Context: an optimization exercise on an open-source flow, tuned for small area. The choices shown serve that exercise and are no tape-out recipe. At most, simulation tests tie the RTL to the original design; equivalence was not proved. The series may have gaps, and a smaller design here may also do less where the tests do not look. The RTL of runs 2 to 4 and 8 was laid out without a check of its function. Power figures rest on the tool's default switching activity, not on a simulated workload.

<file path="config.mk">
export PLATFORM = sky130hd
export DESIGN_NAME = gba_drawer_merge
export DESIGN_NICKNAME = gba_drawer_merge
export VERILOG_FILES = /design/flow/design.v
export SDC_FILE = /design/flow/constraint.sdc
export NUM_CORES = 4
export LEC_CHECK = 0
export CAP_MARGIN = 20
export CORE_MARGIN = 2
export CORE_UTILIZATION = 40
export SLEW_MARGIN = 20
</file>
<file path="constraint.sdc">
create_clock -name core_clock -period 10.0 [get_ports {clk100}]
set_input_delay 2.0000 -clock core_clock [delete_from_list [all_inputs] [get_ports {clk100}]]
set_output_delay 2.0000 -clock core_clock [all_outputs]
set_load 0.01 [all_outputs]
</file>
<file path="design.v">
module gba_drawer_merge
(
   input             clk100,
   input             enable,
   input             hblank,
   input      [7:0]  xpos,
   input      [7:0]  ypos,
   input             in_WND0_on,
   input             in_WND1_on,
   input             in_WNDOBJ_on,
   input      [7:0]  in_WND0_X1,
   input      [7:0]  in_WND0_X2,
   input      [7:0]  in_WND0_Y1,
   input      [7:0]  in_WND0_Y2,
   input      [7:0]  in_WND1_X1,
   input      [7:0]  in_WND1_X2,
   input      [7:0]  in_WND1_Y1,
   input      [7:0]  in_WND1_Y2,
   input      [5:0]  in_enables_wnd0,
   input      [5:0]  in_enables_wnd1,
   input      [5:0]  in_enables_wndobj,
   input      [5:0]  in_enables_wndout,
   input      [1:0]  in_special_effect_in,
   input             in_effect_1st_bg0,
   input             in_effect_1st_bg1,
   input             in_effect_1st_bg2,
   input             in_effect_1st_bg3,
   input             in_effect_1st_obj,
   input             in_effect_1st_BD,
   input             in_effect_2nd_bg0,
   input             in_effect_2nd_bg1,
   input             in_effect_2nd_bg2,
   input             in_effect_2nd_bg3,
   input             in_effect_2nd_obj,
   input             in_effect_2nd_BD,
   input      [1:0]  in_Prio_BG0,
   input      [1:0]  in_Prio_BG1,
   input      [1:0]  in_Prio_BG2,
   input      [1:0]  in_Prio_BG3,
   input      [4:0]  in_EVA,
   input      [4:0]  in_EVB,
   input      [4:0]  in_BLDY,
   input             in_ena_bg0,
   input             in_ena_bg1,
   input             in_ena_bg2,
   input             in_ena_bg3,
   input             in_ena_obj,
   input      [15:0] pixeldata_bg0,
   input      [15:0] pixeldata_bg1,
   input      [15:0] pixeldata_bg2,
   input      [15:0] pixeldata_bg3,
   input      [18:0] pixeldata_obj,
   input      [15:0] pixeldata_back,
   input             objwindow_in,
   output reg [14:0] pixeldata_out,
   output reg [7:0]  pixel_x,
   output reg [7:0]  pixel_y,
   output reg        pixel_we
);
   localparam BG0 = 0;
   localparam BG1 = 1;
   localparam BG2 = 2;
   localparam BG3 = 3;
   localparam OBJ = 4;
   localparam BD  = 5;
   localparam TRANSPARENT = 15;
   localparam OBJALPHA    = 16;
   reg        WND0_on, WND1_on, WNDOBJ_on;
   reg [7:0]  WND0_X1, WND0_X2, WND0_Y1, WND0_Y2;
   reg [7:0]  WND1_X1, WND1_X2, WND1_Y1, WND1_Y2;
   reg [5:0]  enables_wnd0, enables_wnd1, enables_wndobj, enables_wndout;
   reg [1:0]  special_effect_in;
   reg [5:0]  first_target;     
   reg [5:0]  second_target;
   reg [1:0]  Prio_BG0, Prio_BG1, Prio_BG2, Prio_BG3;
   reg [4:0]  EVA, EVB, BLDY;
   reg        ena_bg0, ena_bg1, ena_bg2, ena_bg3, ena_obj;
   reg [4:0]  EVA_MAXED, EVB_MAXED, BLDY_MAXED;
   reg        anywindow;
   reg        inwin_0y, inwin_1y;
   reg        enable_cycle1;
   reg [7:0]  xpos_cycle1, ypos_cycle1;
   reg [15:0] pixeldata_bg0_cycle1, pixeldata_bg1_cycle1, pixeldata_bg2_cycle1, pixeldata_bg3_cycle1;
   reg [18:0] pixeldata_obj_cycle1;
   reg [5:0]  enables_cycle1;
   reg        special_enable_cycle1;
   reg        enable_cycle2;
   reg [7:0]  xpos_cycle2, ypos_cycle2;
   reg [15:0] pixeldata_bg0_cycle2, pixeldata_bg1_cycle2, pixeldata_bg2_cycle2, pixeldata_bg3_cycle2;
   reg [18:0] pixeldata_obj_cycle2;
   reg [5:0]  enables_cycle2;
   reg        special_enable_cycle2;
   reg [5:0]  topprio_cycle2;
   reg        enable_cycle3;
   reg [7:0]  xpos_cycle3, ypos_cycle3;
   reg [15:0] pixeldata_bg0_cycle3, pixeldata_bg1_cycle3, pixeldata_bg2_cycle3, pixeldata_bg3_cycle3;
   reg [18:0] pixeldata_obj_cycle3;
   reg [5:0]  topprio_cycle3;
   reg        special_enable_cycle3;
   reg [5:0]  firstprio_cycle3;
   reg [5:0]  secondprio_cycle3;
   reg [14:0] firstpixel_cycle3;
   reg        enable_cycle4;
   reg [7:0]  xpos_cycle4, ypos_cycle4;
   reg [15:0] pixeldata_bg0_cycle4, pixeldata_bg1_cycle4, pixeldata_bg2_cycle4, pixeldata_bg3_cycle4;
   reg [18:0] pixeldata_obj_cycle4;
   reg [5:0]  topprio_cycle4;
   reg [1:0]  special_effect_cycle4;
   reg        special_out_cycle4;
   reg [8:0]  alpha_red, alpha_green, alpha_blue;
   reg [8:0]  whiter_red, whiter_green, whiter_blue;
   reg [8:0]  blacker_red, blacker_green, blacker_blue;
   function [5:0] resolve_prio;
      input [5:0] en;
      input [1:0] objprio;
      input [1:0] p0, p1, p2, p3;
      reg   [5:0] v;
      begin
         v = en;
         if (v[BG0] && v[OBJ] && objprio > p0) v[OBJ] = 1'b0;
         if (v[BG1] && v[OBJ] && objprio > p1) v[OBJ] = 1'b0;
         if (v[BG2] && v[OBJ] && objprio > p2) v[OBJ] = 1'b0;
         if (v[BG3] && v[OBJ] && objprio > p3) v[OBJ] = 1'b0;
         if (v[BG0] && v[BG1] && p0 > p1) v[BG0] = 1'b0;
         if (v[BG0] && v[BG2] && p0 > p2) v[BG0] = 1'b0;
         if (v[BG0] && v[BG3] && p0 > p3) v[BG0] = 1'b0;
         if (v[BG1] && v[BG2] && p1 > p2) v[BG1] = 1'b0;
         if (v[BG1] && v[BG3] && p1 > p3) v[BG1] = 1'b0;
         if (v[BG2] && v[BG3] && p2 > p3) v[BG2] = 1'b0;
         if      (v[OBJ]) resolve_prio = 6'b010000;
         else if (v[BG0]) resolve_prio = 6'b000001;
         else if (v[BG1]) resolve_prio = 6'b000010;
         else if (v[BG2]) resolve_prio = 6'b000100;
         else if (v[BG3]) resolve_prio = 6'b001000;
         else             resolve_prio = 6'b100000;
      end
   endfunction
   function in_range;
      input [7:0] pos, lo, hi;
      begin
         in_range = (lo <= hi && pos >= lo && pos < hi) ||
                    (lo >  hi && (pos >= lo || pos < hi));
      end
   endfunction
   function [8:0] blend_alpha;
      input [4:0] a, b, eva, evb;
      reg  [10:0] t;
      begin
         t = a * eva + b * evb;
         blend_alpha = {2'b00, t[10:4]};
      end
   endfunction
   function [8:0] blend_whiter;
      input [4:0] a, y;
      reg   [9:0] t;
      begin
         t = (5'd31 - a) * y;
         blend_whiter = {4'd0, a} + {3'd0, t[9:4]};
      end
   endfunction
   function [8:0] blend_blacker;
      input [4:0] a, y;
      reg   [9:0] t;
      begin
         t = a * y;
         blend_blacker = {4'd0, a} - {3'd0, t[9:4]};
      end
   endfunction
   always @(posedge clk100) begin
      if (hblank) begin
         WND0_on           <= in_WND0_on;
         WND1_on           <= in_WND1_on;
         WNDOBJ_on         <= in_WNDOBJ_on;
         WND0_X1           <= in_WND0_X1;
         WND0_X2           <= in_WND0_X2;
         WND0_Y1           <= in_WND0_Y1;
         WND0_Y2           <= in_WND0_Y2;
         WND1_X1           <= in_WND1_X1;
         WND1_X2           <= in_WND1_X2;
         WND1_Y1           <= in_WND1_Y1;
         WND1_Y2           <= in_WND1_Y2;
         enables_wnd0      <= in_enables_wnd0;
         enables_wnd1      <= in_enables_wnd1;
         enables_wndobj    <= in_enables_wndobj;
         enables_wndout    <= in_enables_wndout;
         special_effect_in <= in_special_effect_in;
         first_target      <= {in_effect_1st_BD, in_effect_1st_obj, in_effect_1st_bg3,
                               in_effect_1st_bg2, in_effect_1st_bg1, in_effect_1st_bg0};
         second_target     <= {in_effect_2nd_BD, in_effect_2nd_obj, in_effect_2nd_bg3,
                               in_effect_2nd_bg2, in_effect_2nd_bg1, in_effect_2nd_bg0};
         Prio_BG0          <= in_Prio_BG0;
         Prio_BG1          <= in_Prio_BG1;
         Prio_BG2          <= in_Prio_BG2;
         Prio_BG3          <= in_Prio_BG3;
         EVA               <= in_EVA;
         EVB               <= in_EVB;
         BLDY              <= in_BLDY;
         ena_bg0           <= in_ena_bg0;
         ena_bg1           <= in_ena_bg1;
         ena_bg2           <= in_ena_bg2;
         ena_bg3           <= in_ena_bg3;
         ena_obj           <= in_ena_obj;
      end
   end
   always @(posedge clk100) begin
      EVA_MAXED  <= (EVA  < 5'd16) ? EVA  : 5'd16;
      EVB_MAXED  <= (EVB  < 5'd16) ? EVB  : 5'd16;
      BLDY_MAXED <= (BLDY < 5'd16) ? BLDY : 5'd16;
      anywindow <= WND0_on | WND1_on | WNDOBJ_on;
      inwin_0y  <= WND0_on && in_range(ypos, WND0_Y1, WND0_Y2);
      inwin_1y  <= WND1_on && in_range(ypos, WND1_Y1, WND1_Y2);
   end
   reg [4:0] enables_var;
   always @(posedge clk100) begin
      enable_cycle1        <= enable;
      xpos_cycle1          <= xpos;
      ypos_cycle1          <= ypos;
      pixeldata_bg0_cycle1 <= pixeldata_bg0;
      pixeldata_bg1_cycle1 <= pixeldata_bg1;
      pixeldata_bg2_cycle1 <= pixeldata_bg2;
      pixeldata_bg3_cycle1 <= pixeldata_bg3;
      pixeldata_obj_cycle1 <= pixeldata_obj;
      enables_var = {~pixeldata_obj[TRANSPARENT],
                     ~pixeldata_bg3[TRANSPARENT], ~pixeldata_bg2[TRANSPARENT],
                     ~pixeldata_bg1[TRANSPARENT], ~pixeldata_bg0[TRANSPARENT]};
      special_enable_cycle1 <= 1'b1;
      if (anywindow) begin
         if (inwin_0y && in_range(xpos, WND0_X1, WND0_X2)) begin
            special_enable_cycle1 <= enables_wnd0[5];
            enables_var           = enables_var & enables_wnd0[4:0];
         end else if (inwin_1y && in_range(xpos, WND1_X1, WND1_X2)) begin
            special_enable_cycle1 <= enables_wnd1[5];
            enables_var           = enables_var & enables_wnd1[4:0];
         end else if (objwindow_in) begin
            special_enable_cycle1 <= enables_wndobj[5];
            enables_var           = enables_var & enables_wndobj[4:0];
         end else begin
            special_enable_cycle1 <= enables_wndout[5];
            enables_var           = enables_var & enables_wndout[4:0];
         end
      end
      enables_cycle1 <= {1'b1, enables_var & {ena_obj, ena_bg3, ena_bg2, ena_bg1, ena_bg0}};
   end
   always @(posedge clk100) begin
      enable_cycle2         <= enable_cycle1;
      xpos_cycle2           <= xpos_cycle1;
      ypos_cycle2           <= ypos_cycle1;
      pixeldata_bg0_cycle2  <= pixeldata_bg0_cycle1;
      pixeldata_bg1_cycle2  <= pixeldata_bg1_cycle1;
      pixeldata_bg2_cycle2  <= pixeldata_bg2_cycle1;
      pixeldata_bg3_cycle2  <= pixeldata_bg3_cycle1;
      pixeldata_obj_cycle2  <= pixeldata_obj_cycle1;
      enables_cycle2        <= enables_cycle1;
      special_enable_cycle2 <= special_enable_cycle1;
      topprio_cycle2 <= resolve_prio(enables_cycle1, pixeldata_obj_cycle1[18:17],
                                     Prio_BG0, Prio_BG1, Prio_BG2, Prio_BG3);
   end
   reg [5:0] firstprio_var;
   reg [5:0] secondprio_var;
   always @(posedge clk100) begin
      enable_cycle3         <= enable_cycle2;
      xpos_cycle3           <= xpos_cycle2;
      ypos_cycle3           <= ypos_cycle2;
      pixeldata_bg0_cycle3  <= pixeldata_bg0_cycle2;
      pixeldata_bg1_cycle3  <= pixeldata_bg1_cycle2;
      pixeldata_bg2_cycle3  <= pixeldata_bg2_cycle2;
      pixeldata_bg3_cycle3  <= pixeldata_bg3_cycle2;
      pixeldata_obj_cycle3  <= pixeldata_obj_cycle2;
      topprio_cycle3        <= topprio_cycle2;
      special_enable_cycle3 <= special_enable_cycle2;
      firstprio_var = enables_cycle2 & first_target;
      if (pixeldata_obj_cycle2[OBJALPHA]) firstprio_var[OBJ] = 1'b1;
      firstprio_var = firstprio_var & topprio_cycle2;
      firstprio_cycle3 <= firstprio_var;
      secondprio_var = resolve_prio(enables_cycle2 & ~firstprio_var, pixeldata_obj_cycle2[18:17],
                                    Prio_BG0, Prio_BG1, Prio_BG2, Prio_BG3);
      secondprio_cycle3 <= secondprio_var & second_target;
      if      (firstprio_var[OBJ]) firstpixel_cycle3 <= pixeldata_obj_cycle2[14:0];
      else if (firstprio_var[BG0]) firstpixel_cycle3 <= pixeldata_bg0_cycle2[14:0];
      else if (firstprio_var[BG1]) firstpixel_cycle3 <= pixeldata_bg1_cycle2[14:0];
      else if (firstprio_var[BG2]) firstpixel_cycle3 <= pixeldata_bg2_cycle2[14:0];
      else if (firstprio_var[BG3]) firstpixel_cycle3 <= pixeldata_bg3_cycle2[14:0];
      else                         firstpixel_cycle3 <= pixeldata_back[14:0];
   end
   reg [1:0]  special_effect_var;
   reg [14:0] secondpixel;
   always @(posedge clk100) begin
      enable_cycle4        <= enable_cycle3;
      xpos_cycle4          <= xpos_cycle3;
      ypos_cycle4          <= ypos_cycle3;
      pixeldata_bg0_cycle4 <= pixeldata_bg0_cycle3;
      pixeldata_bg1_cycle4 <= pixeldata_bg1_cycle3;
      pixeldata_bg2_cycle4 <= pixeldata_bg2_cycle3;
      pixeldata_bg3_cycle4 <= pixeldata_bg3_cycle3;
      pixeldata_obj_cycle4 <= pixeldata_obj_cycle3;
      topprio_cycle4       <= topprio_cycle3;
      special_effect_var = special_effect_in;
      special_out_cycle4 <= 1'b0;
      if (special_enable_cycle3 && special_effect_in != 2'd0) begin
         if (firstprio_cycle3 != 6'd0) begin
            if (special_effect_in == 2'd1) begin
               if (secondprio_cycle3 != 6'd0)
                  special_out_cycle4 <= 1'b1;
            end else begin
               special_out_cycle4 <= 1'b1;
            end
         end
      end
      if (pixeldata_obj_cycle3[OBJALPHA] && firstprio_cycle3[4:0] == 5'b10000 && secondprio_cycle3 != 6'd0) begin
         special_effect_var = 2'd1;
         special_out_cycle4 <= 1'b1;
      end
      special_effect_cycle4 <= special_effect_var;
      if      (secondprio_cycle3[OBJ]) secondpixel = pixeldata_obj_cycle3[14:0];
      else if (secondprio_cycle3[BG0]) secondpixel = pixeldata_bg0_cycle3[14:0];
      else if (secondprio_cycle3[BG1]) secondpixel = pixeldata_bg1_cycle3[14:0];
      else if (secondprio_cycle3[BG2]) secondpixel = pixeldata_bg2_cycle3[14:0];
      else if (secondprio_cycle3[BG3]) secondpixel = pixeldata_bg3_cycle3[14:0];
      else                             secondpixel = pixeldata_back[14:0];
      alpha_blue    <= blend_alpha(firstpixel_cycle3[14:10], secondpixel[14:10], EVA_MAXED, EVB_MAXED);
      alpha_green   <= blend_alpha(firstpixel_cycle3[ 9: 5], secondpixel[ 9: 5], EVA_MAXED, EVB_MAXED);
      alpha_red     <= blend_alpha(firstpixel_cycle3[ 4: 0], secondpixel[ 4: 0], EVA_MAXED, EVB_MAXED);
      whiter_blue   <= blend_whiter(firstpixel_cycle3[14:10], BLDY_MAXED);
      whiter_green  <= blend_whiter(firstpixel_cycle3[ 9: 5], BLDY_MAXED);
      whiter_red    <= blend_whiter(firstpixel_cycle3[ 4: 0], BLDY_MAXED);
      blacker_blue  <= blend_blacker(firstpixel_cycle3[14:10], BLDY_MAXED);
      blacker_green <= blend_blacker(firstpixel_cycle3[ 9: 5], BLDY_MAXED);
      blacker_red   <= blend_blacker(firstpixel_cycle3[ 4: 0], BLDY_MAXED);
   end
   always @(posedge clk100) begin
      pixel_we <= 1'b0;
      if (enable_cycle4) begin
         if (special_out_cycle4) begin
            case (special_effect_cycle4)
               2'd1: begin  
                  pixeldata_out[14:10] <= (alpha_blue  < 9'd31) ? alpha_blue[4:0]  : 5'd31;
                  pixeldata_out[ 9: 5] <= (alpha_green < 9'd31) ? alpha_green[4:0] : 5'd31;
                  pixeldata_out[ 4: 0] <= (alpha_red   < 9'd31) ? alpha_red[4:0]   : 5'd31;
               end
               2'd2: begin  
                  pixeldata_out[14:10] <= (whiter_blue  < 9'd31) ? whiter_blue[4:0]  : 5'd31;
                  pixeldata_out[ 9: 5] <= (whiter_green < 9'd31) ? whiter_green[4:0] : 5'd31;
                  pixeldata_out[ 4: 0] <= (whiter_red   < 9'd31) ? whiter_red[4:0]   : 5'd31;
               end
               2'd3: begin  
                  pixeldata_out[14:10] <= blacker_blue[4:0];
                  pixeldata_out[ 9: 5] <= blacker_green[4:0];
                  pixeldata_out[ 4: 0] <= blacker_red[4:0];
               end
               default: ;
            endcase
         end else if (topprio_cycle4[OBJ]) begin
            pixeldata_out <= pixeldata_obj_cycle4[14:0];
         end else if (topprio_cycle4[BG0]) begin
            pixeldata_out <= pixeldata_bg0_cycle4[14:0];
         end else if (topprio_cycle4[BG1]) begin
            pixeldata_out <= pixeldata_bg1_cycle4[14:0];
         end else if (topprio_cycle4[BG2]) begin
            pixeldata_out <= pixeldata_bg2_cycle4[14:0];
         end else if (topprio_cycle4[BG3]) begin
            pixeldata_out <= pixeldata_bg3_cycle4[14:0];
         end else begin
            pixeldata_out <= pixeldata_back[14:0];
         end
         pixel_x  <= xpos_cycle4;
         pixel_y  <= ypos_cycle4;
         pixel_we <= 1'b1;
      end
   end
endmodule
</file>
<file path="run.sh">
#!/bin/bash
# synth_recipe.tcl (not shown) runs the flow's synth.tcl, then flattens the netlist and writes it again
# the make line also repeats each setting of config.mk as NAME=value (left out here)
make -C /OpenROAD-flow-scripts/flow DESIGN_CONFIG=/design/flow/config.mk WORK_HOME=/design/flow/orfs CLKGATE_MAP_FILE= SYNTH_SCRIPT=/design/flow/synth_recipe.tcl finish
</file>
Run 1, clock wires, drivers and flops:
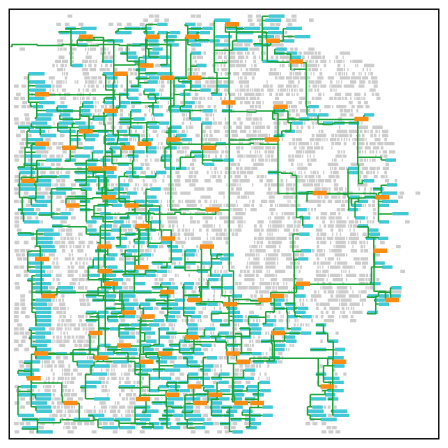
clock-net drivers -> orange  # count 72
flip-flops -> cyan  # count 674
clock wires -> green  # length 7890 um
routed clock nets = 73

Run 1, placed cells, one colour a class:
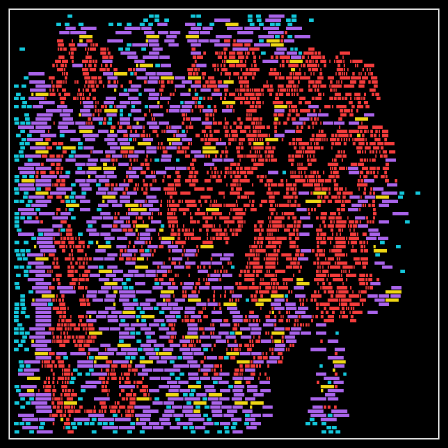
clock drivers and dummy loads -> yellow  # cells 129, share of their area 6.6%
registers -> purple  # cells 674, share of their area 42%
remaining logic cells -> red  # cells 2022, share of their area 43%
remaining buffers and delay cells -> cyan  # cells 314, share of their area 8.5%
Core Area: 0.0772 mm2
Site Rows: 102

Run 1, the metal 2 layer:
Bar = 100 um. Cells faint in the background.
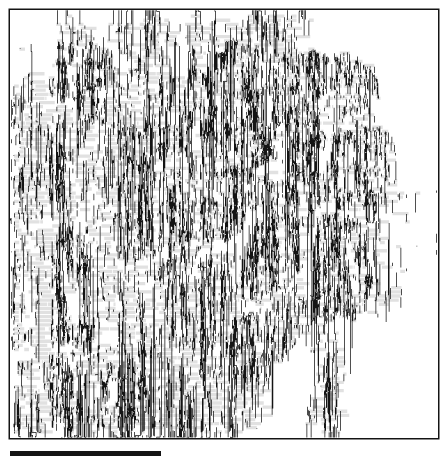
main direction = vertical
wire length on this layer = 35.7 mm
nets with wire on the layer = 3221
longest straight run = 112 um

-- run 1: cell usage in the layout (no fill, tap or decap), types with 5 or more instances in the layout --
| cell | count |
|---|---|
| dfxtp_1 | 507 |
| ha_1 | 332 |
| inv_1 | 285 |
| clkdlybuf4s50_1 | 281 |
| nand2_1 | 209 |
| edfxtp_1 | 164 |
| o21ai_0 | 141 |
| fa_1 | 141 |
| and2_1 | 138 |
| a21oi_1 | 117 |
| nor2_1 | 107 |
| clkbuf_16 | 76 |
| mux2i_1 | 70 |
| nor2b_1 | 69 |
| nand2b_1 | 60 |
| xnor2_1 | 54 |
| a21o_1 | 34 |
| o21a_1 | 32 |
| buf_4 | 32 |
| nand4_1 | 26 |
| nor3_1 | 20 |
| nand3_1 | 19 |
| xor2_1 | 18 |
| a211oi_1 | 18 |
| clkinv_2 | 14 |
| or2_2 | 12 |
| mux2_2 | 11 |
| clkbuf_1 | 11 |
| o21bai_1 | 10 |
| and3_1 | 10 |
| a31oi_1 | 9 |
| o211ai_1 | 9 |
| a21boi_0 | 7 |
| o31a_1 | 7 |
| clkbuf_8 | 7 |
| diode_2 | 5 |
| a41oi_1 | 5 |
-- run 1: final cells by class --
class                   instances  area, um2  share of cell area [%]
multi-input cells            1737      14500                    38.8
repair buffers                314       3060                    8.17
inverters                     285       1070                    2.85
diodes                          5       12.5                  0.0334
flip-flops and latches        674      15100                    40.4
clock buffers                  94       2040                    5.44
clock inverters                35        352                   0.937
well taps                    1040       1300                    3.47
-- run 1: kinds of logic after synthesis --
logic type	Yosys count	share of synthesized area (%)
AOI/OAI and AO/OA	421	8.29
xor gates and xnor gates	72	2.03
adders and majority gates	474	22.5
buffers and inverters	377	4.62
DFF	674	48.7
muxes	83	2.75
and+or+nand+nor	687	11.2
-- run 1: layer usage --
| layer | up-vias | part of all wire (%) | track usage [%] |
|---|---|---|---|
| li1 | 9915 | - | - |
| met1 | 9658 | 41 | 21.4 |
| met2 | 436 | 49 | 32.6 |
| met3 | 132 | 5.9 | 4.34 |
| met4 | 10 | 3.8 | 8.21 |
| met5 | - | 0.087 | 0 |
-- run 1: power breakdown --
group,switching [uW],internal (uW),total [uW]
Combinational,1160,1020,2180
Sequential,149,3110,3260
Clock,1090,1560,2650
==> flow_metrics.tcl, run 1 <==
set metrics [dict create \
    dp.cells 4050 \
    cp-start-kind "input port" \
    clk_pin_slew_ps 60 \
    cts-root-buf "clkbuf_16" \
    n_fill_cell 6925 \
    synth_edf_count 164 \
    slowest_delay_ps 630 \
    synth_cells 2788 \
    ys_types 64 \
    clock-sinks 674 \
    cts_max_path_buffers 3 \
    report.final.hold_viol_count 0 \
    cp.depth 23 \
    critPathTopFamily "adder cells" \
    wl_um 72200 \
    vias 20200 \
    final_antenna_net_count 0 \
    synth_ff_type "dfxtp_1" \
    worstHoldPathCells 0 \
    drv_slew 0 \
    post-cts-setup-buffers 0 \
    crit_end "alpha_blue[4]" \
    antenna_found_initial 10 \
    synth.most_common_cell "dfxtp_1" \
    async_reset_ff_share_pct 0 \
    cp_cell_sequence "clkdlybuf4s50_1, mux2i_1, o21ai_0, mux2i_1, nor2_1, a21oi_1, o21ai_0, nand2_1, fa_1, fa_1, inv_1, fa_1, inv_1, fa_1, fa_1, inv_1, ha_1, a21oi_1, nor2b_1, o31a_1, or2_4, a21oi_2, xnor2_1" \
    grt_pass1_vias 21400 \
    first_pass_iters 5 \
    tightest_slew_ps 987 \
    holdPathEnd "ypos_cycle3[6]" \
    reg2reg_slack_ps 3710 \
    finalClockSkew_ps 26.2 \
    die_x_um 283 \
    cts_tree "yes" \
    yosysSeqAreaShare_pct 48.7 \
    insertion_delay_ps 620 \
    power.total_uw 8090 \
    yosysTopAreaCell "dfxtp_1" \
    routabilityCongestion 0.863 \
    grt_usage_pct 18.5 \
    final_util_pct 48.6 \
    clock.fmax_ghz 0.133 \
    avgSynthCellArea_um2 11.2 \
    slew_headroom_pct 34.0 \
    cp_max_fo 5 \
    syn_area_mm2 0.0311 \
    grt_first_pass_wirelength_um 114000 \
    hpwl_um 56800 \
    cpMaxStageDelayCell "o21ai_0" \
    worstReg2RegStart "secondprio_cycle3[3]" \
    drive_above_1_share_pct 6.12 \
    worst-path-buf-inv 4 \
    power_density_mw_per_mm2 216 \
    synthTopCellsByArea "dfxtp_1, edfxtp_1, ha_1" \
    r2r_end "alpha_blue[4]" \
    worstHoldPathType "flip-flop to flip-flop" \
    syn_nets 3513 \
    cts_buffers 72 \
    wl_per_cell_um 17.2 \
    io_buffers 282 \
    dpl_cell_area_mm2 0.0351 \
    status "no timing/DRC/antenna violations" \
    die-height_um 283 \
    dieArea_mm2 0.0800 \
    yosysWarnings 1 \
    cts_resized 0 \
    setup.worst_path.start "pixeldata_back[12]" \
    cts_hold_buf 0 \
    drt-initial-drc-count 742 \
    drv_cap 0 \
    final_cells 4184 \
    vias_per_cell 4.82 \
    post-place-ws_ps 1810 \
    crit_path_end_kind "flip-flop" \
    period_share_pct 75.0 \
    ys_top_cells_by_count "dfxtp_1, ha_1, inv_1, nand2_1, edfxtp_1" \
    worst-setup-path-type "input port to flip-flop" \
    grt_max_degree 70 \
    tns_ps 0 \
    io_pins 284 \
    route.detailed.drc 0 \
    synth_top_area_share_pct 32.8 \
    reg2reg_depth 23 \
    cp.required_ps 10540 \
    arrival_ps 8040 \
    finish.instance_area_mm2 0.0375 \
    start_util_pct 40.3 \
    vdd_ir_drop_max_mv 0.152 \
    fin_nets 3809 \
    holdWs_ps 320 \
    syn_to_final_growth_pct 20.6 \
    p_leak_uw 0.0166 \
    synth_seq_cells 674 \
    finalSetupViolCount 0 \
    fin_ws_ps 2500 \
    htreeDepth 3 \
    reg_top3 "pixeldata_obj_cycle1 (18), pixeldata_obj_cycle2 (18), pixeldata_obj_cycle3 (16)" \
    fin_crit_ps 7500 \
    crit_path_frequent_cell "fa_1" \
    grt_overflow 0 \
    min-delay-start "ypos_cycle2[6]" \
    rsz0062_at_grt "false" \
]
## Run 2: files that changed since run 1, shown whole
==> design.v <==
module gba_drawer_merge
(
   input             clk100,
   input             enable,
   input             hblank,
   input      [7:0]  xpos,
   input      [7:0]  ypos,
   input             in_WND0_on,
   input             in_WND1_on,
   input             in_WNDOBJ_on,
   input      [7:0]  in_WND0_X1,
   input      [7:0]  in_WND0_X2,
   input      [7:0]  in_WND0_Y1,
   input      [7:0]  in_WND0_Y2,
   input      [7:0]  in_WND1_X1,
   input      [7:0]  in_WND1_X2,
   input      [7:0]  in_WND1_Y1,
   input      [7:0]  in_WND1_Y2,
   input      [5:0]  in_enables_wnd0,
   input      [5:0]  in_enables_wnd1,
   input      [5:0]  in_enables_wndobj,
   input      [5:0]  in_enables_wndout,
   input      [1:0]  in_special_effect_in,
   input             in_effect_1st_bg0,
   input             in_effect_1st_bg1,
   input             in_effect_1st_bg2,
   input             in_effect_1st_bg3,
   input             in_effect_1st_obj,
   input             in_effect_1st_BD,
   input             in_effect_2nd_bg0,
   input             in_effect_2nd_bg1,
   input             in_effect_2nd_bg2,
   input             in_effect_2nd_bg3,
   input             in_effect_2nd_obj,
   input             in_effect_2nd_BD,
   input      [1:0]  in_Prio_BG0,
   input      [1:0]  in_Prio_BG1,
   input      [1:0]  in_Prio_BG2,
   input      [1:0]  in_Prio_BG3,
   input      [4:0]  in_EVA,
   input      [4:0]  in_EVB,
   input      [4:0]  in_BLDY,
   input             in_ena_bg0,
   input             in_ena_bg1,
   input             in_ena_bg2,
   input             in_ena_bg3,
   input             in_ena_obj,
   input      [15:0] pixeldata_bg0,
   input      [15:0] pixeldata_bg1,
   input      [15:0] pixeldata_bg2,
   input      [15:0] pixeldata_bg3,
   input      [18:0] pixeldata_obj,
   input      [15:0] pixeldata_back,
   input             objwindow_in,
   output     [14:0] pixeldata_out,
   output     [7:0]  pixel_x,
   output     [7:0]  pixel_y,
   output            pixel_we
);
   localparam OBJ = 4;
   localparam BD  = 5;
   function in_range;
      input [7:0] pos, lo, hi;
      begin
         in_range = (lo <= hi) ? (pos >= lo && pos < hi) : (pos >= lo || pos < hi);
      end
   endfunction
   function [4:0] sat16;
      input [4:0] v;
      begin
         sat16 = v[4] ? 5'd16 : v;
      end
   endfunction
   function [9:0] mul16;
      input [4:0] a, k;
      begin
         mul16 = ({1'b0, a & {5{k[4]}}, 4'd0} | {5'd0, a & {5{k[0]}}}) +
                 {4'd0, a & {5{k[1]}}, 1'b0} +
                 {3'd0, a & {5{k[2]}}, 2'b0} +
                 {2'd0, a & {5{k[3]}}, 3'b0};
      end
   endfunction
   reg  [7:0] w0x1, w0x2, w1x1, w1x2;
   reg        w0y, w1y;               
   reg  [5:0] e_w0, e_w1, e_obj, e_out;   
   reg  [1:0] eff;
   reg  [5:0] ft, st;
   reg  [1:0] p0, p1, p2, p3;
   reg  [4:0] eva, evb, bldy;
   wire       anyw = in_WND0_on | in_WND1_on | in_WNDOBJ_on;
   wire [4:0] ena  = {in_ena_obj, in_ena_bg3, in_ena_bg2, in_ena_bg1, in_ena_bg0};
   always @(posedge clk100) begin
      if (hblank) begin
         w0x1  <= in_WND0_X1;
         w0x2  <= in_WND0_X2;
         w1x1  <= in_WND1_X1;
         w1x2  <= in_WND1_X2;
         w0y   <= in_WND0_on && in_range(ypos, in_WND0_Y1, in_WND0_Y2);
         w1y   <= in_WND1_on && in_range(ypos, in_WND1_Y1, in_WND1_Y2);
         e_w0  <= {in_enables_wnd0[5], in_enables_wnd0[4:0] & ena};
         e_w1  <= {in_enables_wnd1[5], in_enables_wnd1[4:0] & ena};
         e_obj <= anyw ? {in_enables_wndobj[5], in_enables_wndobj[4:0] & ena} : {1'b1, ena};
         e_out <= anyw ? {in_enables_wndout[5], in_enables_wndout[4:0] & ena} : {1'b1, ena};
         eff   <= in_special_effect_in;
         ft    <= {in_effect_1st_BD, in_effect_1st_obj, in_effect_1st_bg3,
                   in_effect_1st_bg2, in_effect_1st_bg1, in_effect_1st_bg0};
         st    <= {in_effect_2nd_BD, in_effect_2nd_obj, in_effect_2nd_bg3,
                   in_effect_2nd_bg2, in_effect_2nd_bg1, in_effect_2nd_bg0};
         p0    <= in_Prio_BG0;
         p1    <= in_Prio_BG1;
         p2    <= in_Prio_BG2;
         p3    <= in_Prio_BG3;
         eva   <= sat16(in_EVA);
         evb   <= sat16(in_EVB);
         bldy  <= sat16(in_BLDY);
      end
   end
   wire [1:0] op = pixeldata_obj[18:17];
   wire       obj_alpha = pixeldata_obj[16];
   wire       win0 = w0y && in_range(xpos, w0x1, w0x2);
   wire       win1 = w1y && in_range(xpos, w1x1, w1x2);
   wire [5:0] wen  = win0 ? e_w0 : win1 ? e_w1 : objwindow_in ? e_obj : e_out;
   wire [4:0] en = wen[4:0] & ~{pixeldata_obj[15], pixeldata_bg3[15], pixeldata_bg2[15],
                                pixeldata_bg1[15], pixeldata_bg0[15]};
   wire       spec = wen[5];
   wire [4:0] b [0:4];
   assign b[0] = {op > p0, p0 <= p3, p0 <= p2, p0 <= p1, 1'b0};
   assign b[1] = {op > p1, p1 <= p3, p1 <= p2, 1'b0,     p1 <  p0};
   assign b[2] = {op > p2, p2 <= p3, 1'b0,     p2 <  p1, p2 <  p0};
   assign b[3] = {op > p3, 1'b0,     p3 <  p2, p3 <  p1, p3 <  p0};
   assign b[4] = {1'b0,    op <= p3, op <= p2, op <= p1, op <= p0};
   wire [5:0] top, nxt;
   genvar l;
   generate
      for (l = 0; l < 5; l = l + 1) begin : g_prio
         wire [4:0] other = 5'b11111 & ~(5'b00001 << l);
         assign top[l] = en[l] & &(~en | b[l] | ~other);
         assign nxt[l] = en[l] & ~top[l] & &(~en | b[l] | top[4:0] | ~other);
      end
   endgenerate
   assign top[BD] = ~|en;
   assign nxt[BD] = ~|nxt[4:0];
   wire first_nz  = |(top & ft) | (top[OBJ] & obj_alpha);
   wire second_nz = |(nxt & st);
   wire force_a   = obj_alpha & top[OBJ] & second_nz;
   wire special   = force_a |
                    (spec && eff != 2'd0 && first_nz && (eff != 2'd1 || second_nz));
   wire m_alpha   = force_a | (eff == 2'd1);
   wire [14:0] cola = ({15{top[0]}}   & pixeldata_bg0[14:0]) |
                      ({15{top[1]}}   & pixeldata_bg1[14:0]) |
                      ({15{top[2]}}   & pixeldata_bg2[14:0]) |
                      ({15{top[3]}}   & pixeldata_bg3[14:0]) |
                      ({15{top[OBJ]}} & pixeldata_obj[14:0]) |
                      ({15{top[BD]}}  & pixeldata_back[14:0]);
   wire [14:0] colb = ({15{nxt[0]}}   & pixeldata_bg0[14:0]) |
                      ({15{nxt[1]}}   & pixeldata_bg1[14:0]) |
                      ({15{nxt[2]}}   & pixeldata_bg2[14:0]) |
                      ({15{nxt[3]}}   & pixeldata_bg3[14:0]) |
                      ({15{nxt[OBJ]}} & pixeldata_obj[14:0]) |
                      ({15{nxt[BD]}}  & pixeldata_back[14:0]);
   wire [4:0] ydown = 5'd16 - bldy;
   wire [4:0] k1 = !special ? 5'd16 : m_alpha ? eva : ydown;
   wire [4:0] k2 = !special ? 5'd0  : m_alpha ? evb : eff[0] ? 5'd1 : bldy;
   wire [4:0] bconst = {~eff[0], 4'b1111};
   genvar c;
   generate
      for (c = 0; c < 3; c = c + 1) begin : g_ch
         wire [4:0] a  = cola[5*c +: 5];
         wire [4:0] bo = m_alpha ? colb[5*c +: 5] : bconst;
         wire [9:0] s  = mul16(a, k1) + mul16(bo, k2);
         assign pixeldata_out[5*c +: 5] = s[9] ? 5'd31 : s[8:4];
      end
   endgenerate
   assign pixel_x  = xpos;
   assign pixel_y  = ypos;
   assign pixel_we = enable;
endmodule
Run 2, the metal 1 layer:
Bar = 50 um.
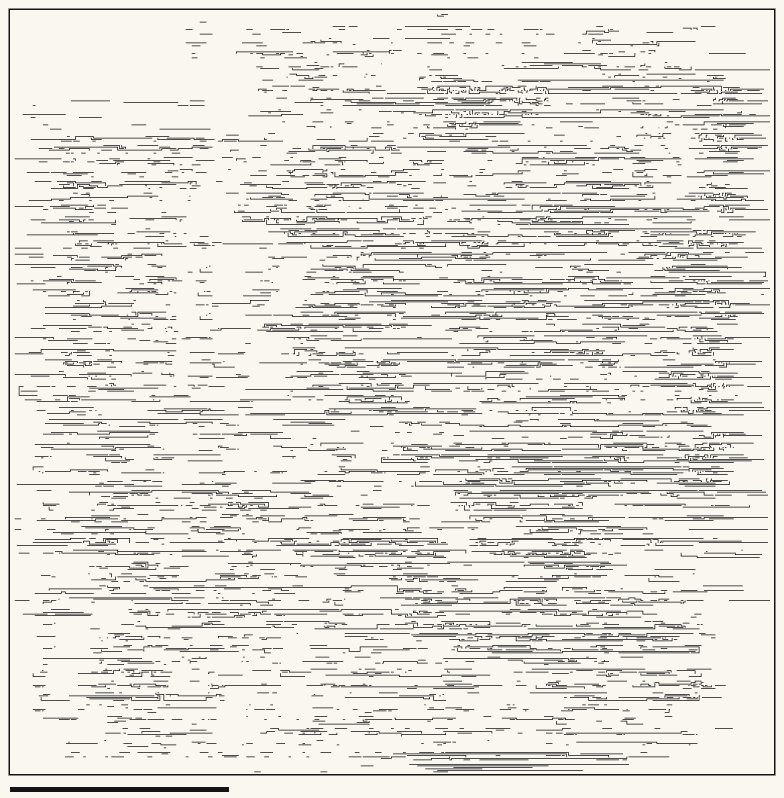
wire length on this layer = 16600 um
share of all routed wire = 43%
longest straight run = 50.1 um
nets with wire on the layer = 1974

Run 2, placed cells, one colour a class:
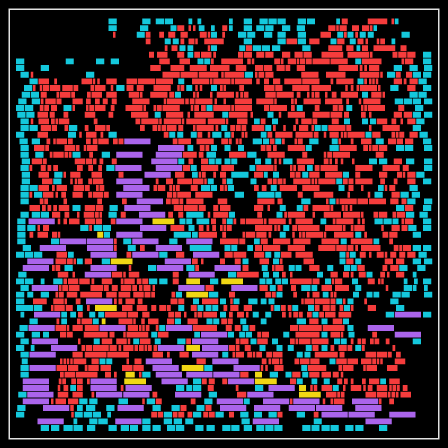
remaining logic cells -> red  # cells 1069, share of their area 55%
clock drivers and dummy loads -> yellow  # cells 16, share of their area 1.7%
registers -> purple  # cells 95, share of their area 17%
remaining buffers and delay cells -> cyan  # cells 517, share of their area 27%

==> run 2 against run 1 <==
  * The layout now fails its checks (setup timing)
  * Maximum frequency decreased by 38%
  * Routed wire length shrank 47%
  * Sequential power decreased by 85%
  * Synthesized cell count decreased by 56%
  * Critical path depth is 11 higher
  * Flip-flop and latch count fell by 579
  * Count of clock-buffer cells in the layout shrank 85
  * Setup slack lost 4500 ps
  * Via count fell by 45%
  * Cell count is 50% lower
  * Critical path type is now input port to output pin
==> flow_metrics.tcl, run 2 <==
set metrics [dict create \
    tns_ps -29600 \
    async_reset_ff_share_pct 0 \
    slew_headroom_pct 57.8 \
    report.final.hold_viol_count 0 \
    ys_top_cells_by_count "ha_1, inv_1, nor2_1, edfxtp_1, fa_1" \
    crit_path_frequent_cell "buf_4" \
    arrival_ps 10030 \
    core-area_mm2 0.0287 \
    tightest_slew_ps 634 \
    min-delay-start "hblank" \
    worstHoldPathCells 1 \
    synth_cells 1213 \
    fin_ws_ps -2030 \
    grt_pass1_vias 11900 \
    cts_hold_buf 0 \
    yosysWarnings 1 \
    io_buffers 280 \
    cp_max_fo 6 \
    yosysTopAreaCell "edfxtp_1" \
    cts_max_path_buffers 2 \
    most-common-layout-cells "clkdlybuf4s50_1, buf_4, ha_1, inv_1, nor2_1" \
    row_count 62 \
    p_seq_share_pct 14.3 \
    avgSynthCellArea_um2 9.60 \
    rsz0062_at_grt "true" \
    grt_overflow 0 \
    p_int_uw 1940 \
    cp-start-kind "input port" \
    syn_to_final_growth_pct 52.2 \
    period_share_pct 120 \
    synth_edf_count 95 \
    hpwl_um 31400 \
    vdd_ir_drop_max_mv 0.104 \
    clock.fmax_ghz 0.0831 \
    cpMaxStageDelayCell "fa_2" \
    worstHoldPathType "input port to flip-flop" \
    drt-initial-drc-count 797 \
    first_pass_iters 6 \
    finalSetupViolCount 15 \
    wl_um 38400 \
    vias_per_cell 5.35 \
    final_antenna_net_count 0 \
    dp.cells 2023 \
    drv_slew 0 \
    clk_pin_slew_ps 80 \
    synth.most_common_cell "ha_1" \
    synthTopCellsByArea "edfxtp_1, fa_1, ha_1" \
    syn_nets 1698 \
    yosysSeqAreaShare_pct 24.5 \
    switching_share_pct 43.9 \
    slowest_delay_ps 590 \
    wl_per_cell_um 18.4 \
    clock-sinks 95 \
    htreeDepth 3 \
    cts_tree "yes" \
    crit_path_end_kind "output pin" \
    holdWs_ps 2170 \
    cts_buffers 9 \
    power_density_mw_per_mm2 195 \
    dieArea_mm2 0.0305 \
    drv_cap 0 \
    drive_above_1_share_pct 26.5 \
    route.detailed.drc 0 \
    dpl_cell_area_mm2 0.0165 \
    cp.required_ps 8000 \
    io_pins 284 \
    synth_top_area_share_pct 24.5 \
    finish.instance_area_mm2 0.0177 \
    cts-root-buf "clkbuf_16" \
    routabilityCongestion 0.896 \
    final_cells 2083 \
    fin_nets 2177 \
    critPathTopFamily "compound AO/OA/AOI/OAI gates" \
    grt_first_pass_wirelength_um 61400 \
    grt_usage_pct 25.4 \
    synth_seq_cells 95 \
    die-height_um 175 \
    worst-setup-path-type "input port to output pin" \
    so.violations "setup timing" \
    worst-path-buf-inv 7 \
    syn_area_mm2 0.0116 \
    die_x_um 175 \
    start_util_pct 40.6 \
    power_frac_comb_pct 75.9 \
    p_leak_uw 0.00776 \
    holdPathEnd "w0x1[7]" \
    final_common_cell "clkdlybuf4s50_1" \
    p_sw_uw 1520 \
    ys_types 73 \
    antenna_found_initial 5 \
    fin_crit_ps 12030 \
    grt_max_degree 49 \
    vias 11100 \
    status "finished with violations" \
    synth_ff_type "edfxtp_1" \
    post-place-ws_ps -3120 \
]
Run 2, clock wires, drivers and flops:
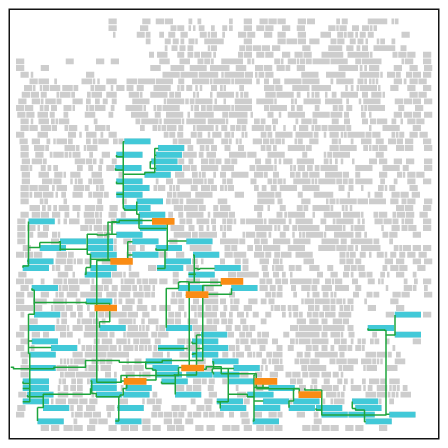
clk pwr: 339 uW
clock power share: 9.8%

-- run 2: kinds of logic after synthesis --
kind of cell / count (synthesis) / synth area share (%)
and+or+nand+nor: 382 / 16.8
AOI/OAI and AO/OA: 290 / 18.6
adders and majority gates: 233 / 31.0
buffers and inverters: 181 / 6.54
DFF: 95 / 24.5
xor gates and xnor gates: 21 / 1.58
muxes: 11 / 1.01
-- run 2: per-stage QoR --
stage	power [uW]	utilization, %
global placement	2980	57.4
detailed placement	2990	57.4
floorplan	1880	-
global route	3760	61.8
finish	3450	61.8
CTS	3400	61.1
-- run 2: worst max path at each step --
stage	to	cells past startpoint	slack, ps	from
after CTS	pixeldata_out[9]	34	-1970	xpos[0]
after floorplan	pixeldata_out[4]	31	-1260	xpos[0]
after global placement	pixeldata_out[9]	35	-3070	xpos[0]
final	pixeldata_out[11]	34	-2030	xpos[0]
after detailed placement	pixeldata_out[8]	34	-3120	xpos[0]
after global routing	pixeldata_out[11]	34	-2310	xpos[0]
-- run 2: layer usage --
layer,up-vias,GRT usage [%],part of all wire [%],routed length (um)
met2,410,43.7,48,18400
met5,-,0,0.10,40
met3,57,5.48,6.8,2610
li1,5327,-,-,-
met4,6,6.11,1.9,741
met1,5343,32.7,43,16600
-- run 2: area by class of cell --
type | count | area [um2]
clock inverters | 7 | 73.8
well taps | 384 | 480
fillers | 2489 | 11000
inverters | 132 | 508
clock buffers | 9 | 225
flip-flops and latches | 95 | 2850
multi-input cells | 937 | 8950
diodes | 2 | 5.00
repair buffers | 517 | 4630
-- run 2: timing repair --
item | CTS | global route
setup buffers | 34 | 11
cloned | 2 | 0
resized for setup | 200 | 38
setup endpoints to repair | 15 | 15
pin swaps | 86 | 50
-- run 2: power groups by stage --
stage          Clock, uW  Sequential (uW)  Combinational [uW]
4_1_cts              348              494                2560
3_3_place_gp           0              502                2480
2_1_floorplan          0              494                1390
5_1_grt              364              497                2900
3_5_place_dp           0              502                2490
6_report             339              494                2620
==> run 2 -> run 3 <==
--- a/design.v
+++ b/design.v
@@ -52,10 +52,10 @@
    input      [18:0] pixeldata_obj,
    input      [15:0] pixeldata_back,
    input             objwindow_in,
-   output     [14:0] pixeldata_out,
-   output     [7:0]  pixel_x,
+   output reg [14:0] pixeldata_out,
+   output reg [7:0]  pixel_x,
    output     [7:0]  pixel_y,
-   output            pixel_we
+   output reg        pixel_we
 );
    localparam OBJ = 4;
    localparam BD  = 5;
@@ -168,10 +168,13 @@
          wire [4:0] a  = cola[5*c +: 5];
          wire [4:0] bo = m_alpha ? colb[5*c +: 5] : bconst;
          wire [9:0] s  = mul16(a, k1) + mul16(bo, k2);
-         assign pixeldata_out[5*c +: 5] = s[9] ? 5'd31 : s[8:4];
+         always @(posedge clk100)
+            pixeldata_out[5*c +: 5] <= s[9] ? 5'd31 : s[8:4];
       end
    endgenerate
-   assign pixel_x  = xpos;
-   assign pixel_y  = ypos;
-   assign pixel_we = enable;
+   always @(posedge clk100) begin
+      pixel_x  <= xpos;
+      pixel_we <= enable;
+   end
+   assign pixel_y = ypos;
 endmodule
Run 3, placed cells, one colour a class:
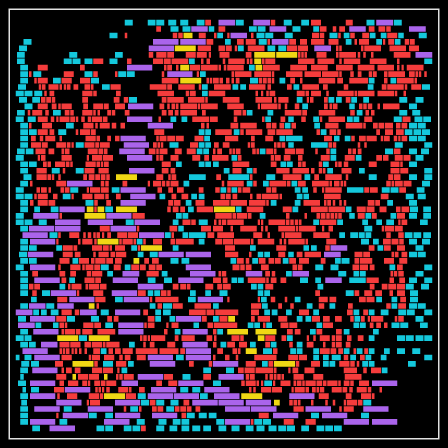
post-route design area: 0.0184 mm2
Core Area: 0.0307 mm2
fraction of area in registers: 18.1%
Site Rows: 64
fin util: 60.1%

Run 3, wires after detailed routing:
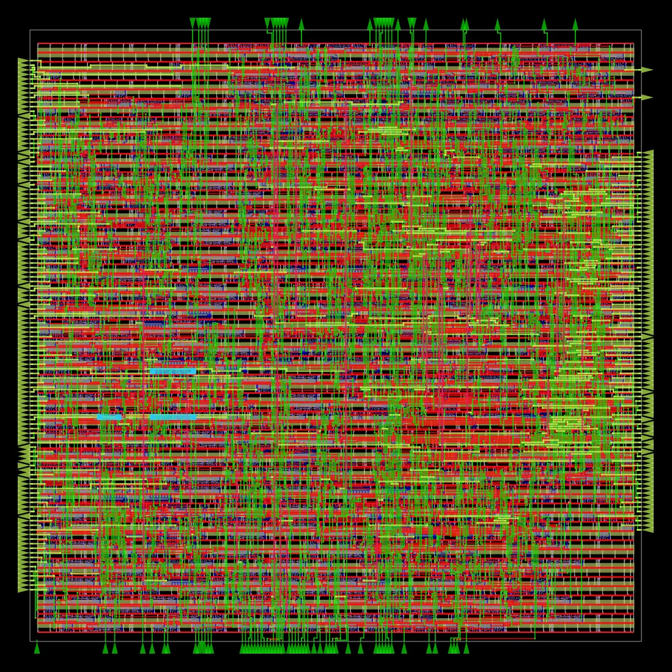
final WL: 41900 um
Met2 Wirelength: 19200 um

==> run 3 against run 2 <==
  * Largest cell class unchanged
  * Sequential power is 31% higher
  * Largest power group unchanged
  * Critical path depth did not move
  * Setup slack improved by 2300 ps
  * Routed wire length is 9.1% higher
  * First-iteration DRC count is 15% higher
  * Cell area rose by 4.0%
  * Now clean on timing, DRC and antenna
  * Critical path type is now input port to flip-flop
  * Global-route usage up 0.23 points
==> flow_metrics.tcl, run 3 <==
set metrics [dict create \
    power_density_mw_per_mm2 210 \
    synth.most_common_cell "inv_1" \
    finalSetupViolCount 0 \
    synth_top_area_share_pct 22.8 \
    setup.worst_path.start "xpos[0]" \
    worst-path-buf-inv 8 \
    hpwl_um 34300 \
    slowest_delay_ps 550 \
    finalClockSkew_ps 6.29 \
    die-height_um 181 \
    vias_per_cell 5.44 \
    drv_cap 0 \
    dp.cells 2119 \
    syn_to_final_growth_pct 47.6 \
    clock.fmax_ghz 0.102 \
    io_buffers 282 \
    holdWs_ps 1280 \
    worstHoldPathCells 6 \
    worstHoldPathType "flip-flop to flip-flop" \
    p_sw_uw 1610 \
    min-delay-start "evb[1]" \
    synth_seq_cells 119 \
    clk_pin_slew_ps 60 \
    final_antenna_net_count 0 \
    grt_max_degree 51 \
    power_frac_comb_pct 67.8 \
    grt_overflow 0 \
    cp_max_fo 6 \
    start_util_pct 40.8 \
    yosysSeqAreaShare_pct 26.7 \
    crit_end "pixeldata_out[2]" \
    cts_hold_buf 0 \
    die_x_um 181 \
    cpMaxStageDelayCell "a2111oi_2" \
    report.final.hold_viol_count 0 \
    insertion_delay_ps 440 \
    first_pass_iters 7 \
    crit_path_end_kind "flip-flop" \
    grt_first_pass_wirelength_um 65100 \
    syn_area_mm2 0.0125 \
    r2r_end "pixeldata_out[2]" \
    status "no timing/DRC/antenna violations" \
    drt-initial-drc-count 914 \
    wl_per_cell_um 19.3 \
    cts-root-buf "clkbuf_16" \
    synth_cells 1280 \
    reg2reg_slack_ps 1590 \
    antenna_found_initial 6 \
    syn_nets 1765 \
    io_pins 284 \
    ys_types 80 \
    clock-sinks 119 \
    cp.depth 34 \
    n_fill_cell 2654 \
    final_common_cell "clkdlybuf4s50_1" \
    arrival_ps 10080 \
    yosysWarnings 1 \
    period_share_pct 97.6 \
    synth_edf_count 95 \
    route.detailed.drc 0 \
    avgSynthCellArea_um2 9.76 \
    p_seq_share_pct 16.7 \
    async_reset_ff_share_pct 0 \
    p_leak_uw 0.00817 \
    ys_top_cells_by_count "inv_1, ha_1, edfxtp_1, fa_1, nor3_1" \
    drive_above_1_share_pct 22.3 \
    grt_usage_pct 25.7 \
    reg2reg_depth 32 \
    yosysTopAreaCell "edfxtp_1" \
]
Run 3, the metal 1 layer:
Bar = 50 um.
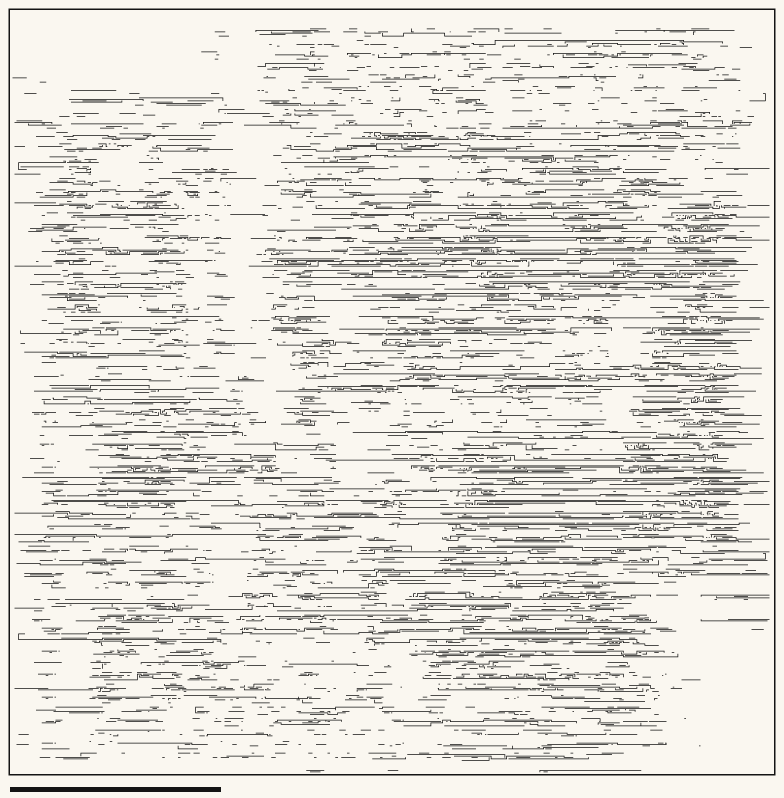
met1 GRT Util: 32.2%
Vias: 11800

-- run 3: changes by cell type in the layout (fill, tap and decap cells not counted), moves of 17 or more --
cell / delta
nor2_1: -58
nor3_1: +55
inv_1: +47
dfxtp_1: +24
buf_2: -20
nand2_1: -19
clkdlybuf4s50_1: +18
a222oi_1: -17
-- run 3: cell families (layout without fill, tap and decap cells) --
group	count (synthesis)	count (layout)	synth area share, %
AND/OR/NAND/NOR	377	377	16.5
AO/OA/AOI/OAI	288	288	17.8
adder cells (fa/ha/maj)	233	233	28.9
buffers and inverters	228	719	7.49
flip-flops	119	119	26.7
XOR/XNOR	21	21	1.47
multiplexers	14	14	1.19
other	0	3	0
-- run 3: through the flow --
stage / setup TNS (ps) / util (%) / total power [uW] / setup WS (ps) / cell area [um2]
2_1_floorplan: 0 / - / 2100 / 477 / 12500
3_3_place_gp: -12250 / 56.3 / 3110 / -1010 / 17300
3_5_place_dp: -13100 / 56.3 / 3150 / -1010 / 17300
4_1_cts: 0 / 58.6 / 3790 / 3.57 / 18000
5_1_grt: -159 / 60.1 / 4240 / -30.0 / 18400
6_report: 0 / 60.1 / 3860 / 244 / 18400
-- run 3: area by class of cell --
cell class | count | area (um2) | area share (%)
Clock buffer | 19 | 464 | 2.52
Inverter | 172 | 646 | 3.50
Antenna cell | 3 | 7.51 | 0.0407
Timing Repair Buffer | 515 | 4670 | 25.3
Tap cell | 396 | 495 | 2.69
Sequential cell | 119 | 3330 | 18.1
Clock inverter | 13 | 108 | 0.583
Multi-Input combinational cell | 933 | 8720 | 47.3
-- run 3: per-layer routing --
| metal | GRT usage [%] | share of wire [%] | vias to the layer above |
|---|---|---|---|
| met1 | 32.2 | 42 | 5612 |
| li1 | - | - | 5603 |
| met5 | 0 | 0.069 | - |
| met4 | 8.65 | 2.7 | 6 |
| met2 | 42.7 | 46 | 502 |
| met3 | 6.95 | 9.0 | 79 |
-- run 3: power groups by stage --
stage | Combinational [uW] | Sequential (uW) | Clock, uW
6_report | 2620 | 646 | 597
5_1_grt | 2950 | 653 | 632
4_1_cts | 2540 | 647 | 611
3_5_place_dp | 2490 | 657 | 0
3_3_place_gp | 2450 | 655 | 0
2_1_floorplan | 1430 | 666 | 0
-- run 3: repair_timing --
action                     in CTS  in global routing
buffers inserted                4                 11
resized for setup              28                 82
pin swaps                       6                 30
cloned                          0                  1
setup endpoints to repair      15                 15
==> run 3 -> run 4 <==
--- a/design.v
+++ b/design.v
@@ -59,25 +59,31 @@
 );
    localparam OBJ = 4;
    localparam BD  = 5;
+   function ge8;
+      input [7:0] a, b;
+      integer i;
+      reg c;
+      begin
+         c = 1'b1;
+         for (i = 0; i < 8; i = i + 1)
+            c = (a[i] & ~b[i]) | (a[i] & c) | (~b[i] & c);
+         ge8 = c;
+      end
+   endfunction
    function in_range;
       input [7:0] pos, lo, hi;
+      reg ge, lt, wrap;
       begin
-         in_range = (lo <= hi) ? (pos >= lo && pos < hi) : (pos >= lo || pos < hi);
+         ge   = ge8(pos, lo);
+         lt   = ~ge8(pos, hi);
+         wrap = ~ge8(hi, lo);
+         in_range = (ge & lt) | (ge & wrap) | (lt & wrap);
       end
    endfunction
    function [4:0] sat16;
       input [4:0] v;
       begin
          sat16 = v[4] ? 5'd16 : v;
-      end
-   endfunction
-   function [9:0] mul16;
-      input [4:0] a, k;
-      begin
-         mul16 = ({1'b0, a & {5{k[4]}}, 4'd0} | {5'd0, a & {5{k[0]}}}) +
-                 {4'd0, a & {5{k[1]}}, 1'b0} +
-                 {3'd0, a & {5{k[2]}}, 2'b0} +
-                 {2'd0, a & {5{k[3]}}, 3'b0};
       end
    endfunction
    reg  [7:0] w0x1, w0x2, w1x1, w1x2;
@@ -167,7 +173,8 @@
       for (c = 0; c < 3; c = c + 1) begin : g_ch
          wire [4:0] a  = cola[5*c +: 5];
          wire [4:0] bo = m_alpha ? colb[5*c +: 5] : bconst;
-         wire [9:0] s  = mul16(a, k1) + mul16(bo, k2);
+         wire [9:0] s;
+         gba_drawer_merge_madd u_madd (.a(a), .b(bo), .k1(k1), .k2(k2), .s(s));
          always @(posedge clk100)
             pixeldata_out[5*c +: 5] <= s[9] ? 5'd31 : s[8:4];
       end
@@ -178,3 +185,144 @@
    end
    assign pixel_y = ypos;
 endmodule
+module gba_drawer_merge_madd
+(
+   input  [4:0] a, b, k1, k2,
+   output [9:0] s
+);
+   wire pa00 = a[0] & k1[0];
+   wire pa01 = a[0] & k1[1];
+   wire pa02 = a[0] & k1[2];
+   wire pa03 = a[0] & k1[3];
+   wire pa10 = a[1] & k1[0];
+   wire pa11 = a[1] & k1[1];
+   wire pa12 = a[1] & k1[2];
+   wire pa13 = a[1] & k1[3];
+   wire pa20 = a[2] & k1[0];
+   wire pa21 = a[2] & k1[1];
+   wire pa22 = a[2] & k1[2];
+   wire pa23 = a[2] & k1[3];
+   wire pa30 = a[3] & k1[0];
+   wire pa31 = a[3] & k1[1];
+   wire pa32 = a[3] & k1[2];
+   wire pa33 = a[3] & k1[3];
+   wire pa40 = (a[4] & k1[0]) | (a[0] & k1[4]);
+   wire pa41 = a[4] & k1[1];
+   wire pa42 = a[4] & k1[2];
+   wire pa43 = a[4] & k1[3];
+   wire pa14 = a[1] & k1[4];
+   wire pa24 = a[2] & k1[4];
+   wire pa34 = a[3] & k1[4];
+   wire pa44 = a[4] & k1[4];
+   wire pb00 = b[0] & k2[0];
+   wire pb01 = b[0] & k2[1];
+   wire pb02 = b[0] & k2[2];
+   wire pb03 = b[0] & k2[3];
+   wire pb10 = b[1] & k2[0];
+   wire pb11 = b[1] & k2[1];
+   wire pb12 = b[1] & k2[2];
+   wire pb13 = b[1] & k2[3];
+   wire pb20 = b[2] & k2[0];
+   wire pb21 = b[2] & k2[1];
+   wire pb22 = b[2] & k2[2];
+   wire pb23 = b[2] & k2[3];
+   wire pb30 = b[3] & k2[0];
+   wire pb31 = b[3] & k2[1];
+   wire pb32 = b[3] & k2[2];
+   wire pb33 = b[3] & k2[3];
+   wire pb40 = (b[4] & k2[0]) | (b[0] & k2[4]);
+   wire pb41 = b[4] & k2[1];
+   wire pb42 = b[4] & k2[2];
+   wire pb43 = b[4] & k2[3];
+   wire pb14 = b[1] & k2[4];
+   wire pb24 = b[2] & k2[4];
+   wire pb34 = b[3] & k2[4];
+   wire pb44 = b[4] & k2[4];
+   wire t1 = pa03 ^ pa12 ^ pa21;
+   wire t2 = (pa03 & pa12) | (pa03 & pa21) | (pa12 & pa21);
+   wire t3 = pa13 ^ pa22 ^ pa31;
+   wire t4 = (pa13 & pa22) | (pa13 & pa31) | (pa22 & pa31);
+   wire t5 = pa40 ^ pb13;
+   wire t6 = pa40 & pb13;
+   wire t7 = pa23 ^ pa32 ^ pa41;
+   wire t8 = (pa23 & pa32) | (pa23 & pa41) | (pa32 & pa41);
+   wire t9 = pa14 ^ pb23 ^ pb32;
+   wire t10 = (pa14 & pb23) | (pa14 & pb32) | (pb23 & pb32);
+   wire t11 = pa33 ^ pa42 ^ pa24;
+   wire t12 = (pa33 & pa42) | (pa33 & pa24) | (pa42 & pa24);
+   wire t13 = pa02 ^ pa11 ^ pa20;
+   wire t14 = (pa02 & pa11) | (pa02 & pa20) | (pa11 & pa20);
+   wire t15 = pa30 ^ pb03 ^ pb12;
+   wire t16 = (pa30 & pb03) | (pa30 & pb12) | (pb03 & pb12);
+   wire t17 = pb21 ^ pb30;
+   wire t18 = pb21 & pb30;
+   wire t19 = pb22 ^ pb31 ^ pb40;
+   wire t20 = (pb22 & pb31) | (pb22 & pb40) | (pb31 & pb40);
+   wire t21 = t3 ^ t5 ^ t2;
+   wire t22 = (t3 & t5) | (t3 & t2) | (t5 & t2);
+   wire t23 = pb41 ^ pb14 ^ t7;
+   wire t24 = (pb41 & pb14) | (pb41 & t7) | (pb14 & t7);
+   wire t25 = t9 ^ t4 ^ t6;
+   wire t26 = (t9 & t4) | (t9 & t6) | (t4 & t6);
+   wire t27 = pb33 ^ pb42 ^ pb24;
+   wire t28 = (pb33 & pb42) | (pb33 & pb24) | (pb42 & pb24);
+   wire t29 = t11 ^ t8 ^ t10;
+   wire t30 = (t11 & t8) | (t11 & t10) | (t8 & t10);
+   wire t31 = pa43 ^ pa34 ^ pb43;
+   wire t32 = (pa43 & pa34) | (pa43 & pb43) | (pa34 & pb43);
+   wire t33 = pb34 ^ t12;
+   wire t34 = pb34 & t12;
+   wire t35 = pa01 ^ pa10;
+   wire t36 = pa01 & pa10;
+   wire t37 = pb02 ^ pb11 ^ pb20;
+   wire t38 = (pb02 & pb11) | (pb02 & pb20) | (pb11 & pb20);
+   wire t39 = t1 ^ t15 ^ t17;
+   wire t40 = (t1 & t15) | (t1 & t17) | (t15 & t17);
+   wire t41 = t19 ^ t21 ^ t16;
+   wire t42 = (t19 & t21) | (t19 & t16) | (t21 & t16);
+   wire t43 = t23 ^ t25 ^ t20;
+   wire t44 = (t23 & t25) | (t23 & t20) | (t25 & t20);
+   wire t45 = t27 ^ t29 ^ t24;
+   wire t46 = (t27 & t29) | (t27 & t24) | (t29 & t24);
+   wire t47 = t31 ^ t33 ^ t28;
+   wire t48 = (t31 & t33) | (t31 & t28) | (t33 & t28);
+   wire t49 = pa44 ^ pb44 ^ t32;
+   wire t50 = (pa44 & pb44) | (pa44 & t32) | (pb44 & t32);
+   wire t51 = pb01 ^ pb10;
+   wire t52 = pb01 & pb10;
+   wire t53 = t13 ^ t37 ^ t36;
+   wire t54 = (t13 & t37) | (t13 & t36) | (t37 & t36);
+   wire t55 = t14 ^ t39 ^ t38;
+   wire t56 = (t14 & t39) | (t14 & t38) | (t39 & t38);
+   wire t57 = t18 ^ t41 ^ t40;
+   wire t58 = (t18 & t41) | (t18 & t40) | (t41 & t40);
+   wire t59 = t22 ^ t43 ^ t42;
+   wire t60 = (t22 & t43) | (t22 & t42) | (t43 & t42);
+   wire t61 = t26 ^ t45 ^ t44;
+   wire t62 = (t26 & t45) | (t26 & t44) | (t45 & t44);
+   wire t63 = t30 ^ t47 ^ t46;
+   wire t64 = (t30 & t47) | (t30 & t46) | (t47 & t46);
+   wire t65 = t34 ^ t49 ^ t48;
+   wire t66 = (t34 & t49) | (t34 & t48) | (t49 & t48);
+   wire rs1 = pa00 ^ pb00;
+   wire rc1 = pa00 & pb00;
+   wire rs2 = t35 ^ t51 ^ rc1;
+   wire rc2 = (t35 & t51) | (t35 & rc1) | (t51 & rc1);
+   wire rs3 = t53 ^ t52 ^ rc2;
+   wire rc3 = (t53 & t52) | (t53 & rc2) | (t52 & rc2);
+   wire rs4 = t55 ^ t54 ^ rc3;
+   wire rc4 = (t55 & t54) | (t55 & rc3) | (t54 & rc3);
+   wire rs5 = t57 ^ t56 ^ rc4;
+   wire rc5 = (t57 & t56) | (t57 & rc4) | (t56 & rc4);
+   wire rs6 = t59 ^ t58 ^ rc5;
+   wire rc6 = (t59 & t58) | (t59 & rc5) | (t58 & rc5);
+   wire rs7 = t61 ^ t60 ^ rc6;
+   wire rc7 = (t61 & t60) | (t61 & rc6) | (t60 & rc6);
+   wire rs8 = t63 ^ t62 ^ rc7;
+   wire rc8 = (t63 & t62) | (t63 & rc7) | (t62 & rc7);
+   wire rs9 = t65 ^ t64 ^ rc8;
+   wire rc9 = (t65 & t64) | (t65 & rc8) | (t64 & rc8);
+   wire rs10 = t50 ^ t66 ^ rc9;
+   wire rc10 = (t50 & t66) | (t50 & rc9) | (t66 & rc9);
+   assign s = {rs10, rs9, rs8, rs7, rs6, rs5, rs4, rs3, rs2, rs1};
+endmodule
Run 4, the metal 2 layer:
Bar = 50 um. Cells faint in the background.
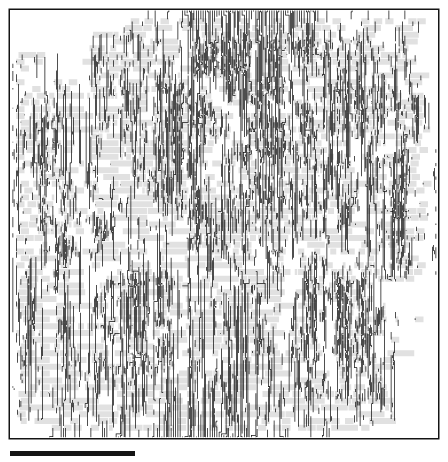
main direction = vertical
wire length on this layer = 17900 um
share of all routed wire = 48%

Run 4, the metal 1 layer:
Bar = 50 um.
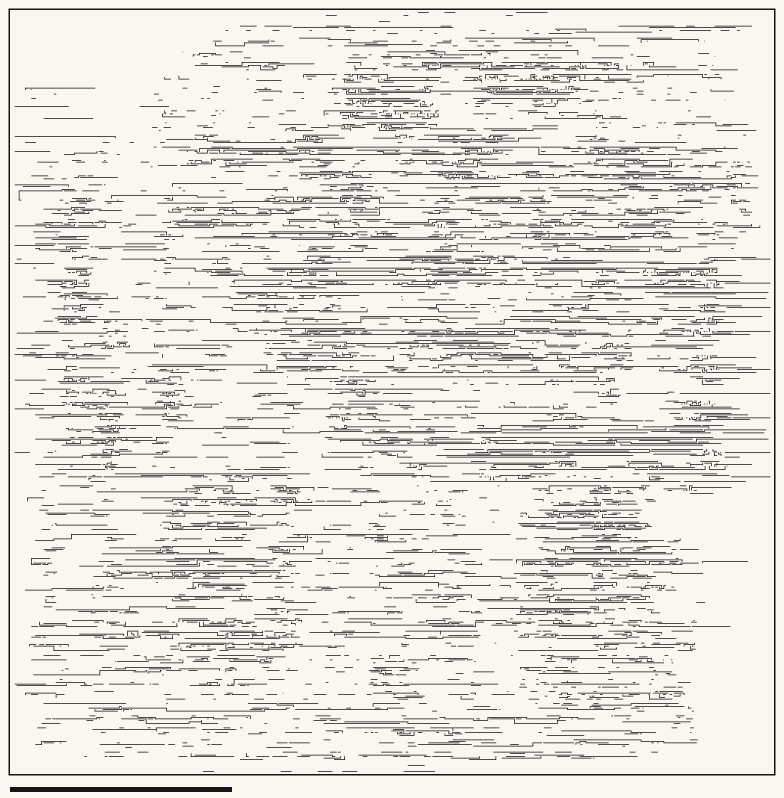
main direction = horizontal
wire length on this layer = 16000 um
nets with wire on the layer = 1775
longest straight run = 76.4 um
share of all routed wire = 43%

==> run 4 against run 3 <==
  * Now fails the layout checks on setup timing
  * Core utilization is 0.32 points higher
  * Register-to-register slack worse by 1400 ps
  * Sequential share of layout area rose by 1.8 points
  * Critical path type unchanged
  * Largest cell class unchanged
  * Global-route usage about the same
  * First-iteration DRC count fell by 12%
==> flow_metrics.tcl, run 4 <==
set metrics [dict create \
    grt_overflow 0 \
    status "finished with violations" \
    dpl_cell_area_mm2 0.0156 \
    dp.cells 1903 \
    most-common-layout-cells "clkdlybuf4s50_1, buf_4, inv_1, nor2_1, edfxtp_1" \
    grt_pass1_vias 11100 \
    cts_hold_buf 0 \
    core-area_mm2 0.0278 \
    grt.busiest_layer "met2" \
    fin_ws_ps -1030 \
    clock-sinks 119 \
    crit_path_frequent_cell "fa_2" \
    n_fill_cell 2365 \
    io_pins 284 \
    drv_slew 0 \
    cp-start-kind "input port" \
    so.violations "setup timing" \
    tns_ps -14250 \
    yosysWarnings 1 \
    htreeDepth 4 \
    synth_seq_cells 119 \
    clk_pin_slew_ps 70 \
    first_pass_iters 7 \
    tightest_slew_ps 592 \
    antenna_found_initial 5 \
    dieArea_mm2 0.0295 \
    worst-path-buf-inv 6 \
    vias_per_cell 5.33 \
    synth.most_common_cell "inv_1" \
    use_met2_pct 42.9 \
    drt-initial-drc-count 803 \
    crit_path_end_kind "flip-flop" \
    vdd_ir_drop_max_mv 0.110 \
    largest_reg_flops 15 \
    row_count 61 \
    grt_usage_pct 25.6 \
    drive_above_1_share_pct 23.0 \
    power_density_mw_per_mm2 190 \
    finalClockSkew_ps 15.6 \
    cts_buffers 17 \
    start_util_pct 40.5 \
    finalSetupViolCount 15 \
    cpMaxStageDelayCell "or4_4" \
    ys_types 87 \
    cp.required_ps 10310 \
    finish.instance_area_mm2 0.0168 \
    final_antenna_net_count 0 \
    critPathTopFamily "adder cells" \
    fin_crit_ps 11030 \
    period_share_pct 110 \
    clock.fmax_ghz 0.0906 \
    io_buffers 282 \
    worstHoldPathType "flip-flop to flip-flop" \
    final_common_cell "clkdlybuf4s50_1" \
    grt_use_met1_pct 33.0 \
    avgSynthCellArea_um2 9.96 \
    largest-register "pixeldata_out" \
    drv_cap 0 \
    use_met3_pct 5.68 \
    syn_nets 1517 \
    final_cells 1970 \
    p_leak_uw 0.00649 \
    cts_max_path_buffers 2 \
    post-place-ws_ps -2060 \
    async_reset_ff_share_pct 0 \
    syn_area_mm2 0.0113 \
    route.detailed.drc 0 \
    rsz0062_at_grt "true" \
    cts_tree "yes" \
    insertion_delay_ps 430 \
    syn_to_final_growth_pct 49.2 \
    yosysTopAreaCell "edfxtp_1" \
    synth_top_area_share_pct 25.3 \
    cp_max_fo 13 \
    synth_cells 1130 \
    synthTopCellsByArea "edfxtp_1, fa_1, a222oi_1" \
    routabilityCongestion 0.909 \
    synth_ff_type "edfxtp_1" \
    fin_nets 1964 \
    synth_edf_count 95 \
    vias 10500 \
    die_x_um 172 \
    die-height_um 172 \
    wl_um 37300 \
    wl_per_cell_um 19.0 \
    slowest_delay_ps 570 \
    report.final.hold_viol_count 0 \
    hpwl_um 29800 \
    worst-setup-path-type "input port to flip-flop" \
    arrival_ps 11340 \
    slew_headroom_pct 59.5 \
    cts-root-buf "clkbuf_16" \
    yosysSeqAreaShare_pct 29.6 \
    grt_first_pass_wirelength_um 58000 \
    ys_top_cells_by_count "inv_1, nor2_1, fa_1, edfxtp_1, nand2_1" \
    grt_max_degree 50 \
]
Run 4, placed cells, one colour a class:
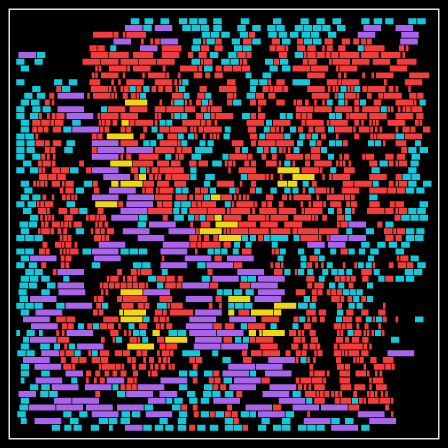
registers -> purple  # cells 119, share of their area 20%
clock drivers and dummy loads -> yellow  # cells 32, share of their area 3.7%
remaining logic cells -> red  # cells 964, share of their area 49%
remaining buffers and delay cells -> cyan  # cells 475, share of their area 27%

-- run 4: layout make-up --
type                            instances  area, um2  share of cell area (%)
Tap cell                              378        473                    2.82
Sequential cell                       119       3330                    19.8
Antenna cell                            2       5.00                  0.0298
Clock inverter                         14        168                   0.998
Timing Repair Buffer                  475       4330                    25.8
Inverter                              121        454                    2.70
Clock buffer                           18        429                    2.56
Multi-Input combinational cell        843       7600                    45.3
-- run 4: tightest hold or removal path: cells and delay by family, from the launching register on --
kind / cells / cell delay, ps
AO/OA/AOI/OAI: 1 / 80
adder cells (fa/ha/maj): 3 / 580
buffers and inverters: 2 / 150
flip-flops: 1 / 360
AND/OR/NAND/NOR: 3 / 260
-- run 4: cells by family (layout without fill, tap and decap cells) --
family          after synthesis  in the layout  synth area share [%]
mux                          11             12                  1.23
other cells                   0              2                     0
compound gates              278            278                  20.4
xor+xnor                      9              9                 0.700
fa+ha+maj                   163            163                  24.1
flops                       119            119                  29.6
simple gates                381            381                  17.4
buf+inv                     169            628                  6.55
-- run 4: final timing paths --
check                              from                to  slack [ps]  depth (start not counted)
worst max-delay path            xpos[0]  pixeldata_out[4]       -1030                         37
worst min register to register   evb[1]  pixeldata_out[0]        1450                          9
worst min-delay path             evb[1]  pixeldata_out[0]        1450                          9
worst max register to register  w1x2[7]  pixeldata_out[4]         160                         39
-- run 4: what timing repair did --
| action | in CTS | in global routing |
|---|---|---|
| pin swaps | 33 | 48 |
| setup endpoints to repair | 15 | 15 |
| buffers inserted | 22 | 11 |
| cloned | 1 | 0 |
| gates resized for setup | 76 | 45 |
-- run 4: per-layer routing --
metal | vias to the layer above | wire, um
li1 | 4986 | -
met1 | 5086 | 16000
met2 | 374 | 17900
met3 | 58 | 2630
met4 | 4 | 784
met5 | - | 33
-- run 4: report_power, final --
group	leakage [uW]	internal (uW)	switching (uW)	total, uW
sequential	0.00113	616	31.1	647
combinational	0.00507	930	976	1910
clock	0.000291	376	268	643
-- run 4: stage by stage --
stage                     utilization (%)  hold WS [ps]  total power (uW)
after floorplan                         -          1010              1710
after global placement               56.1          1420              2400
after detailed placement             56.1          1430              2410
after CTS                            59.6          1410              3140
after global routing                 60.4          1540              3450
final                                60.4          1450              3200
==> run 4 -> run 5 <==
--- a/design.v
+++ b/design.v
@@ -52,7 +52,7 @@
    input      [18:0] pixeldata_obj,
    input      [15:0] pixeldata_back,
    input             objwindow_in,
-   output reg [14:0] pixeldata_out,
+   output     [14:0] pixeldata_out,
    output reg [7:0]  pixel_x,
    output     [7:0]  pixel_y,
    output reg        pixel_we
@@ -164,26 +164,31 @@
                       ({15{nxt[3]}}   & pixeldata_bg3[14:0]) |
                       ({15{nxt[OBJ]}} & pixeldata_obj[14:0]) |
                       ({15{nxt[BD]}}  & pixeldata_back[14:0]);
+   reg [14:0] cola_r, colb_r;
+   reg        special_r, m_alpha_r;
+   always @(posedge clk100) begin
+      cola_r    <= cola;
+      colb_r    <= colb;
+      special_r <= special;
+      m_alpha_r <= m_alpha;
+      pixel_x   <= xpos;
+      pixel_we  <= enable;
+   end
+   assign pixel_y = ypos;
    wire [4:0] ydown = 5'd16 - bldy;
-   wire [4:0] k1 = !special ? 5'd16 : m_alpha ? eva : ydown;
-   wire [4:0] k2 = !special ? 5'd0  : m_alpha ? evb : eff[0] ? 5'd1 : bldy;
+   wire [4:0] k1 = !special_r ? 5'd16 : m_alpha_r ? eva : ydown;
+   wire [4:0] k2 = !special_r ? 5'd0  : m_alpha_r ? evb : eff[0] ? 5'd1 : bldy;
    wire [4:0] bconst = {~eff[0], 4'b1111};
    genvar c;
    generate
       for (c = 0; c < 3; c = c + 1) begin : g_ch
-         wire [4:0] a  = cola[5*c +: 5];
-         wire [4:0] bo = m_alpha ? colb[5*c +: 5] : bconst;
+         wire [4:0] a  = cola_r[5*c +: 5];
+         wire [4:0] bo = m_alpha_r ? colb_r[5*c +: 5] : bconst;
          wire [9:0] s;
          gba_drawer_merge_madd u_madd (.a(a), .b(bo), .k1(k1), .k2(k2), .s(s));
-         always @(posedge clk100)
-            pixeldata_out[5*c +: 5] <= s[9] ? 5'd31 : s[8:4];
+         assign pixeldata_out[5*c +: 5] = s[9] ? 5'd31 : s[8:4];
       end
    endgenerate
-   always @(posedge clk100) begin
-      pixel_x  <= xpos;
-      pixel_we <= enable;
-   end
-   assign pixel_y = ypos;
 endmodule
 module gba_drawer_merge_madd
 (
Run 5, the metal 1 layer:
Bar = 50 um.
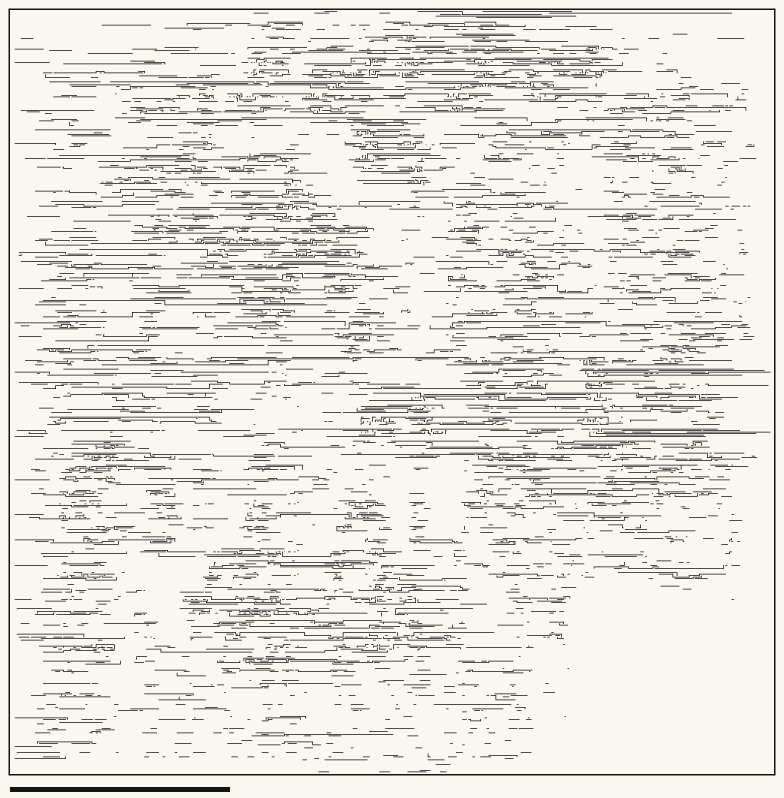
wire length on this layer = 14500 um
nets with wire on the layer = 1641
longest straight run = 45.5 um

Run 5, wires after detailed routing:
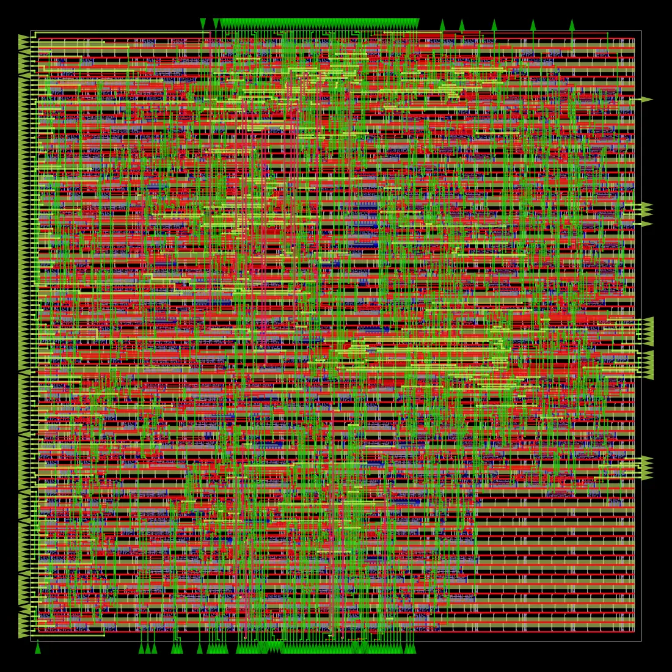
Tot GR Track Use: 23.6%
M1 WL: 14500 um
Avg WL per Cell: 19.3 um
Met2 Wirelength: 16900 um

==> run 5 against run 4 <==
  * Now clean on timing, DRC and antenna
  * Combinational power is about 20% lower
  * Routed wire length is 4.8% lower
  * Core utilization is 6.7 points lower
  * Largest power group unchanged
  * Clock power is 3.4% lower
  * Non-clock buffer count is 174 lower
  * Cell area is 8.7% lower
==> flow_metrics.tcl, run 5 <==
set metrics [dict create \
    syn_nets 1556 \
    drive_above_1_share_pct 7.08 \
    io_pins 284 \
    cts_max_path_buffers 2 \
    grt_overflow 0 \
    worstHoldPathCells 3 \
    synthTopCellsByArea "edfxtp_1, fa_1, dfxtp_1" \
    die-height_um 174 \
    synthMuxAreaShare_pct 1.90 \
    reg_top3 "cola_r (15), colb_r (15)" \
    synthAdderAreaFrac_pct 24.3 \
    yosysSeqAreaShare_pct 31.9 \
    cp.required_ps 8000 \
    worst-path-buf-inv 5 \
    rsz0062_at_grt "false" \
    synth_xor_area_share_pct 0.685 \
    grt_first_pass_wirelength_um 55600 \
    dieArea_mm2 0.0301 \
    dpl_cell_area_mm2 0.0148 \
    cts_tree "yes" \
    n_fill_cell 2635 \
    post-cts-setup-buffers 0 \
    async_reset_ff_share_pct 0 \
    post-place-ws_ps 973 \
    critPathTopFamily "adder cells" \
    holdPathEnd "m_alpha_r" \
    core-area_mm2 0.0285 \
    synth_cells 1169 \
    drv_slew 0 \
    row_count 62 \
    final_antenna_net_count 0 \
    vias 9980 \
    power_density_mw_per_mm2 190 \
    period_share_pct 93.1 \
    cts_buffers 17 \
    yosysWarnings 1 \
    arrival_ps 7310 \
    drv_cap 0 \
    io_buffers 282 \
    vdd_ir_drop_max_mv 0.121 \
    grt_pass1_vias 10500 \
    hpwl_um 28700 \
    routabilityCongestion 0.964 \
    clk_pin_slew_ps 60 \
    cts_hold_buf 0 \
    synth-compound-area-share_pct 16.6 \
    clock-sinks 136 \
    yosysTopAreaCell "edfxtp_1" \
    fin_crit_ps 9310 \
    grt_max_degree 80 \
    finalClockSkew_ps 11.6 \
    route.detailed.drc 0 \
    synth.most_common_cell "inv_1" \
    insertion_delay_ps 420 \
    syn_to_final_growth_pct 33.3 \
    synth_seq_cells 136 \
    finalSetupViolCount 0 \
    synth_top_family_by_area "adder cells" \
    finish.instance_area_mm2 0.0153 \
    cts_resized 0 \
    first_pass_iters 7 \
    final_common_cell "clkdlybuf4s50_1" \
    synthSimpleGateAreaFrac_pct 17.1 \
    worst-setup-path-type "flip-flop to output pin" \
    slowest_delay_ps 720 \
    start_util_pct 40.3 \
    syn_area_mm2 0.0115 \
    antenna_found_initial 4 \
    slew_headroom_pct 34.0 \
    fin_nets 1830 \
    clock.fmax_ghz 0.107 \
    crit_path_end_kind "output pin" \
    worstReg2RegStart "w0x2[3]" \
    synth_ff_type "edfxtp_1" \
    reg2reg_depth 13 \
    reg2reg_slack_ps 4080 \
    p_leak_uw 0.00631 \
    min-delay-start "eff[1]" \
    worstHoldPathType "flip-flop to flip-flop" \
    tns_ps 0 \
    ys_top_cells_by_count "inv_1, fa_1, edfxtp_1, nor2_1, nand2_1" \
    report.final.hold_viol_count 0 \
    die_x_um 174 \
    cpMaxStageDelayCell "dfxtp_1" \
    avgSynthCellArea_um2 9.84 \
    cp_cell_sequence "nor2_1, a22o_1, nand2_1, buf_4, nor2_1, ha_1, inv_1, fa_1, fa_1, inv_1, fa_1, fa_1, fa_1, fa_1, fa_1, inv_1, fa_1, xor2_1, xnor2_1, nand2_1, clkdlybuf4s50_1" \
    status "no timing/DRC/antenna violations" \
    wl_um 35500 \
    htreeDepth 4 \
    synth_edf_count 95 \
    fin_ws_ps 691 \
    cts-root-buf "clkbuf_16" \
    vias_per_cell 5.42 \
    cp-start-kind "flip-flop" \
    drt-initial-drc-count 822 \
    synth_top_area_share_pct 24.8 \
    power.total_uw 2920 \
    tightest_slew_ps 991 \
    most-common-layout-cells "clkdlybuf4s50_1, inv_1, fa_1, edfxtp_1, nor2_1" \
    cp_max_fo 18 \
    r2r_end "colb_r[14]" \
    crit_path_frequent_cell "fa_1" \
    ys_types 76 \
]
Run 5, clock wires, drivers and flops:
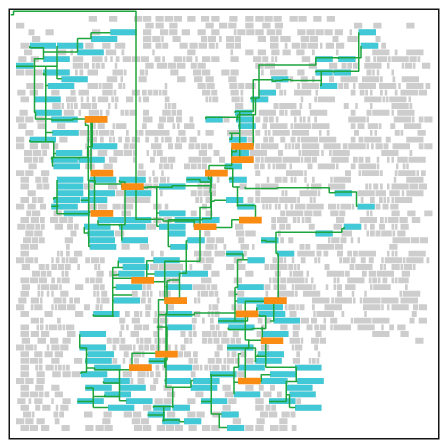
clock wires -> green  # length 1980 um
flip-flops -> cyan  # count 136
clock-net drivers -> orange  # count 17
routed clock nets = 18

==> run 5: power breakdown <==
part | internal [uW] | total [uW] | switching (uW)
clock | 368 | 621 | 253
combinational | 731 | 1520 | 790
sequential | 698 | 774 | 75.3
total | 1800 | 2920 | 1120
==> run 5: stage by stage <==
| stage | utilization, % | cells | hold WS, ps |
|---|---|---|---|
| detailed placement | 51.7 | 1808 | 591 |
| floorplan | - | 1169 | 533 |
| global route | 53.7 | 1841 | 650 |
| finish | 53.7 | 1843 | 602 |
| global placement | 51.7 | 1807 | 580 |
| CTS | 53.7 | 1839 | 600 |
==> run 5: kinds of logic after synthesis <==
kind of cell	after synthesis
AND/OR/NAND/NOR	375
AO/OA/AOI/OAI	239
buffers and inverters	219
adder cells (fa/ha/maj)	171
flip-flops	136
multiplexers	20
XOR/XNOR	9
==> run 5: how the worst max path moves through the flow <==
stage,slack (ps),from,cells past startpoint,end
final,690,m_alpha_r,21,pixeldata_out[9]
after global routing,190,m_alpha_r,21,pixeldata_out[9]
after CTS,500,m_alpha_r,21,pixeldata_out[9]
after detailed placement,970,m_alpha_r,21,pixeldata_out[9]
after global placement,1110,m_alpha_r,21,pixeldata_out[9]
after floorplan,2050,m_alpha_r,21,pixeldata_out[9]
==> run 5: cell type report <==
class | count | area, um2 | area share [%]
multi-input combinational | 814 | 6990 | 45.6
tap | 384 | 480 | 3.13
clock buffer | 18 | 429 | 2.80
inverter | 173 | 649 | 4.23
antenna | 4 | 10.0 | 0.0653
timing repair buffer | 301 | 2960 | 19.3
clock inverter | 13 | 148 | 0.962
sequential | 136 | 3670 | 23.9
==> run 5: routing by layer <==
metal  share of wire (%)  vias up  global-route usage, %
met2                  48      486                   39.9
li1                    -     4671                      -
met3                 8.9       67                   5.77
met4                 2.9        0                   8.72
met1                  41     4756                   29.5
met5                   0        -                      0
==> run 5: worst min-delay path, delay by kind of cell, from the launching register on <==
| kind | cells | cell delay [ps] |
|---|---|---|
| compound gates | 1 | 50 |
| flops | 1 | 340 |
| simple gates | 2 | 160 |
==> run 5 -> run 6 <==
==> flow/run.sh (new file) <==
#!/bin/bash
# The standard layout (standard.sh), with the smallest buffer on the ports.
export BUFFER_PORTS_ARGS="-buffer_cell sky130_fd_sc_hd__buf_1"
bash standard.sh > standard.log 2>&1
==> standard.sh (new file) <==
#!/bin/bash
# synth_recipe.tcl (not shown) runs the flow's synth.tcl, then flattens the netlist and writes it again
# the make line also repeats each setting of config.mk as NAME=value (left out here)
make -C /OpenROAD-flow-scripts/flow DESIGN_CONFIG=/design/flow/config.mk WORK_HOME=/design/flow/orfs CLKGATE_MAP_FILE= SYNTH_SCRIPT=/design/flow/synth_recipe.tcl "${@:-finish}"
removed: run.sh
Run 6, wires after detailed routing:
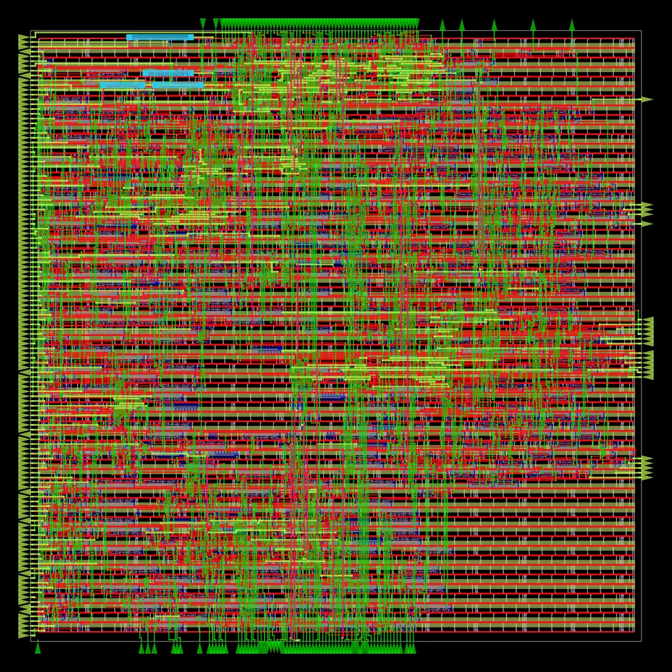
final WL: 33700 um
Avg WL per Cell: 18.3 um
routed length on met3: 2910 um
Tot GR Track Use: 22.5%
M1 WL: 13600 um

Run 6, clock wires, drivers and flops:
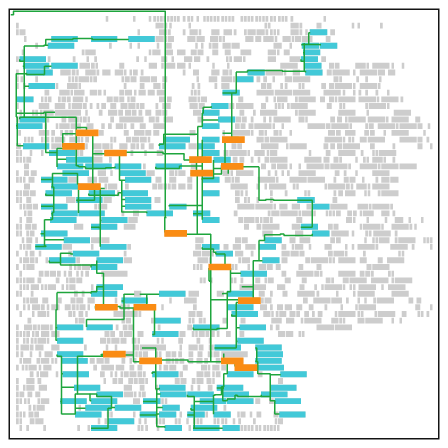
flip-flops -> cyan  # count 136
clock wires -> green  # length 1890 um
clock-net drivers -> orange  # count 17
routed clock nets = 18
clk_skew: 14.9 ps
clk pwr: 679 uW
clock power share: 24.6%
clock latency on the worst-skew pair: 420 ps

==> run 6 against run 5 <==
  * Cell area is 11% lower
  * Still clean
  * Highest routed layer is now met5
  * Worst hold slack better by 5.4 ps
  * Critical endpoint is now pixeldata_out[0]
  * Setup slack better by 320 ps
  * Register-to-register slack hardly changed
  * Synthesized cell count stayed put
  * Critical path depth stayed put
==> flow_metrics.tcl, run 6 <==
set metrics [dict create \
    tns_ps 0 \
    cts_buffers 17 \
    first_pass_iters 10 \
    cp_max_fo 8 \
    synth.most_common_cell "inv_1" \
    post-cts-setup-buffers 0 \
    async_reset_ff_share_pct 0 \
    min-delay-start "eff[1]" \
    worst-setup-path-type "flip-flop to output pin" \
    drt-initial-drc-count 966 \
    report.final.hold_viol_count 0 \
    grt_max_degree 68 \
    io_buffers 282 \
    synth_edf_count 95 \
    syn_nets 1556 \
    synthTopCellsByArea "edfxtp_1, fa_1, dfxtp_1" \
    cts_hold_buf 0 \
    rsz0062_at_grt "false" \
    row_count 62 \
    arrival_ps 6980 \
    ys_top_cells_by_count "inv_1, fa_1, edfxtp_1, nor2_1, nand2_1" \
    status "no timing/DRC/antenna violations" \
    drv_slew 0 \
    synth_seq_cells 136 \
    fin_crit_ps 8980 \
    vdd_ir_drop_max_mv 0.112 \
    cp-start-kind "flip-flop" \
    grt_overflow 0 \
    crit_path_end_kind "output pin" \
    clock.fmax_ghz 0.111 \
    antenna_found_initial 9 \
    start_util_pct 40.3 \
    yosysSeqAreaShare_pct 31.9 \
    route.detailed.drc 0 \
    synth_cells 1169 \
    finish.instance_area_mm2 0.0136 \
    dieArea_mm2 0.0301 \
    grt_first_pass_wirelength_um 53200 \
    yosysWarnings 1 \
    syn_area_mm2 0.0115 \
    synth_top_area_share_pct 24.8 \
    yosysTopAreaCell "edfxtp_1" \
    clock-sinks 136 \
    cts_resized 0 \
    vias_per_cell 5.40 \
    routabilityCongestion 0.886 \
    ys_types 76 \
    io_pins 284 \
    worstHoldPathType "flip-flop to flip-flop" \
    die-height_um 174 \
    power_density_mw_per_mm2 202 \
    most-common-layout-cells "buf_1, inv_1, fa_1, edfxtp_1, nor2_1" \
    cts_max_path_buffers 2 \
    worstReg2RegStart "w1x2[4]" \
    finalSetupViolCount 0 \
    clk_pin_slew_ps 70 \
    cp.required_ps 8000 \
    setup.worst_path.start "eff[0]" \
    final_antenna_net_count 0 \
    synth_ff_type "edfxtp_1" \
    hpwl_um 26700 \
    die_x_um 174 \
    drv_cap 0 \
    avgSynthCellArea_um2 9.84 \
    p_leak_uw 0.00556 \
    core-area_mm2 0.0285 \
    dpl_cell_area_mm2 0.0130 \
    cts_tree "yes" \
    final_common_cell "buf_1" \
    syn_to_final_growth_pct 18.4 \
    tightest_slew_ps 978 \
    drive_above_1_share_pct 6.82 \
    htreeDepth 4 \
    period_share_pct 89.8 \
    fin_nets 1827 \
    grt_pass1_vias 10000 \
    reg_top3 "cola_r (15), colb_r (15)" \
    cts-root-buf "clkbuf_16" \
    slew_headroom_pct 34.8 \
    vias 9944 \
]
Run 6, the metal 2 layer:
Bar = 50 um. Cells faint in the background.
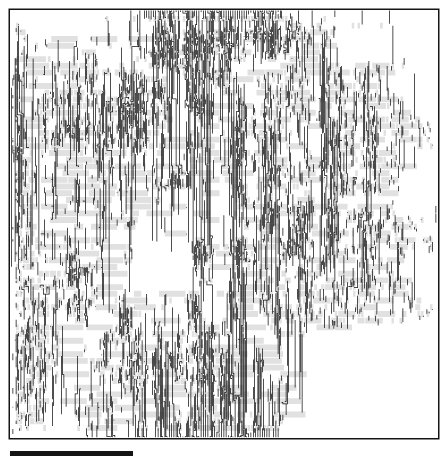
wire length on this layer = 16100 um
main direction = vertical
longest straight run = 89.3 um
nets with wire on the layer = 1547

==> run 6: cell counts after synthesis <==
No cell type changed its count.
==> run 6: path summary, 6_finish.rpt <==
kind	end	slack [ps]	cells past startpoint
worst min-delay path	m_alpha_r	610	3
worst max-delay path	pixeldata_out[0]	1020	21
worst min register to register	m_alpha_r	610	3
worst max register to register	colb_r[14]	4080	14
==> run 6: cell type report <==
cell class	instances	area, um2
antenna	5	12.5
clock buffer	17	425
clock inverter	13	203
fill	2816	14900
inverter	173	649
multi-input combinational	814	7000
sequential	136	3670
tap	384	480
timing repair buffer	298	1180
==> run 6: kinds of logic (layout without fill, tap and decap cells) <==
logic type,after synthesis,in the layout,share of synthesized area [%]
and+or+nand+nor,375,375,17.1
other,0,5,0
buffers and inverters,219,501,7.49
DFF,136,136,31.9
muxes,20,20,1.90
AOI/OAI and AO/OA,239,239,16.6
xor gates and xnor gates,9,9,0.685
adders and majority gates,171,171,24.3
==> run 6: critical path, cell delays in order (launching register included) <==
cell and delay [ps]:
edfxtp_1 550, nor2_1 530, a22o_1 210, nand2_1 260
buf_4 300, nor2_1 110, ha_1 230, inv_1 80
fa_1 450, fa_1 520, inv_1 60, fa_1 460
fa_1 400, fa_1 470, fa_1 470, fa_1 430
inv_1 90, fa_1 180, xor2_1 70, xnor2_1 380
nand2b_1 140, buf_1 160
==> run 6: report_power, final <==
part           total (uW)  switching [uW]  internal [uW]
combinational        1310             784            525
sequential            767            68.7            698
clock                 679             240            439
total                2760            1090           1660
==> run 6: metal layers <==
| layer | share of wire, % | up-vias | track usage [%] |
|---|---|---|---|
| li1 | - | 4657 | - |
| met1 | 41 | 4730 | 27.9 |
| met2 | 48 | 474 | 38.0 |
| met3 | 8.6 | 75 | 5.81 |
| met4 | 2.9 | 8 | 7.77 |
| met5 | 0.16 | - | 0 |
==> run 6: stage by stage <==
step / setup WS [ps] / utilization [%] / total power (uW) / cells / hold WS, ps
after floorplan: 2050 / - / 1660 / 1169 / 533
after global placement: 1250 / 45.5 / 2070 / 1805 / 580
after detailed placement: 1340 / 45.5 / 2100 / 1805 / 588
after CTS: 892 / 47.7 / 2780 / 1835 / 613
after global routing: 520 / 47.7 / 2980 / 1840 / 650
final: 1020 / 47.7 / 2760 / 1840 / 608
==> run 6 -> run 7 <==
==> flow/run.sh (replaced) <==
#!/bin/bash
# The standard layout (standard.sh) with the smallest buffer on the ports and
# a clock tree of small buffers without dummy loads.
export BUFFER_PORTS_ARGS="-buffer_cell sky130_fd_sc_hd__buf_1"
export CTS_ARGS="-sink_clustering_enable -repair_clock_nets -dont_use_dummy_load -buf_list {sky130_fd_sc_hd__clkbuf_4 sky130_fd_sc_hd__clkbuf_8}"
bash standard.sh > standard.log 2>&1
Run 7, clock wires, drivers and flops:
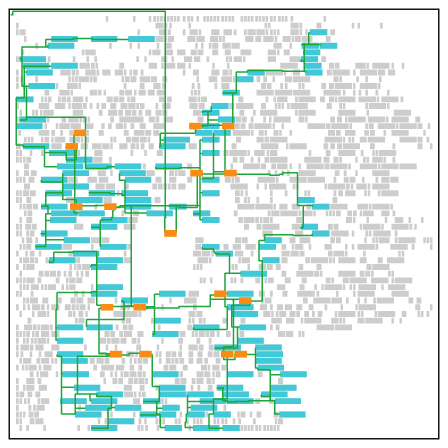
clock power share: 13.8%
clock latency on the worst-skew pair: 450 ps

Run 7, the metal 2 layer:
Bar = 50 um. Cells faint in the background.
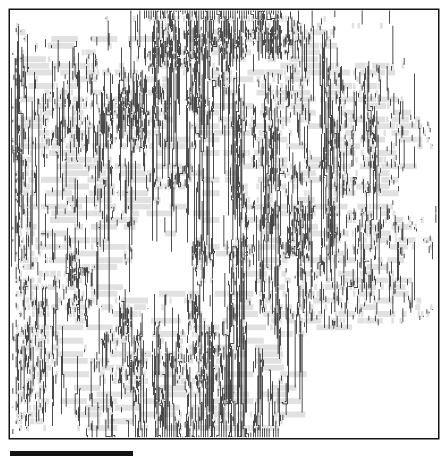
main direction = vertical
wire length on this layer = 16100 um

==> run 7 against run 6 <==
  * Cell area is 2.9% lower
  * Combinational power about the same
  * Clock power is 51% lower
  * Routed wire length decreased by 0.62%
  * Synthesized cell count unchanged
  * Via count decreased by 1.1%
  * Largest cell class unchanged
  * Largest power group unchanged
==> flow_metrics.tcl, run 7 <==
set metrics [dict create \
    hpwl_um 26700 \
    critPathTopFamily "adder cells" \
    reg2reg_slack_ps 4100 \
    post-cts-setup-buffers 0 \
    fin_crit_ps 9020 \
    fin_nets 1827 \
    synth.most_common_cell "inv_1" \
    die_x_um 174 \
    slowest_delay_ps 550 \
    antenna_found_initial 8 \
    n_fill_cell 2852 \
    cpMaxStageDelayCell "edfxtp_1" \
    power_density_mw_per_mm2 182 \
    syn_area_mm2 0.0115 \
    finish.instance_area_mm2 0.0132 \
    die-height_um 174 \
    yosysWarnings 1 \
    status "no timing/DRC/antenna violations" \
    syn_to_final_growth_pct 15.0 \
    final_antenna_net_count 0 \
    clock-sinks 136 \
    min-delay-start "st[3]" \
    worst-setup-path-type "flip-flop to output pin" \
    routed.top_layer "met5" \
    crit_end "pixeldata_out[0]" \
    core-area_mm2 0.0285 \
    rsz0062_at_grt "false" \
    yosysSeqAreaShare_pct 31.9 \
    first_pass_iters 8 \
    cp_cell_sequence "nor2_1, a22o_1, nand2_1, buf_4, nor2_1, ha_1, inv_1, fa_1, fa_1, inv_1, fa_1, fa_1, fa_1, fa_1, fa_1, inv_1, fa_1, xor2_1, xnor2_1, nand2b_1, buf_1" \
    cts_hold_buf 0 \
    synth_ff_type "edfxtp_1" \
    routabilityCongestion 0.886 \
    r2r_end "colb_r[14]" \
    htreeDepth 4 \
    worstReg2RegStart "w1x2[4]" \
    finalSetupViolCount 0 \
    clock.fmax_ghz 0.111 \
    wl_per_cell_um 18.3 \
    grt_overflow 0 \
    tns_ps 0 \
    cts-root-buf "clkbuf_8" \
    worstHoldPathType "flip-flop to flip-flop" \
    cts_buffers 17 \
    most-common-layout-cells "buf_1, inv_1, fa_1, edfxtp_1, nor2_1" \
    met3_length_um 2600 \
    tightest_slew_ps 948 \
    slew_headroom_pct 36.8 \
    start_util_pct 40.3 \
    clk_pin_slew_ps 80 \
    row_count 62 \
    drt-initial-drc-count 1065 \
    finalClockSkew_ps 26.5 \
    drive_above_1_share_pct 6.19 \
    grt_max_degree 68 \
    final_common_cell "buf_1" \
    drv_cap 0 \
    arrival_ps 7020 \
    cp.depth 21 \
    crit_path_frequent_cell "fa_1" \
    report.final.hold_viol_count 0 \
    setup.worst_path.start "eff[0]" \
    reg_top3 "cola_r (15), colb_r (15)" \
    period_share_pct 90.2 \
    cp.required_ps 8000 \
]
Run 7, wires after detailed routing:
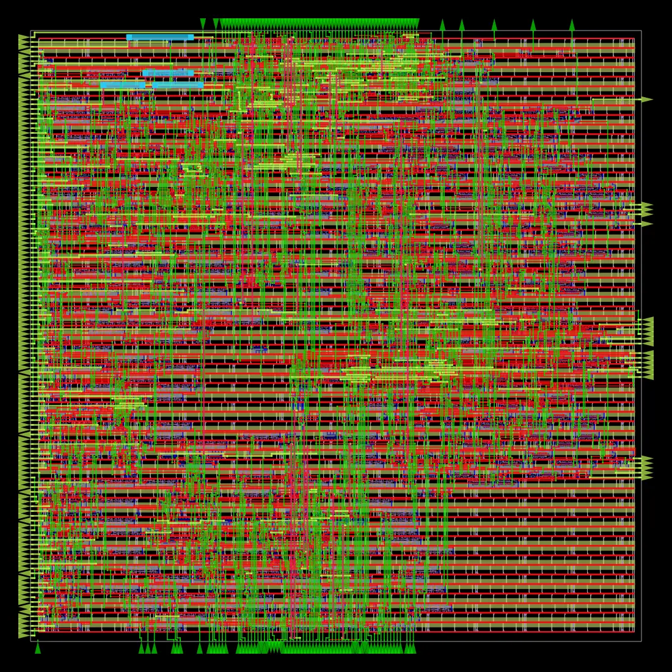
Tot GR Track Use: 22.4%
final WL: 33500 um
M1 WL: 13900 um

==> run 7: cell counts after synthesis <==
Identical to the previous run, type by type.
==> run 7: final cells by class <==
| class | count | area, um2 | share of cell area (%) |
|---|---|---|---|
| Inverter | 173 | 649 | 4.91 |
| Sequential cell | 136 | 3670 | 27.8 |
| Antenna cell | 4 | 10.0 | 0.0757 |
| Clock buffer | 17 | 234 | 1.77 |
| Timing Repair Buffer | 298 | 1180 | 8.94 |
| Tap cell | 384 | 480 | 3.63 |
| Multi-Input combinational cell | 814 | 7000 | 52.9 |
==> run 7: worst min-delay path by stage <==
stage                end  slack, ps  cells after the start
3_3_place_gp   m_alpha_r        580                      3
2_1_floorplan  m_alpha_r        530                      3
4_1_cts        special_r        620                      2
3_5_place_dp   m_alpha_r        590                      3
5_1_grt        m_alpha_r        650                      3
6_report       special_r        610                      2
==> run 7: power breakdown <==
part | total [uW] | switching, uW | internal, uW
clock network | 333 | 183 | 150
registers | 766 | 68.4 | 698
logic | 1310 | 783 | 524
total | 2410 | 1030 | 1370
==> run 7: cells by family after synthesis <==
kind of cell,Yosys count,share of synthesized area [%]
AND/OR/NAND/NOR,375,17.1
adder cells (fa/ha/maj),171,24.3
flip-flops,136,31.9
XOR/XNOR,9,0.685
multiplexers,20,1.90
buffers and inverters,219,7.49
AO/OA/AOI/OAI,239,16.6
==> run 7: worst reg2reg max path: cells and delay by family (launching register included) <==
kind | cells | cell delay, ps
AO/OA/AOI/OAI | 5 | 1550
flip-flops | 1 | 450
multiplexers | 2 | 1000
AND/OR/NAND/NOR | 7 | 2710
==> run 7: through the flow <==
| stage | worst slack [ps] | hold slack, ps | power (uW) | util, % | std cells |
|---|---|---|---|---|---|
| after global placement | 1250 | 580 | 2070 | 45.5 | 1805 |
| after global routing | 479 | 647 | 2630 | 46.3 | 1826 |
| after floorplan | 2050 | 533 | 1660 | - | 1169 |
| final | 978 | 614 | 2410 | 46.3 | 1826 |
| after CTS | 859 | 618 | 2430 | 46.3 | 1822 |
| after detailed placement | 1340 | 588 | 2100 | 45.5 | 1805 |
==> run 7: per-layer routing <==
metal  global-route usage [%]  vias to the layer above
li1                         -                     4642
met1                     28.0                     4683
met2                     37.9                      442
met3                     5.53                       64
met4                     7.60                        8
met5                        0                        -
## Run 8: large edit since run 7, in outline
design.v: 333 -> 350 lines; modules unchanged: 1
  gba_drawer_merge_madd: edited, 141 -> 141 lines
  gba_drawer_merge_fa: new, 9 lines
  gba_drawer_merge_ha: new, 8 lines
==> module gba_drawer_merge_ha as of run 8 <==
module gba_drawer_merge_ha
(
   input  a, b,
   output s, co
);
   assign s  = a ^ b;
   assign co = a & b;
endmodule
==> module gba_drawer_merge_fa as of run 8 <==
module gba_drawer_merge_fa
(
   input  a, b, c,
   output s, co
);
   wire x = a ^ b;
   assign s  = x ^ c;
   assign co = (a & b) | (c & x);
endmodule
--- a/config.mk
+++ b/config.mk
@@ -10,2 +10,4 @@
 export CORE_UTILIZATION = 40
 export SLEW_MARGIN = 20
+export SYNTH_HIERARCHICAL = 1
+export SYNTH_MINIMUM_KEEP_SIZE = 0
Run 8, the metal 2 layer:
Bar = 50 um. Cells faint in the background.
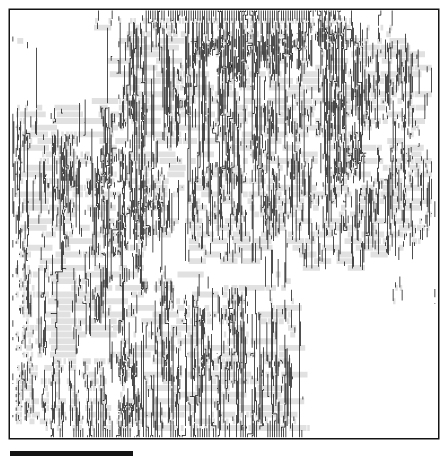
wire length on this layer = 16000 um
share of all routed wire = 49%
main direction = vertical
longest straight run = 54.6 um
nets with wire on the layer = 1486

Run 8, placed cells, one colour a class:
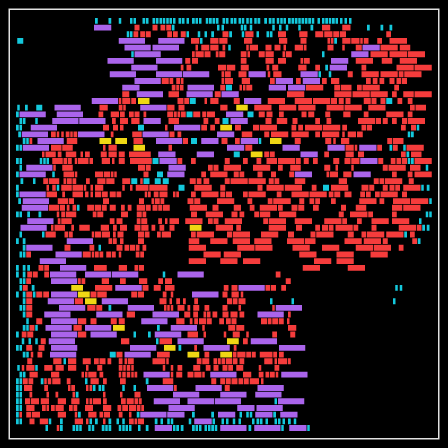
remaining logic cells -> red  # cells 895, share of their area 60%
remaining buffers and delay cells -> cyan  # cells 301, share of their area 9.4%
clock-net drivers -> yellow  # cells 17, share of their area 1.8%
registers -> purple  # cells 136, share of their area 29%

==> run 8 against run 7 <==
  * Largest cell class unchanged
  * Worst hold slack worse by 79 ps
  * Cell area up 0.60%
  * Largest power group unchanged
  * Maximum frequency down 4.8%
  * Count of clock-buffer cells in the layout unchanged
  * Critical path type unchanged
==> flow_metrics.tcl, run 8 <==
set metrics [dict create \
    grt_max_degree 77 \
    dieArea_mm2 0.0304 \
    crit_path_end_kind "output pin" \
    hpwl_um 25500 \
    worstHoldPathCells 1 \
    cp-start-kind "flip-flop" \
    slew_headroom_pct 35.4 \
    grt_usage_pct 21.6 \
    period_share_pct 94.8 \
    power.total_uw 2810 \
    power_density_mw_per_mm2 211 \
    cts-root-buf "clkbuf_8" \
    reg_top3 "cola_r (15), colb_r (15)" \
    finalSetupViolCount 0 \
    fin_nets 1753 \
    die-height_um 174 \
    core-area_mm2 0.0286 \
    holdPathEnd "special_r" \
    finalClockSkew_ps 34.1 \
    rsz0062_at_grt "false" \
    syn_to_final_growth_pct 14.5 \
    io_pins 284 \
    wl_per_cell_um 18.8 \
    cts_resized 0 \
    post-place-ws_ps 971 \
    cts_tree "yes" \
    antenna_found_initial 1 \
    cts_hold_buf 0 \
    avgSynthCellArea_um2 10.8 \
    insertion_delay_ps 440 \
    cp.required_ps 8000 \
    drt-initial-drc-count 983 \
    grt_first_pass_wirelength_um 51400 \
    wl_um 32600 \
    drv_cap 0 \
    final_util_pct 46.5 \
    clk_pin_slew_ps 90 \
    grt_overflow 0 \
    tightest_slew_ps 968 \
    tns_ps 0 \
    worstReg2RegStart "w1x1[0]" \
    routabilityCongestion 0.870 \
    htreeDepth 4 \
    first_pass_iters 10 \
    min-delay-start "st[5]" \
    arrival_ps 7480 \
    io_buffers 282 \
    worstHoldPathType "flip-flop to flip-flop" \
    grt_pass1_vias 9882 \
    clock-sinks 136 \
    syn_nets 1481 \
    vdd_ir_drop_max_mv 0.0876 \
    syn_area_mm2 0.0116 \
    fin_crit_ps 9480 \
    worst-setup-path-type "flip-flop to output pin" \
    vias_per_cell 5.49 \
    drv_slew 0 \
    cp_max_fo 16 \
    reg2reg_slack_ps 4770 \
    cts_buffers 17 \
    reg2reg_depth 14 \
    p_leak_uw 0.00553 \
    r2r_end "special_r" \
    synth_cells 1079 \
    route.detailed.drc 0 \
    start_util_pct 40.6 \
    post-cts-setup-buffers 0 \
    yosysWarnings 7 \
    clock.fmax_ghz 0.105 \
    die_x_um 174 \
    most-common-layout-cells "buf_1, and2_1, fa_1, edfxtp_1, nand2_1" \
    final_common_cell "buf_1" \
    row_count 62 \
    status "no timing/DRC/antenna violations" \
    report.final.hold_viol_count 0 \
    drive_above_1_share_pct 7.93 \
    cts_max_path_buffers 2 \
    fin_ws_ps 519 \
    final_antenna_net_count 0 \
]
Run 8, wires after detailed routing:
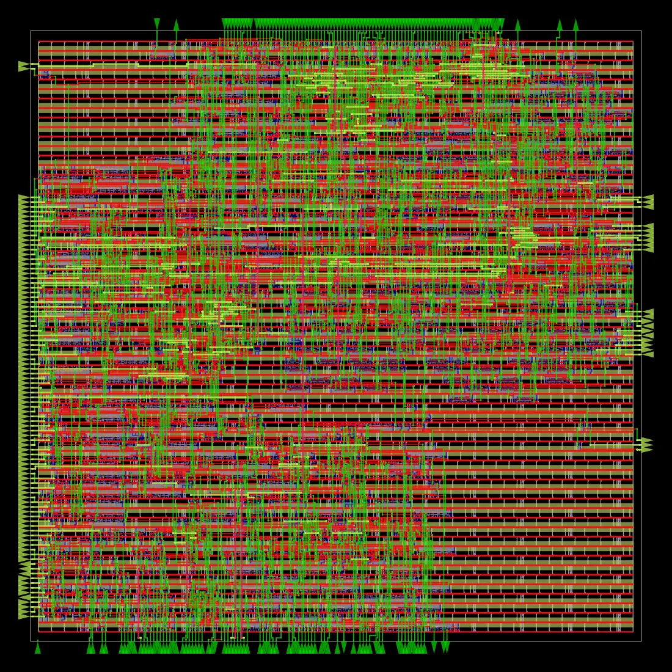
Vias: 9514
Max Used Layer: met4
Met2 Wirelength: 16000 um
M1 WL: 13700 um

## run 8: cell type report
class | count | area [um2]
fillers | 2794 | 15300
multi-input cells | 838 | 7500
flip-flops and latches | 136 | 3670
repair buffers | 301 | 1200
well taps | 384 | 480
clock buffers | 17 | 234
inverters | 57 | 214
diodes | 1 | 2.50
## run 8: layer usage
| layer | track usage (%) | wire length (um) | vias up |
|---|---|---|---|
| li1 | - | - | 4458 |
| met1 | 28.2 | 13700 | 4613 |
| met2 | 36.5 | 16000 | 404 |
| met3 | 4.42 | 2320 | 39 |
| met4 | 5.53 | 553 | 0 |
| met5 | 0 | 0 | - |
## run 8: worst max path at each step
stage                         start          endpoint  slack [ps]  cells past startpoint
final                     m_alpha_r  pixeldata_out[8]         520                     17
after global routing      m_alpha_r  pixeldata_out[1]         230                     17
after CTS                 m_alpha_r  pixeldata_out[8]         490                     17
after detailed placement  m_alpha_r  pixeldata_out[8]         970                     17
after global placement    m_alpha_r  pixeldata_out[8]        1030                     17
after floorplan           m_alpha_r  pixeldata_out[0]        1730                     17
## run 8: worst max-delay path: stages (launching register included)
cell and delay, ps:
dfxtp_1 760, buf_4 340, nand2_1 70, o21ai_0 90, and2_1 540, and2_1 250
fa_1 420, fa_1 580, fa_1 460, fa_1 500, fa_1 440, fa_1 380
fa_1 410, fa_1 390, fa_1 390, fa_1 530, or2_2 320, buf_1 140
## run 8: stage by stage
stage | cell area (um2) | hold WS, ps | instances
6_report | 13300 | 535 | 1734
5_1_grt | 13300 | 586 | 1733
4_1_cts | 13300 | 546 | 1733
3_5_place_dp | 13100 | 532 | 1716
3_3_place_gp | 13100 | 537 | 1716
2_1_floorplan | 11600 | 487 | 1079
## run 8: power breakdown
| part | switching (uW) | internal, uW |
|---|---|---|
| Clock | 182 | 150 |
| Sequential | 75.7 | 704 |
| Combinational | 951 | 746 |
| Total | 1210 | 1600 |
## Run 9: large edit since run 8, in outline
design.v: 350 -> 382 lines; modules unchanged: 1
  gba_drawer_merge: edited, 192 -> 199 lines
  gba_drawer_merge_madd: edited, 141 -> 145 lines
  gba_drawer_merge_lt8: new, 15 lines
  gba_drawer_merge_maj: new, 7 lines
  gba_drawer_merge_xnor: new, 7 lines
  removed: gba_drawer_merge_ha
==> module gba_drawer_merge_maj as of run 9 <==
module gba_drawer_merge_maj
(
   input  a, b, c,
   output y
);
   assign y = (a & b) | (c & (a | b));
endmodule
==> module gba_drawer_merge_lt8 as of run 9 <==
module gba_drawer_merge_lt8
(
   input  [7:0] na, b,
   output       lt
);
   wire [7:0] c;
   assign c[0] = na[0] & b[0];
   genvar i;
   generate
      for (i = 1; i < 8; i = i + 1) begin : g_bit
         gba_drawer_merge_maj u_maj (.a(na[i]), .b(b[i]), .c(c[i-1]), .y(c[i]));
      end
   endgenerate
   assign lt = c[7];
endmodule
==> module gba_drawer_merge_xnor as of run 9 <==
module gba_drawer_merge_xnor
(
   input  a, b,
   output y
);
   assign y = ~(a ^ b);
endmodule
--- a/config.mk
+++ b/config.mk
@@ -6,8 +6,9 @@
 export NUM_CORES = 4
 export LEC_CHECK = 0
-export CAP_MARGIN = 20
+export CAP_MARGIN = 0
 export CORE_MARGIN = 2
 export CORE_UTILIZATION = 40
-export SLEW_MARGIN = 20
+export GPL_TIMING_DRIVEN = 0
+export SLEW_MARGIN = 0
 export SYNTH_HIERARCHICAL = 1
 export SYNTH_MINIMUM_KEEP_SIZE = 0
Run 9, the metal 1 layer:
Bar = 50 um.
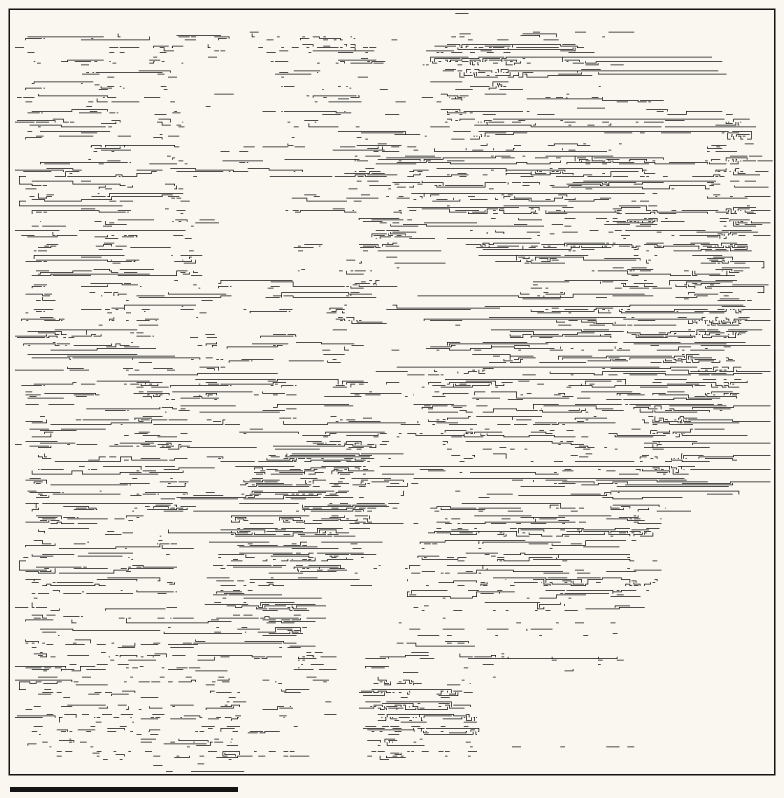
main direction = horizontal
longest straight run = 63.5 um
wire length on this layer = 11800 um
nets with wire on the layer = 1428

Run 9, clock wires, drivers and flops:
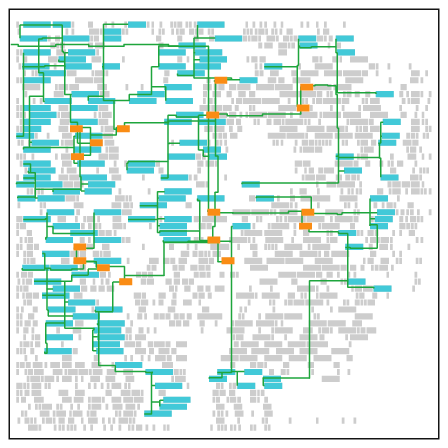
flip-flops -> cyan  # count 136
clock wires -> green  # length 2060 um
clock-net drivers -> orange  # count 17
flops lie = all over the die

==> run 9 against run 8 <==
  * Clock skew up 2.0 ps
  * Sequential power down 2%
  * Worst hold slack worse by 12 ps
==> flow_metrics.tcl, run 9 <==
set metrics [dict create \
    p_leak_uw 0.00406 \
    cts_buffers 17 \
    worstReg2RegStart "w0x1[0]" \
    drv_cap 0 \
    switching_share_pct 41.9 \
    first_pass_iters 7 \
    synthTopCellsByArea "edfxtp_1, fa_1, maj3_2" \
    slew_headroom_pct 12.8 \
    worstHoldPathType "flip-flop to flip-flop" \
    ys_top_cells_by_count "nand2_1, fa_1, edfxtp_1, maj3_2, inv_1" \
    cts_hold_buf 0 \
    drv_slew 0 \
    status "no timing/DRC/antenna violations" \
    use_met2_pct 37.2 \
    reg2reg_slack_ps 3220 \
    reg_top3 "cola_r (15), colb_r (15)" \
    insertion_delay_ps 460 \
    period_share_pct 95.5 \
    wl_um 30100 \
    clock-sinks 136 \
    arrival_ps 7550 \
    syn_nets 1364 \
    use_met3_pct 7.75 \
    power_frac_comb_pct 57.4 \
    ys_types 55 \
    routabilityCongestion 0.905 \
    final_antenna_net_count 0 \
    grt_first_pass_wirelength_um 47000 \
    crit_path_frequent_cell "fa_1" \
    p_seq_share_pct 29.4 \
    yosysSeqAreaShare_pct 34.3 \
    drive_above_1_share_pct 12.9 \
    worst-setup-path-type "flip-flop to output pin" \
    fin_crit_ps 9550 \
    start_util_pct 41.0 \
    synth_cells 998 \
    cts-root-buf "clkbuf_8" \
    core-area_mm2 0.0261 \
    die-height_um 168 \
    hpwl_um 23900 \
    final_cells 1640 \
    synth_seq_cells 136 \
    cp_max_fo 15 \
    htreeDepth 4 \
    yosysTopAreaCell "edfxtp_1" \
    rsz0062_at_grt "false" \
    synth_top_area_share_pct 26.7 \
    grt_use_met1_pct 25.8 \
    die_x_um 168 \
    dieArea_mm2 0.0281 \
    row_count 59 \
    tightest_slew_ps 1310 \
    fin_nets 1669 \
    cpMaxStageDelayCell "nor2b_1" \
    io_pins 284 \
    syn_area_mm2 0.0107 \
    final_common_cell "buf_1" \
    synth_edf_count 95 \
    cp-start-kind "flip-flop" \
    cts_max_path_buffers 2 \
    finalClockSkew_ps 36.1 \
    cp.required_ps 8000 \
    report.final.hold_viol_count 0 \
    grt.busiest_layer "met2" \
    grt_pass1_vias 9094 \
    p_int_uw 1520 \
    clk_pin_slew_ps 80 \
    holdWs_ps 523 \
    vias_per_cell 5.35 \
    dp.cells 1618 \
    grt_max_degree 43 \
    tns_ps 0 \
    crit_path_end_kind "output pin" \
    antenna_found_initial 5 \
    min-delay-start "eff[1]" \
    synth.most_common_cell "nand2_1" \
    n_fill_cell 2535 \
    route.detailed.drc 0 \
    cts_tree "yes" \
    synth_ff_type "edfxtp_1" \
    clock.fmax_ghz 0.105 \
    vdd_ir_drop_max_mv 0.0960 \
    most-common-layout-cells "buf_1, nand2_1, fa_1, edfxtp_1, maj3_2" \
    wl_per_cell_um 18.3 \
    p_sw_uw 1090 \
    cp_cell_sequence "inv_1, ha_1, ha_1, mux2i_1, nor2b_1, nand2_1, fa_1, fa_1, fa_1, fa_1, fa_1, fa_1, fa_1, fa_1, fa_1, fa_1, buf_4, nand2_1, buf_1" \
    power_density_mw_per_mm2 208 \
    clkPwrFrac_pct 13.2 \
    io_buffers 281 \
    syn_to_final_growth_pct 17.0 \
    finalSetupViolCount 0 \
    avgSynthCellArea_um2 10.7 \
    async_reset_ff_share_pct 0 \
    yosysWarnings 7 \
    grt_overflow 0 \
    setup.worst_path.start "bldy[0]" \
    slowest_delay_ps 990 \
    drt-initial-drc-count 598 \
    vias 8771 \
]
Run 9, wires after detailed routing:
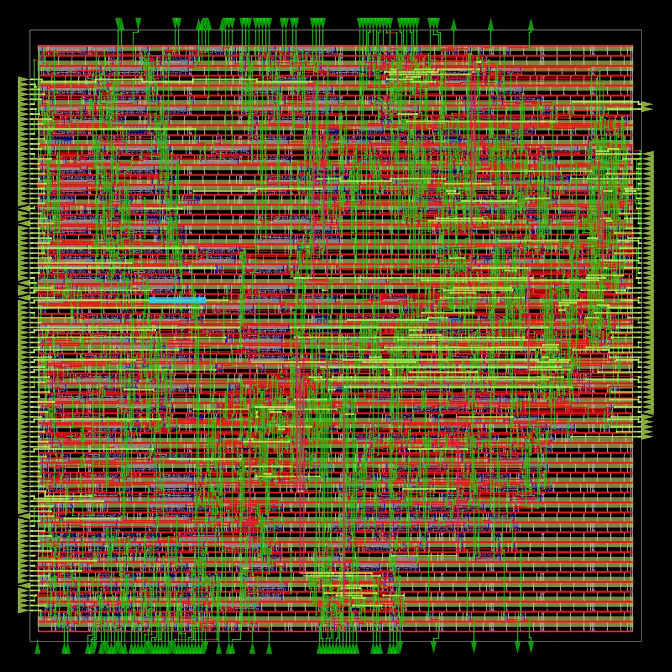
Met2 Wirelength: 14700 um
Max Used Layer: met5
Tot GR Track Use: 21.7%

-- run 9: cell families after synthesis --
logic type	after synthesis	share of synthesized area, %
simple gates	356	16.2
fa+ha+maj	209	30.5
compound gates	152	11.8
flops	136	34.3
buf+inv	120	5.13
xor+xnor	16	1.31
mux	9	0.842
-- run 9: power by group through the flow --
| stage | Clock [uW] | Combinational, uW | Sequential (uW) |
|---|---|---|---|
| floorplan | 0 | 1100 | 751 |
| global placement | 0 | 1490 | 781 |
| detailed placement | 0 | 1520 | 778 |
| CTS | 358 | 1520 | 768 |
| global route | 378 | 1690 | 779 |
| finish | 344 | 1500 | 768 |
-- run 9: final timing paths --
check,depth (start not counted),end
setup / recovery,19,pixeldata_out[11]
hold / removal,1,m_alpha_r
setup reg to reg,18,colb_r[13]
hold reg to reg,1,m_alpha_r
-- run 9: worst max-delay path, delay by kind of cell (launching register included) --
kind / cells / cell delay, ps
fa+ha+maj: 12 / 5000
simple gates: 3 / 1260
buf+inv: 3 / 410
flops: 1 / 360
mux: 1 / 70
-- run 9: layout make-up --
class	count	area, um2	share of cell area [%]
Sequential cell	136	3670	29.3
Timing Repair Buffer	286	1130	9.02
Multi-Input combinational cell	742	6500	51.9
Antenna cell	4	10.0	0.0800
Inverter	70	263	2.10
Tap cell	335	419	3.35
Buffer	50	288	2.30
Clock buffer	17	234	1.87
-- run 9: layer usage --
layer,wire length (um),vias to the layer above
li1,-,4183
met1,11800,4155
met2,14700,394
met3,3070,37
met4,570,2
met5,13,-
-- run 9: timing repair --
| action | CTS | global route |
|---|---|---|
| endpoints found under the setup margin | 0 | 15 |
| resized for setup | 0 | 3 |
| setup buffers | 0 | 0 |
-- run 9: per-module statistics from Yosys, one instance, submodules excluded --
module / cells / area [um2] / flops+latches / copies in the design
gba_drawer_merge_fa: 1 / 20.0 / 0 / 102
gba_drawer_merge_madd: 58 / 268 / 0 / 3
gba_drawer_merge_maj: 1 / 11.3 / 0 / 93
gba_drawer_merge_lt8: 1 / 6.26 / 0 / 12
gba_drawer_merge_xnor: 1 / 8.76 / 0 / 15
gba_drawer_merge: 602 / 6600 / 136 / 1
-- run 9: per-stage QoR --
step                      utilization, %  total power, uW  instance area [um2]  worst slack (ps)
after CTS                           47.8             2640                12500              31.7
after detailed placement            46.9             2290                12300               513
final                               47.9             2610                12500               446
after global routing                47.9             2850                12500              43.2
after global placement              46.6             2270                12200               568
after floorplan                        -             1850                10700              1670

==> notes/layouts.md <==
Pictures saved along the way, in no particular order.

Wires after detailed routing.
shot_01.png
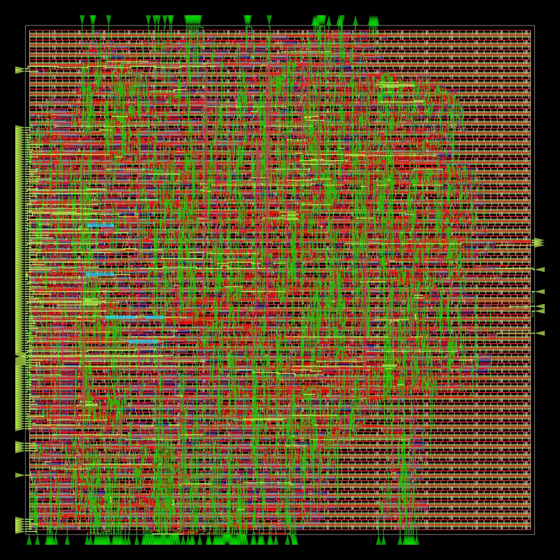
shot_02.png
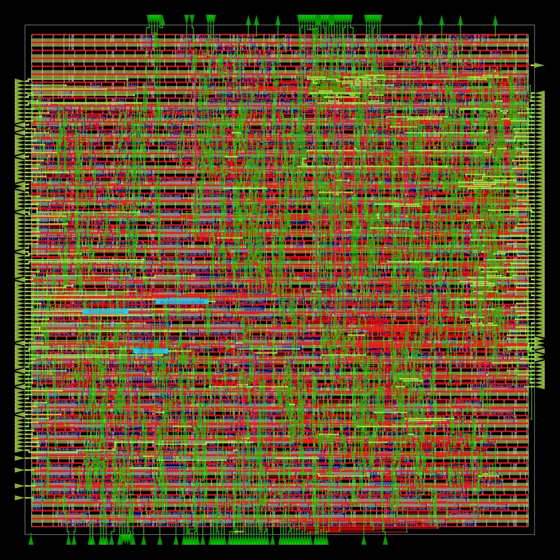
The one with the most wire is shot_01.png.
The one with the highest track usage is shot_02.png.
Run 2 is shot_02.png.
Run 1 is shot_01.png.


## Gallery

The metal 2 layer.
Bar = 50 um. Cells faint in the background.
panel A
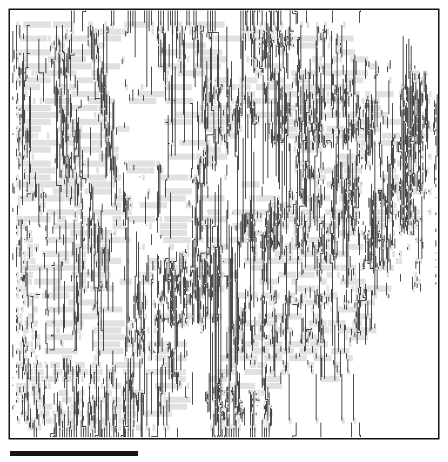
panel B
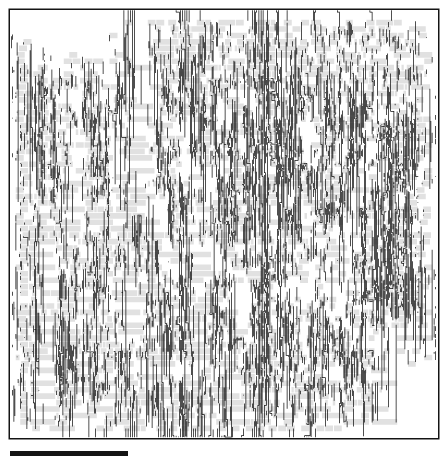
The one with the largest die is panel B.
| picture | from |
|---|---|
| panel A | run 9 |
| panel B | run 3 |

## afterwards: timing with drivers on the ports
In the flow no input, the clock included, has a driving cell. The finished layouts below were timed again as built, in two steps. Step 1 (the two cells are an assumption about what drives the block):
set clk [get_ports {clk100}]
set_driving_cell -lib_cell sky130_fd_sc_hd__clkbuf_16 $clk
set_driving_cell -lib_cell sky130_fd_sc_hd__buf_2 [delete_from_list [all_inputs] $clk]
Step 2 also shifts input and output timing later by t, the mid clock arrival at the registers, as if the neighbouring blocks saw the same clock. Slacks: no drivers / after step 1 / after step 2; pairs: no drivers / after step 1.
| run | t (ns) | slack for setup (ns) | hold slack, ns | clock arrival spread, ns | cell pins on the clock port's net |
|---|---|---|---|---|---|
| run 1 | 0.663 | 2.497 / 2.474 / 1.811 | 0.320 / 0.320 / 0.320 | 0.027 / 0.027 | 1 |
| run 2 | 0.394 | -2.034 / -2.079 / -2.079 | 2.167 / 2.146 / 2.540 | 0.018 / 0.018 | 1 |
| run 3 | 0.485 | 0.244 / 0.264 / -0.221 | 1.284 / 1.284 / 1.284 | 0.008 / 0.007 | 1 |
| run 4 | 0.469 | -1.033 / -1.019 / -1.488 | 1.452 / 1.452 / 1.452 | 0.016 / 0.016 | 1 |
| run 5 | 0.467 | 0.691 / 0.640 / 1.107 | 0.602 / 0.602 / 0.602 | 0.012 / 0.011 | 1 |
| run 6 | 0.466 | 1.015 / 0.967 / 1.432 | 0.608 / 0.608 / 0.608 | 0.015 / 0.015 | 1 |
| run 7 | 0.477 | 0.978 / 0.934 / 1.410 | 0.614 / 0.614 / 0.614 | 0.032 / 0.033 | 1 |
| run 8 | 0.470 | 0.519 / 0.474 / 0.944 | 0.535 / 0.535 / 0.535 | 0.035 / 0.035 | 1 |
| run 9 | 0.480 | 0.446 / 0.405 / 0.885 | 0.523 / 0.523 / 0.523 | 0.037 / 0.038 | 1 |
With both steps, setup timing fails in run 3, where it was met with ideal ports. For run 1, which loses most, drivers alone change the setup slack by -0.023 ns; drivers and shift together by -0.686 ns.
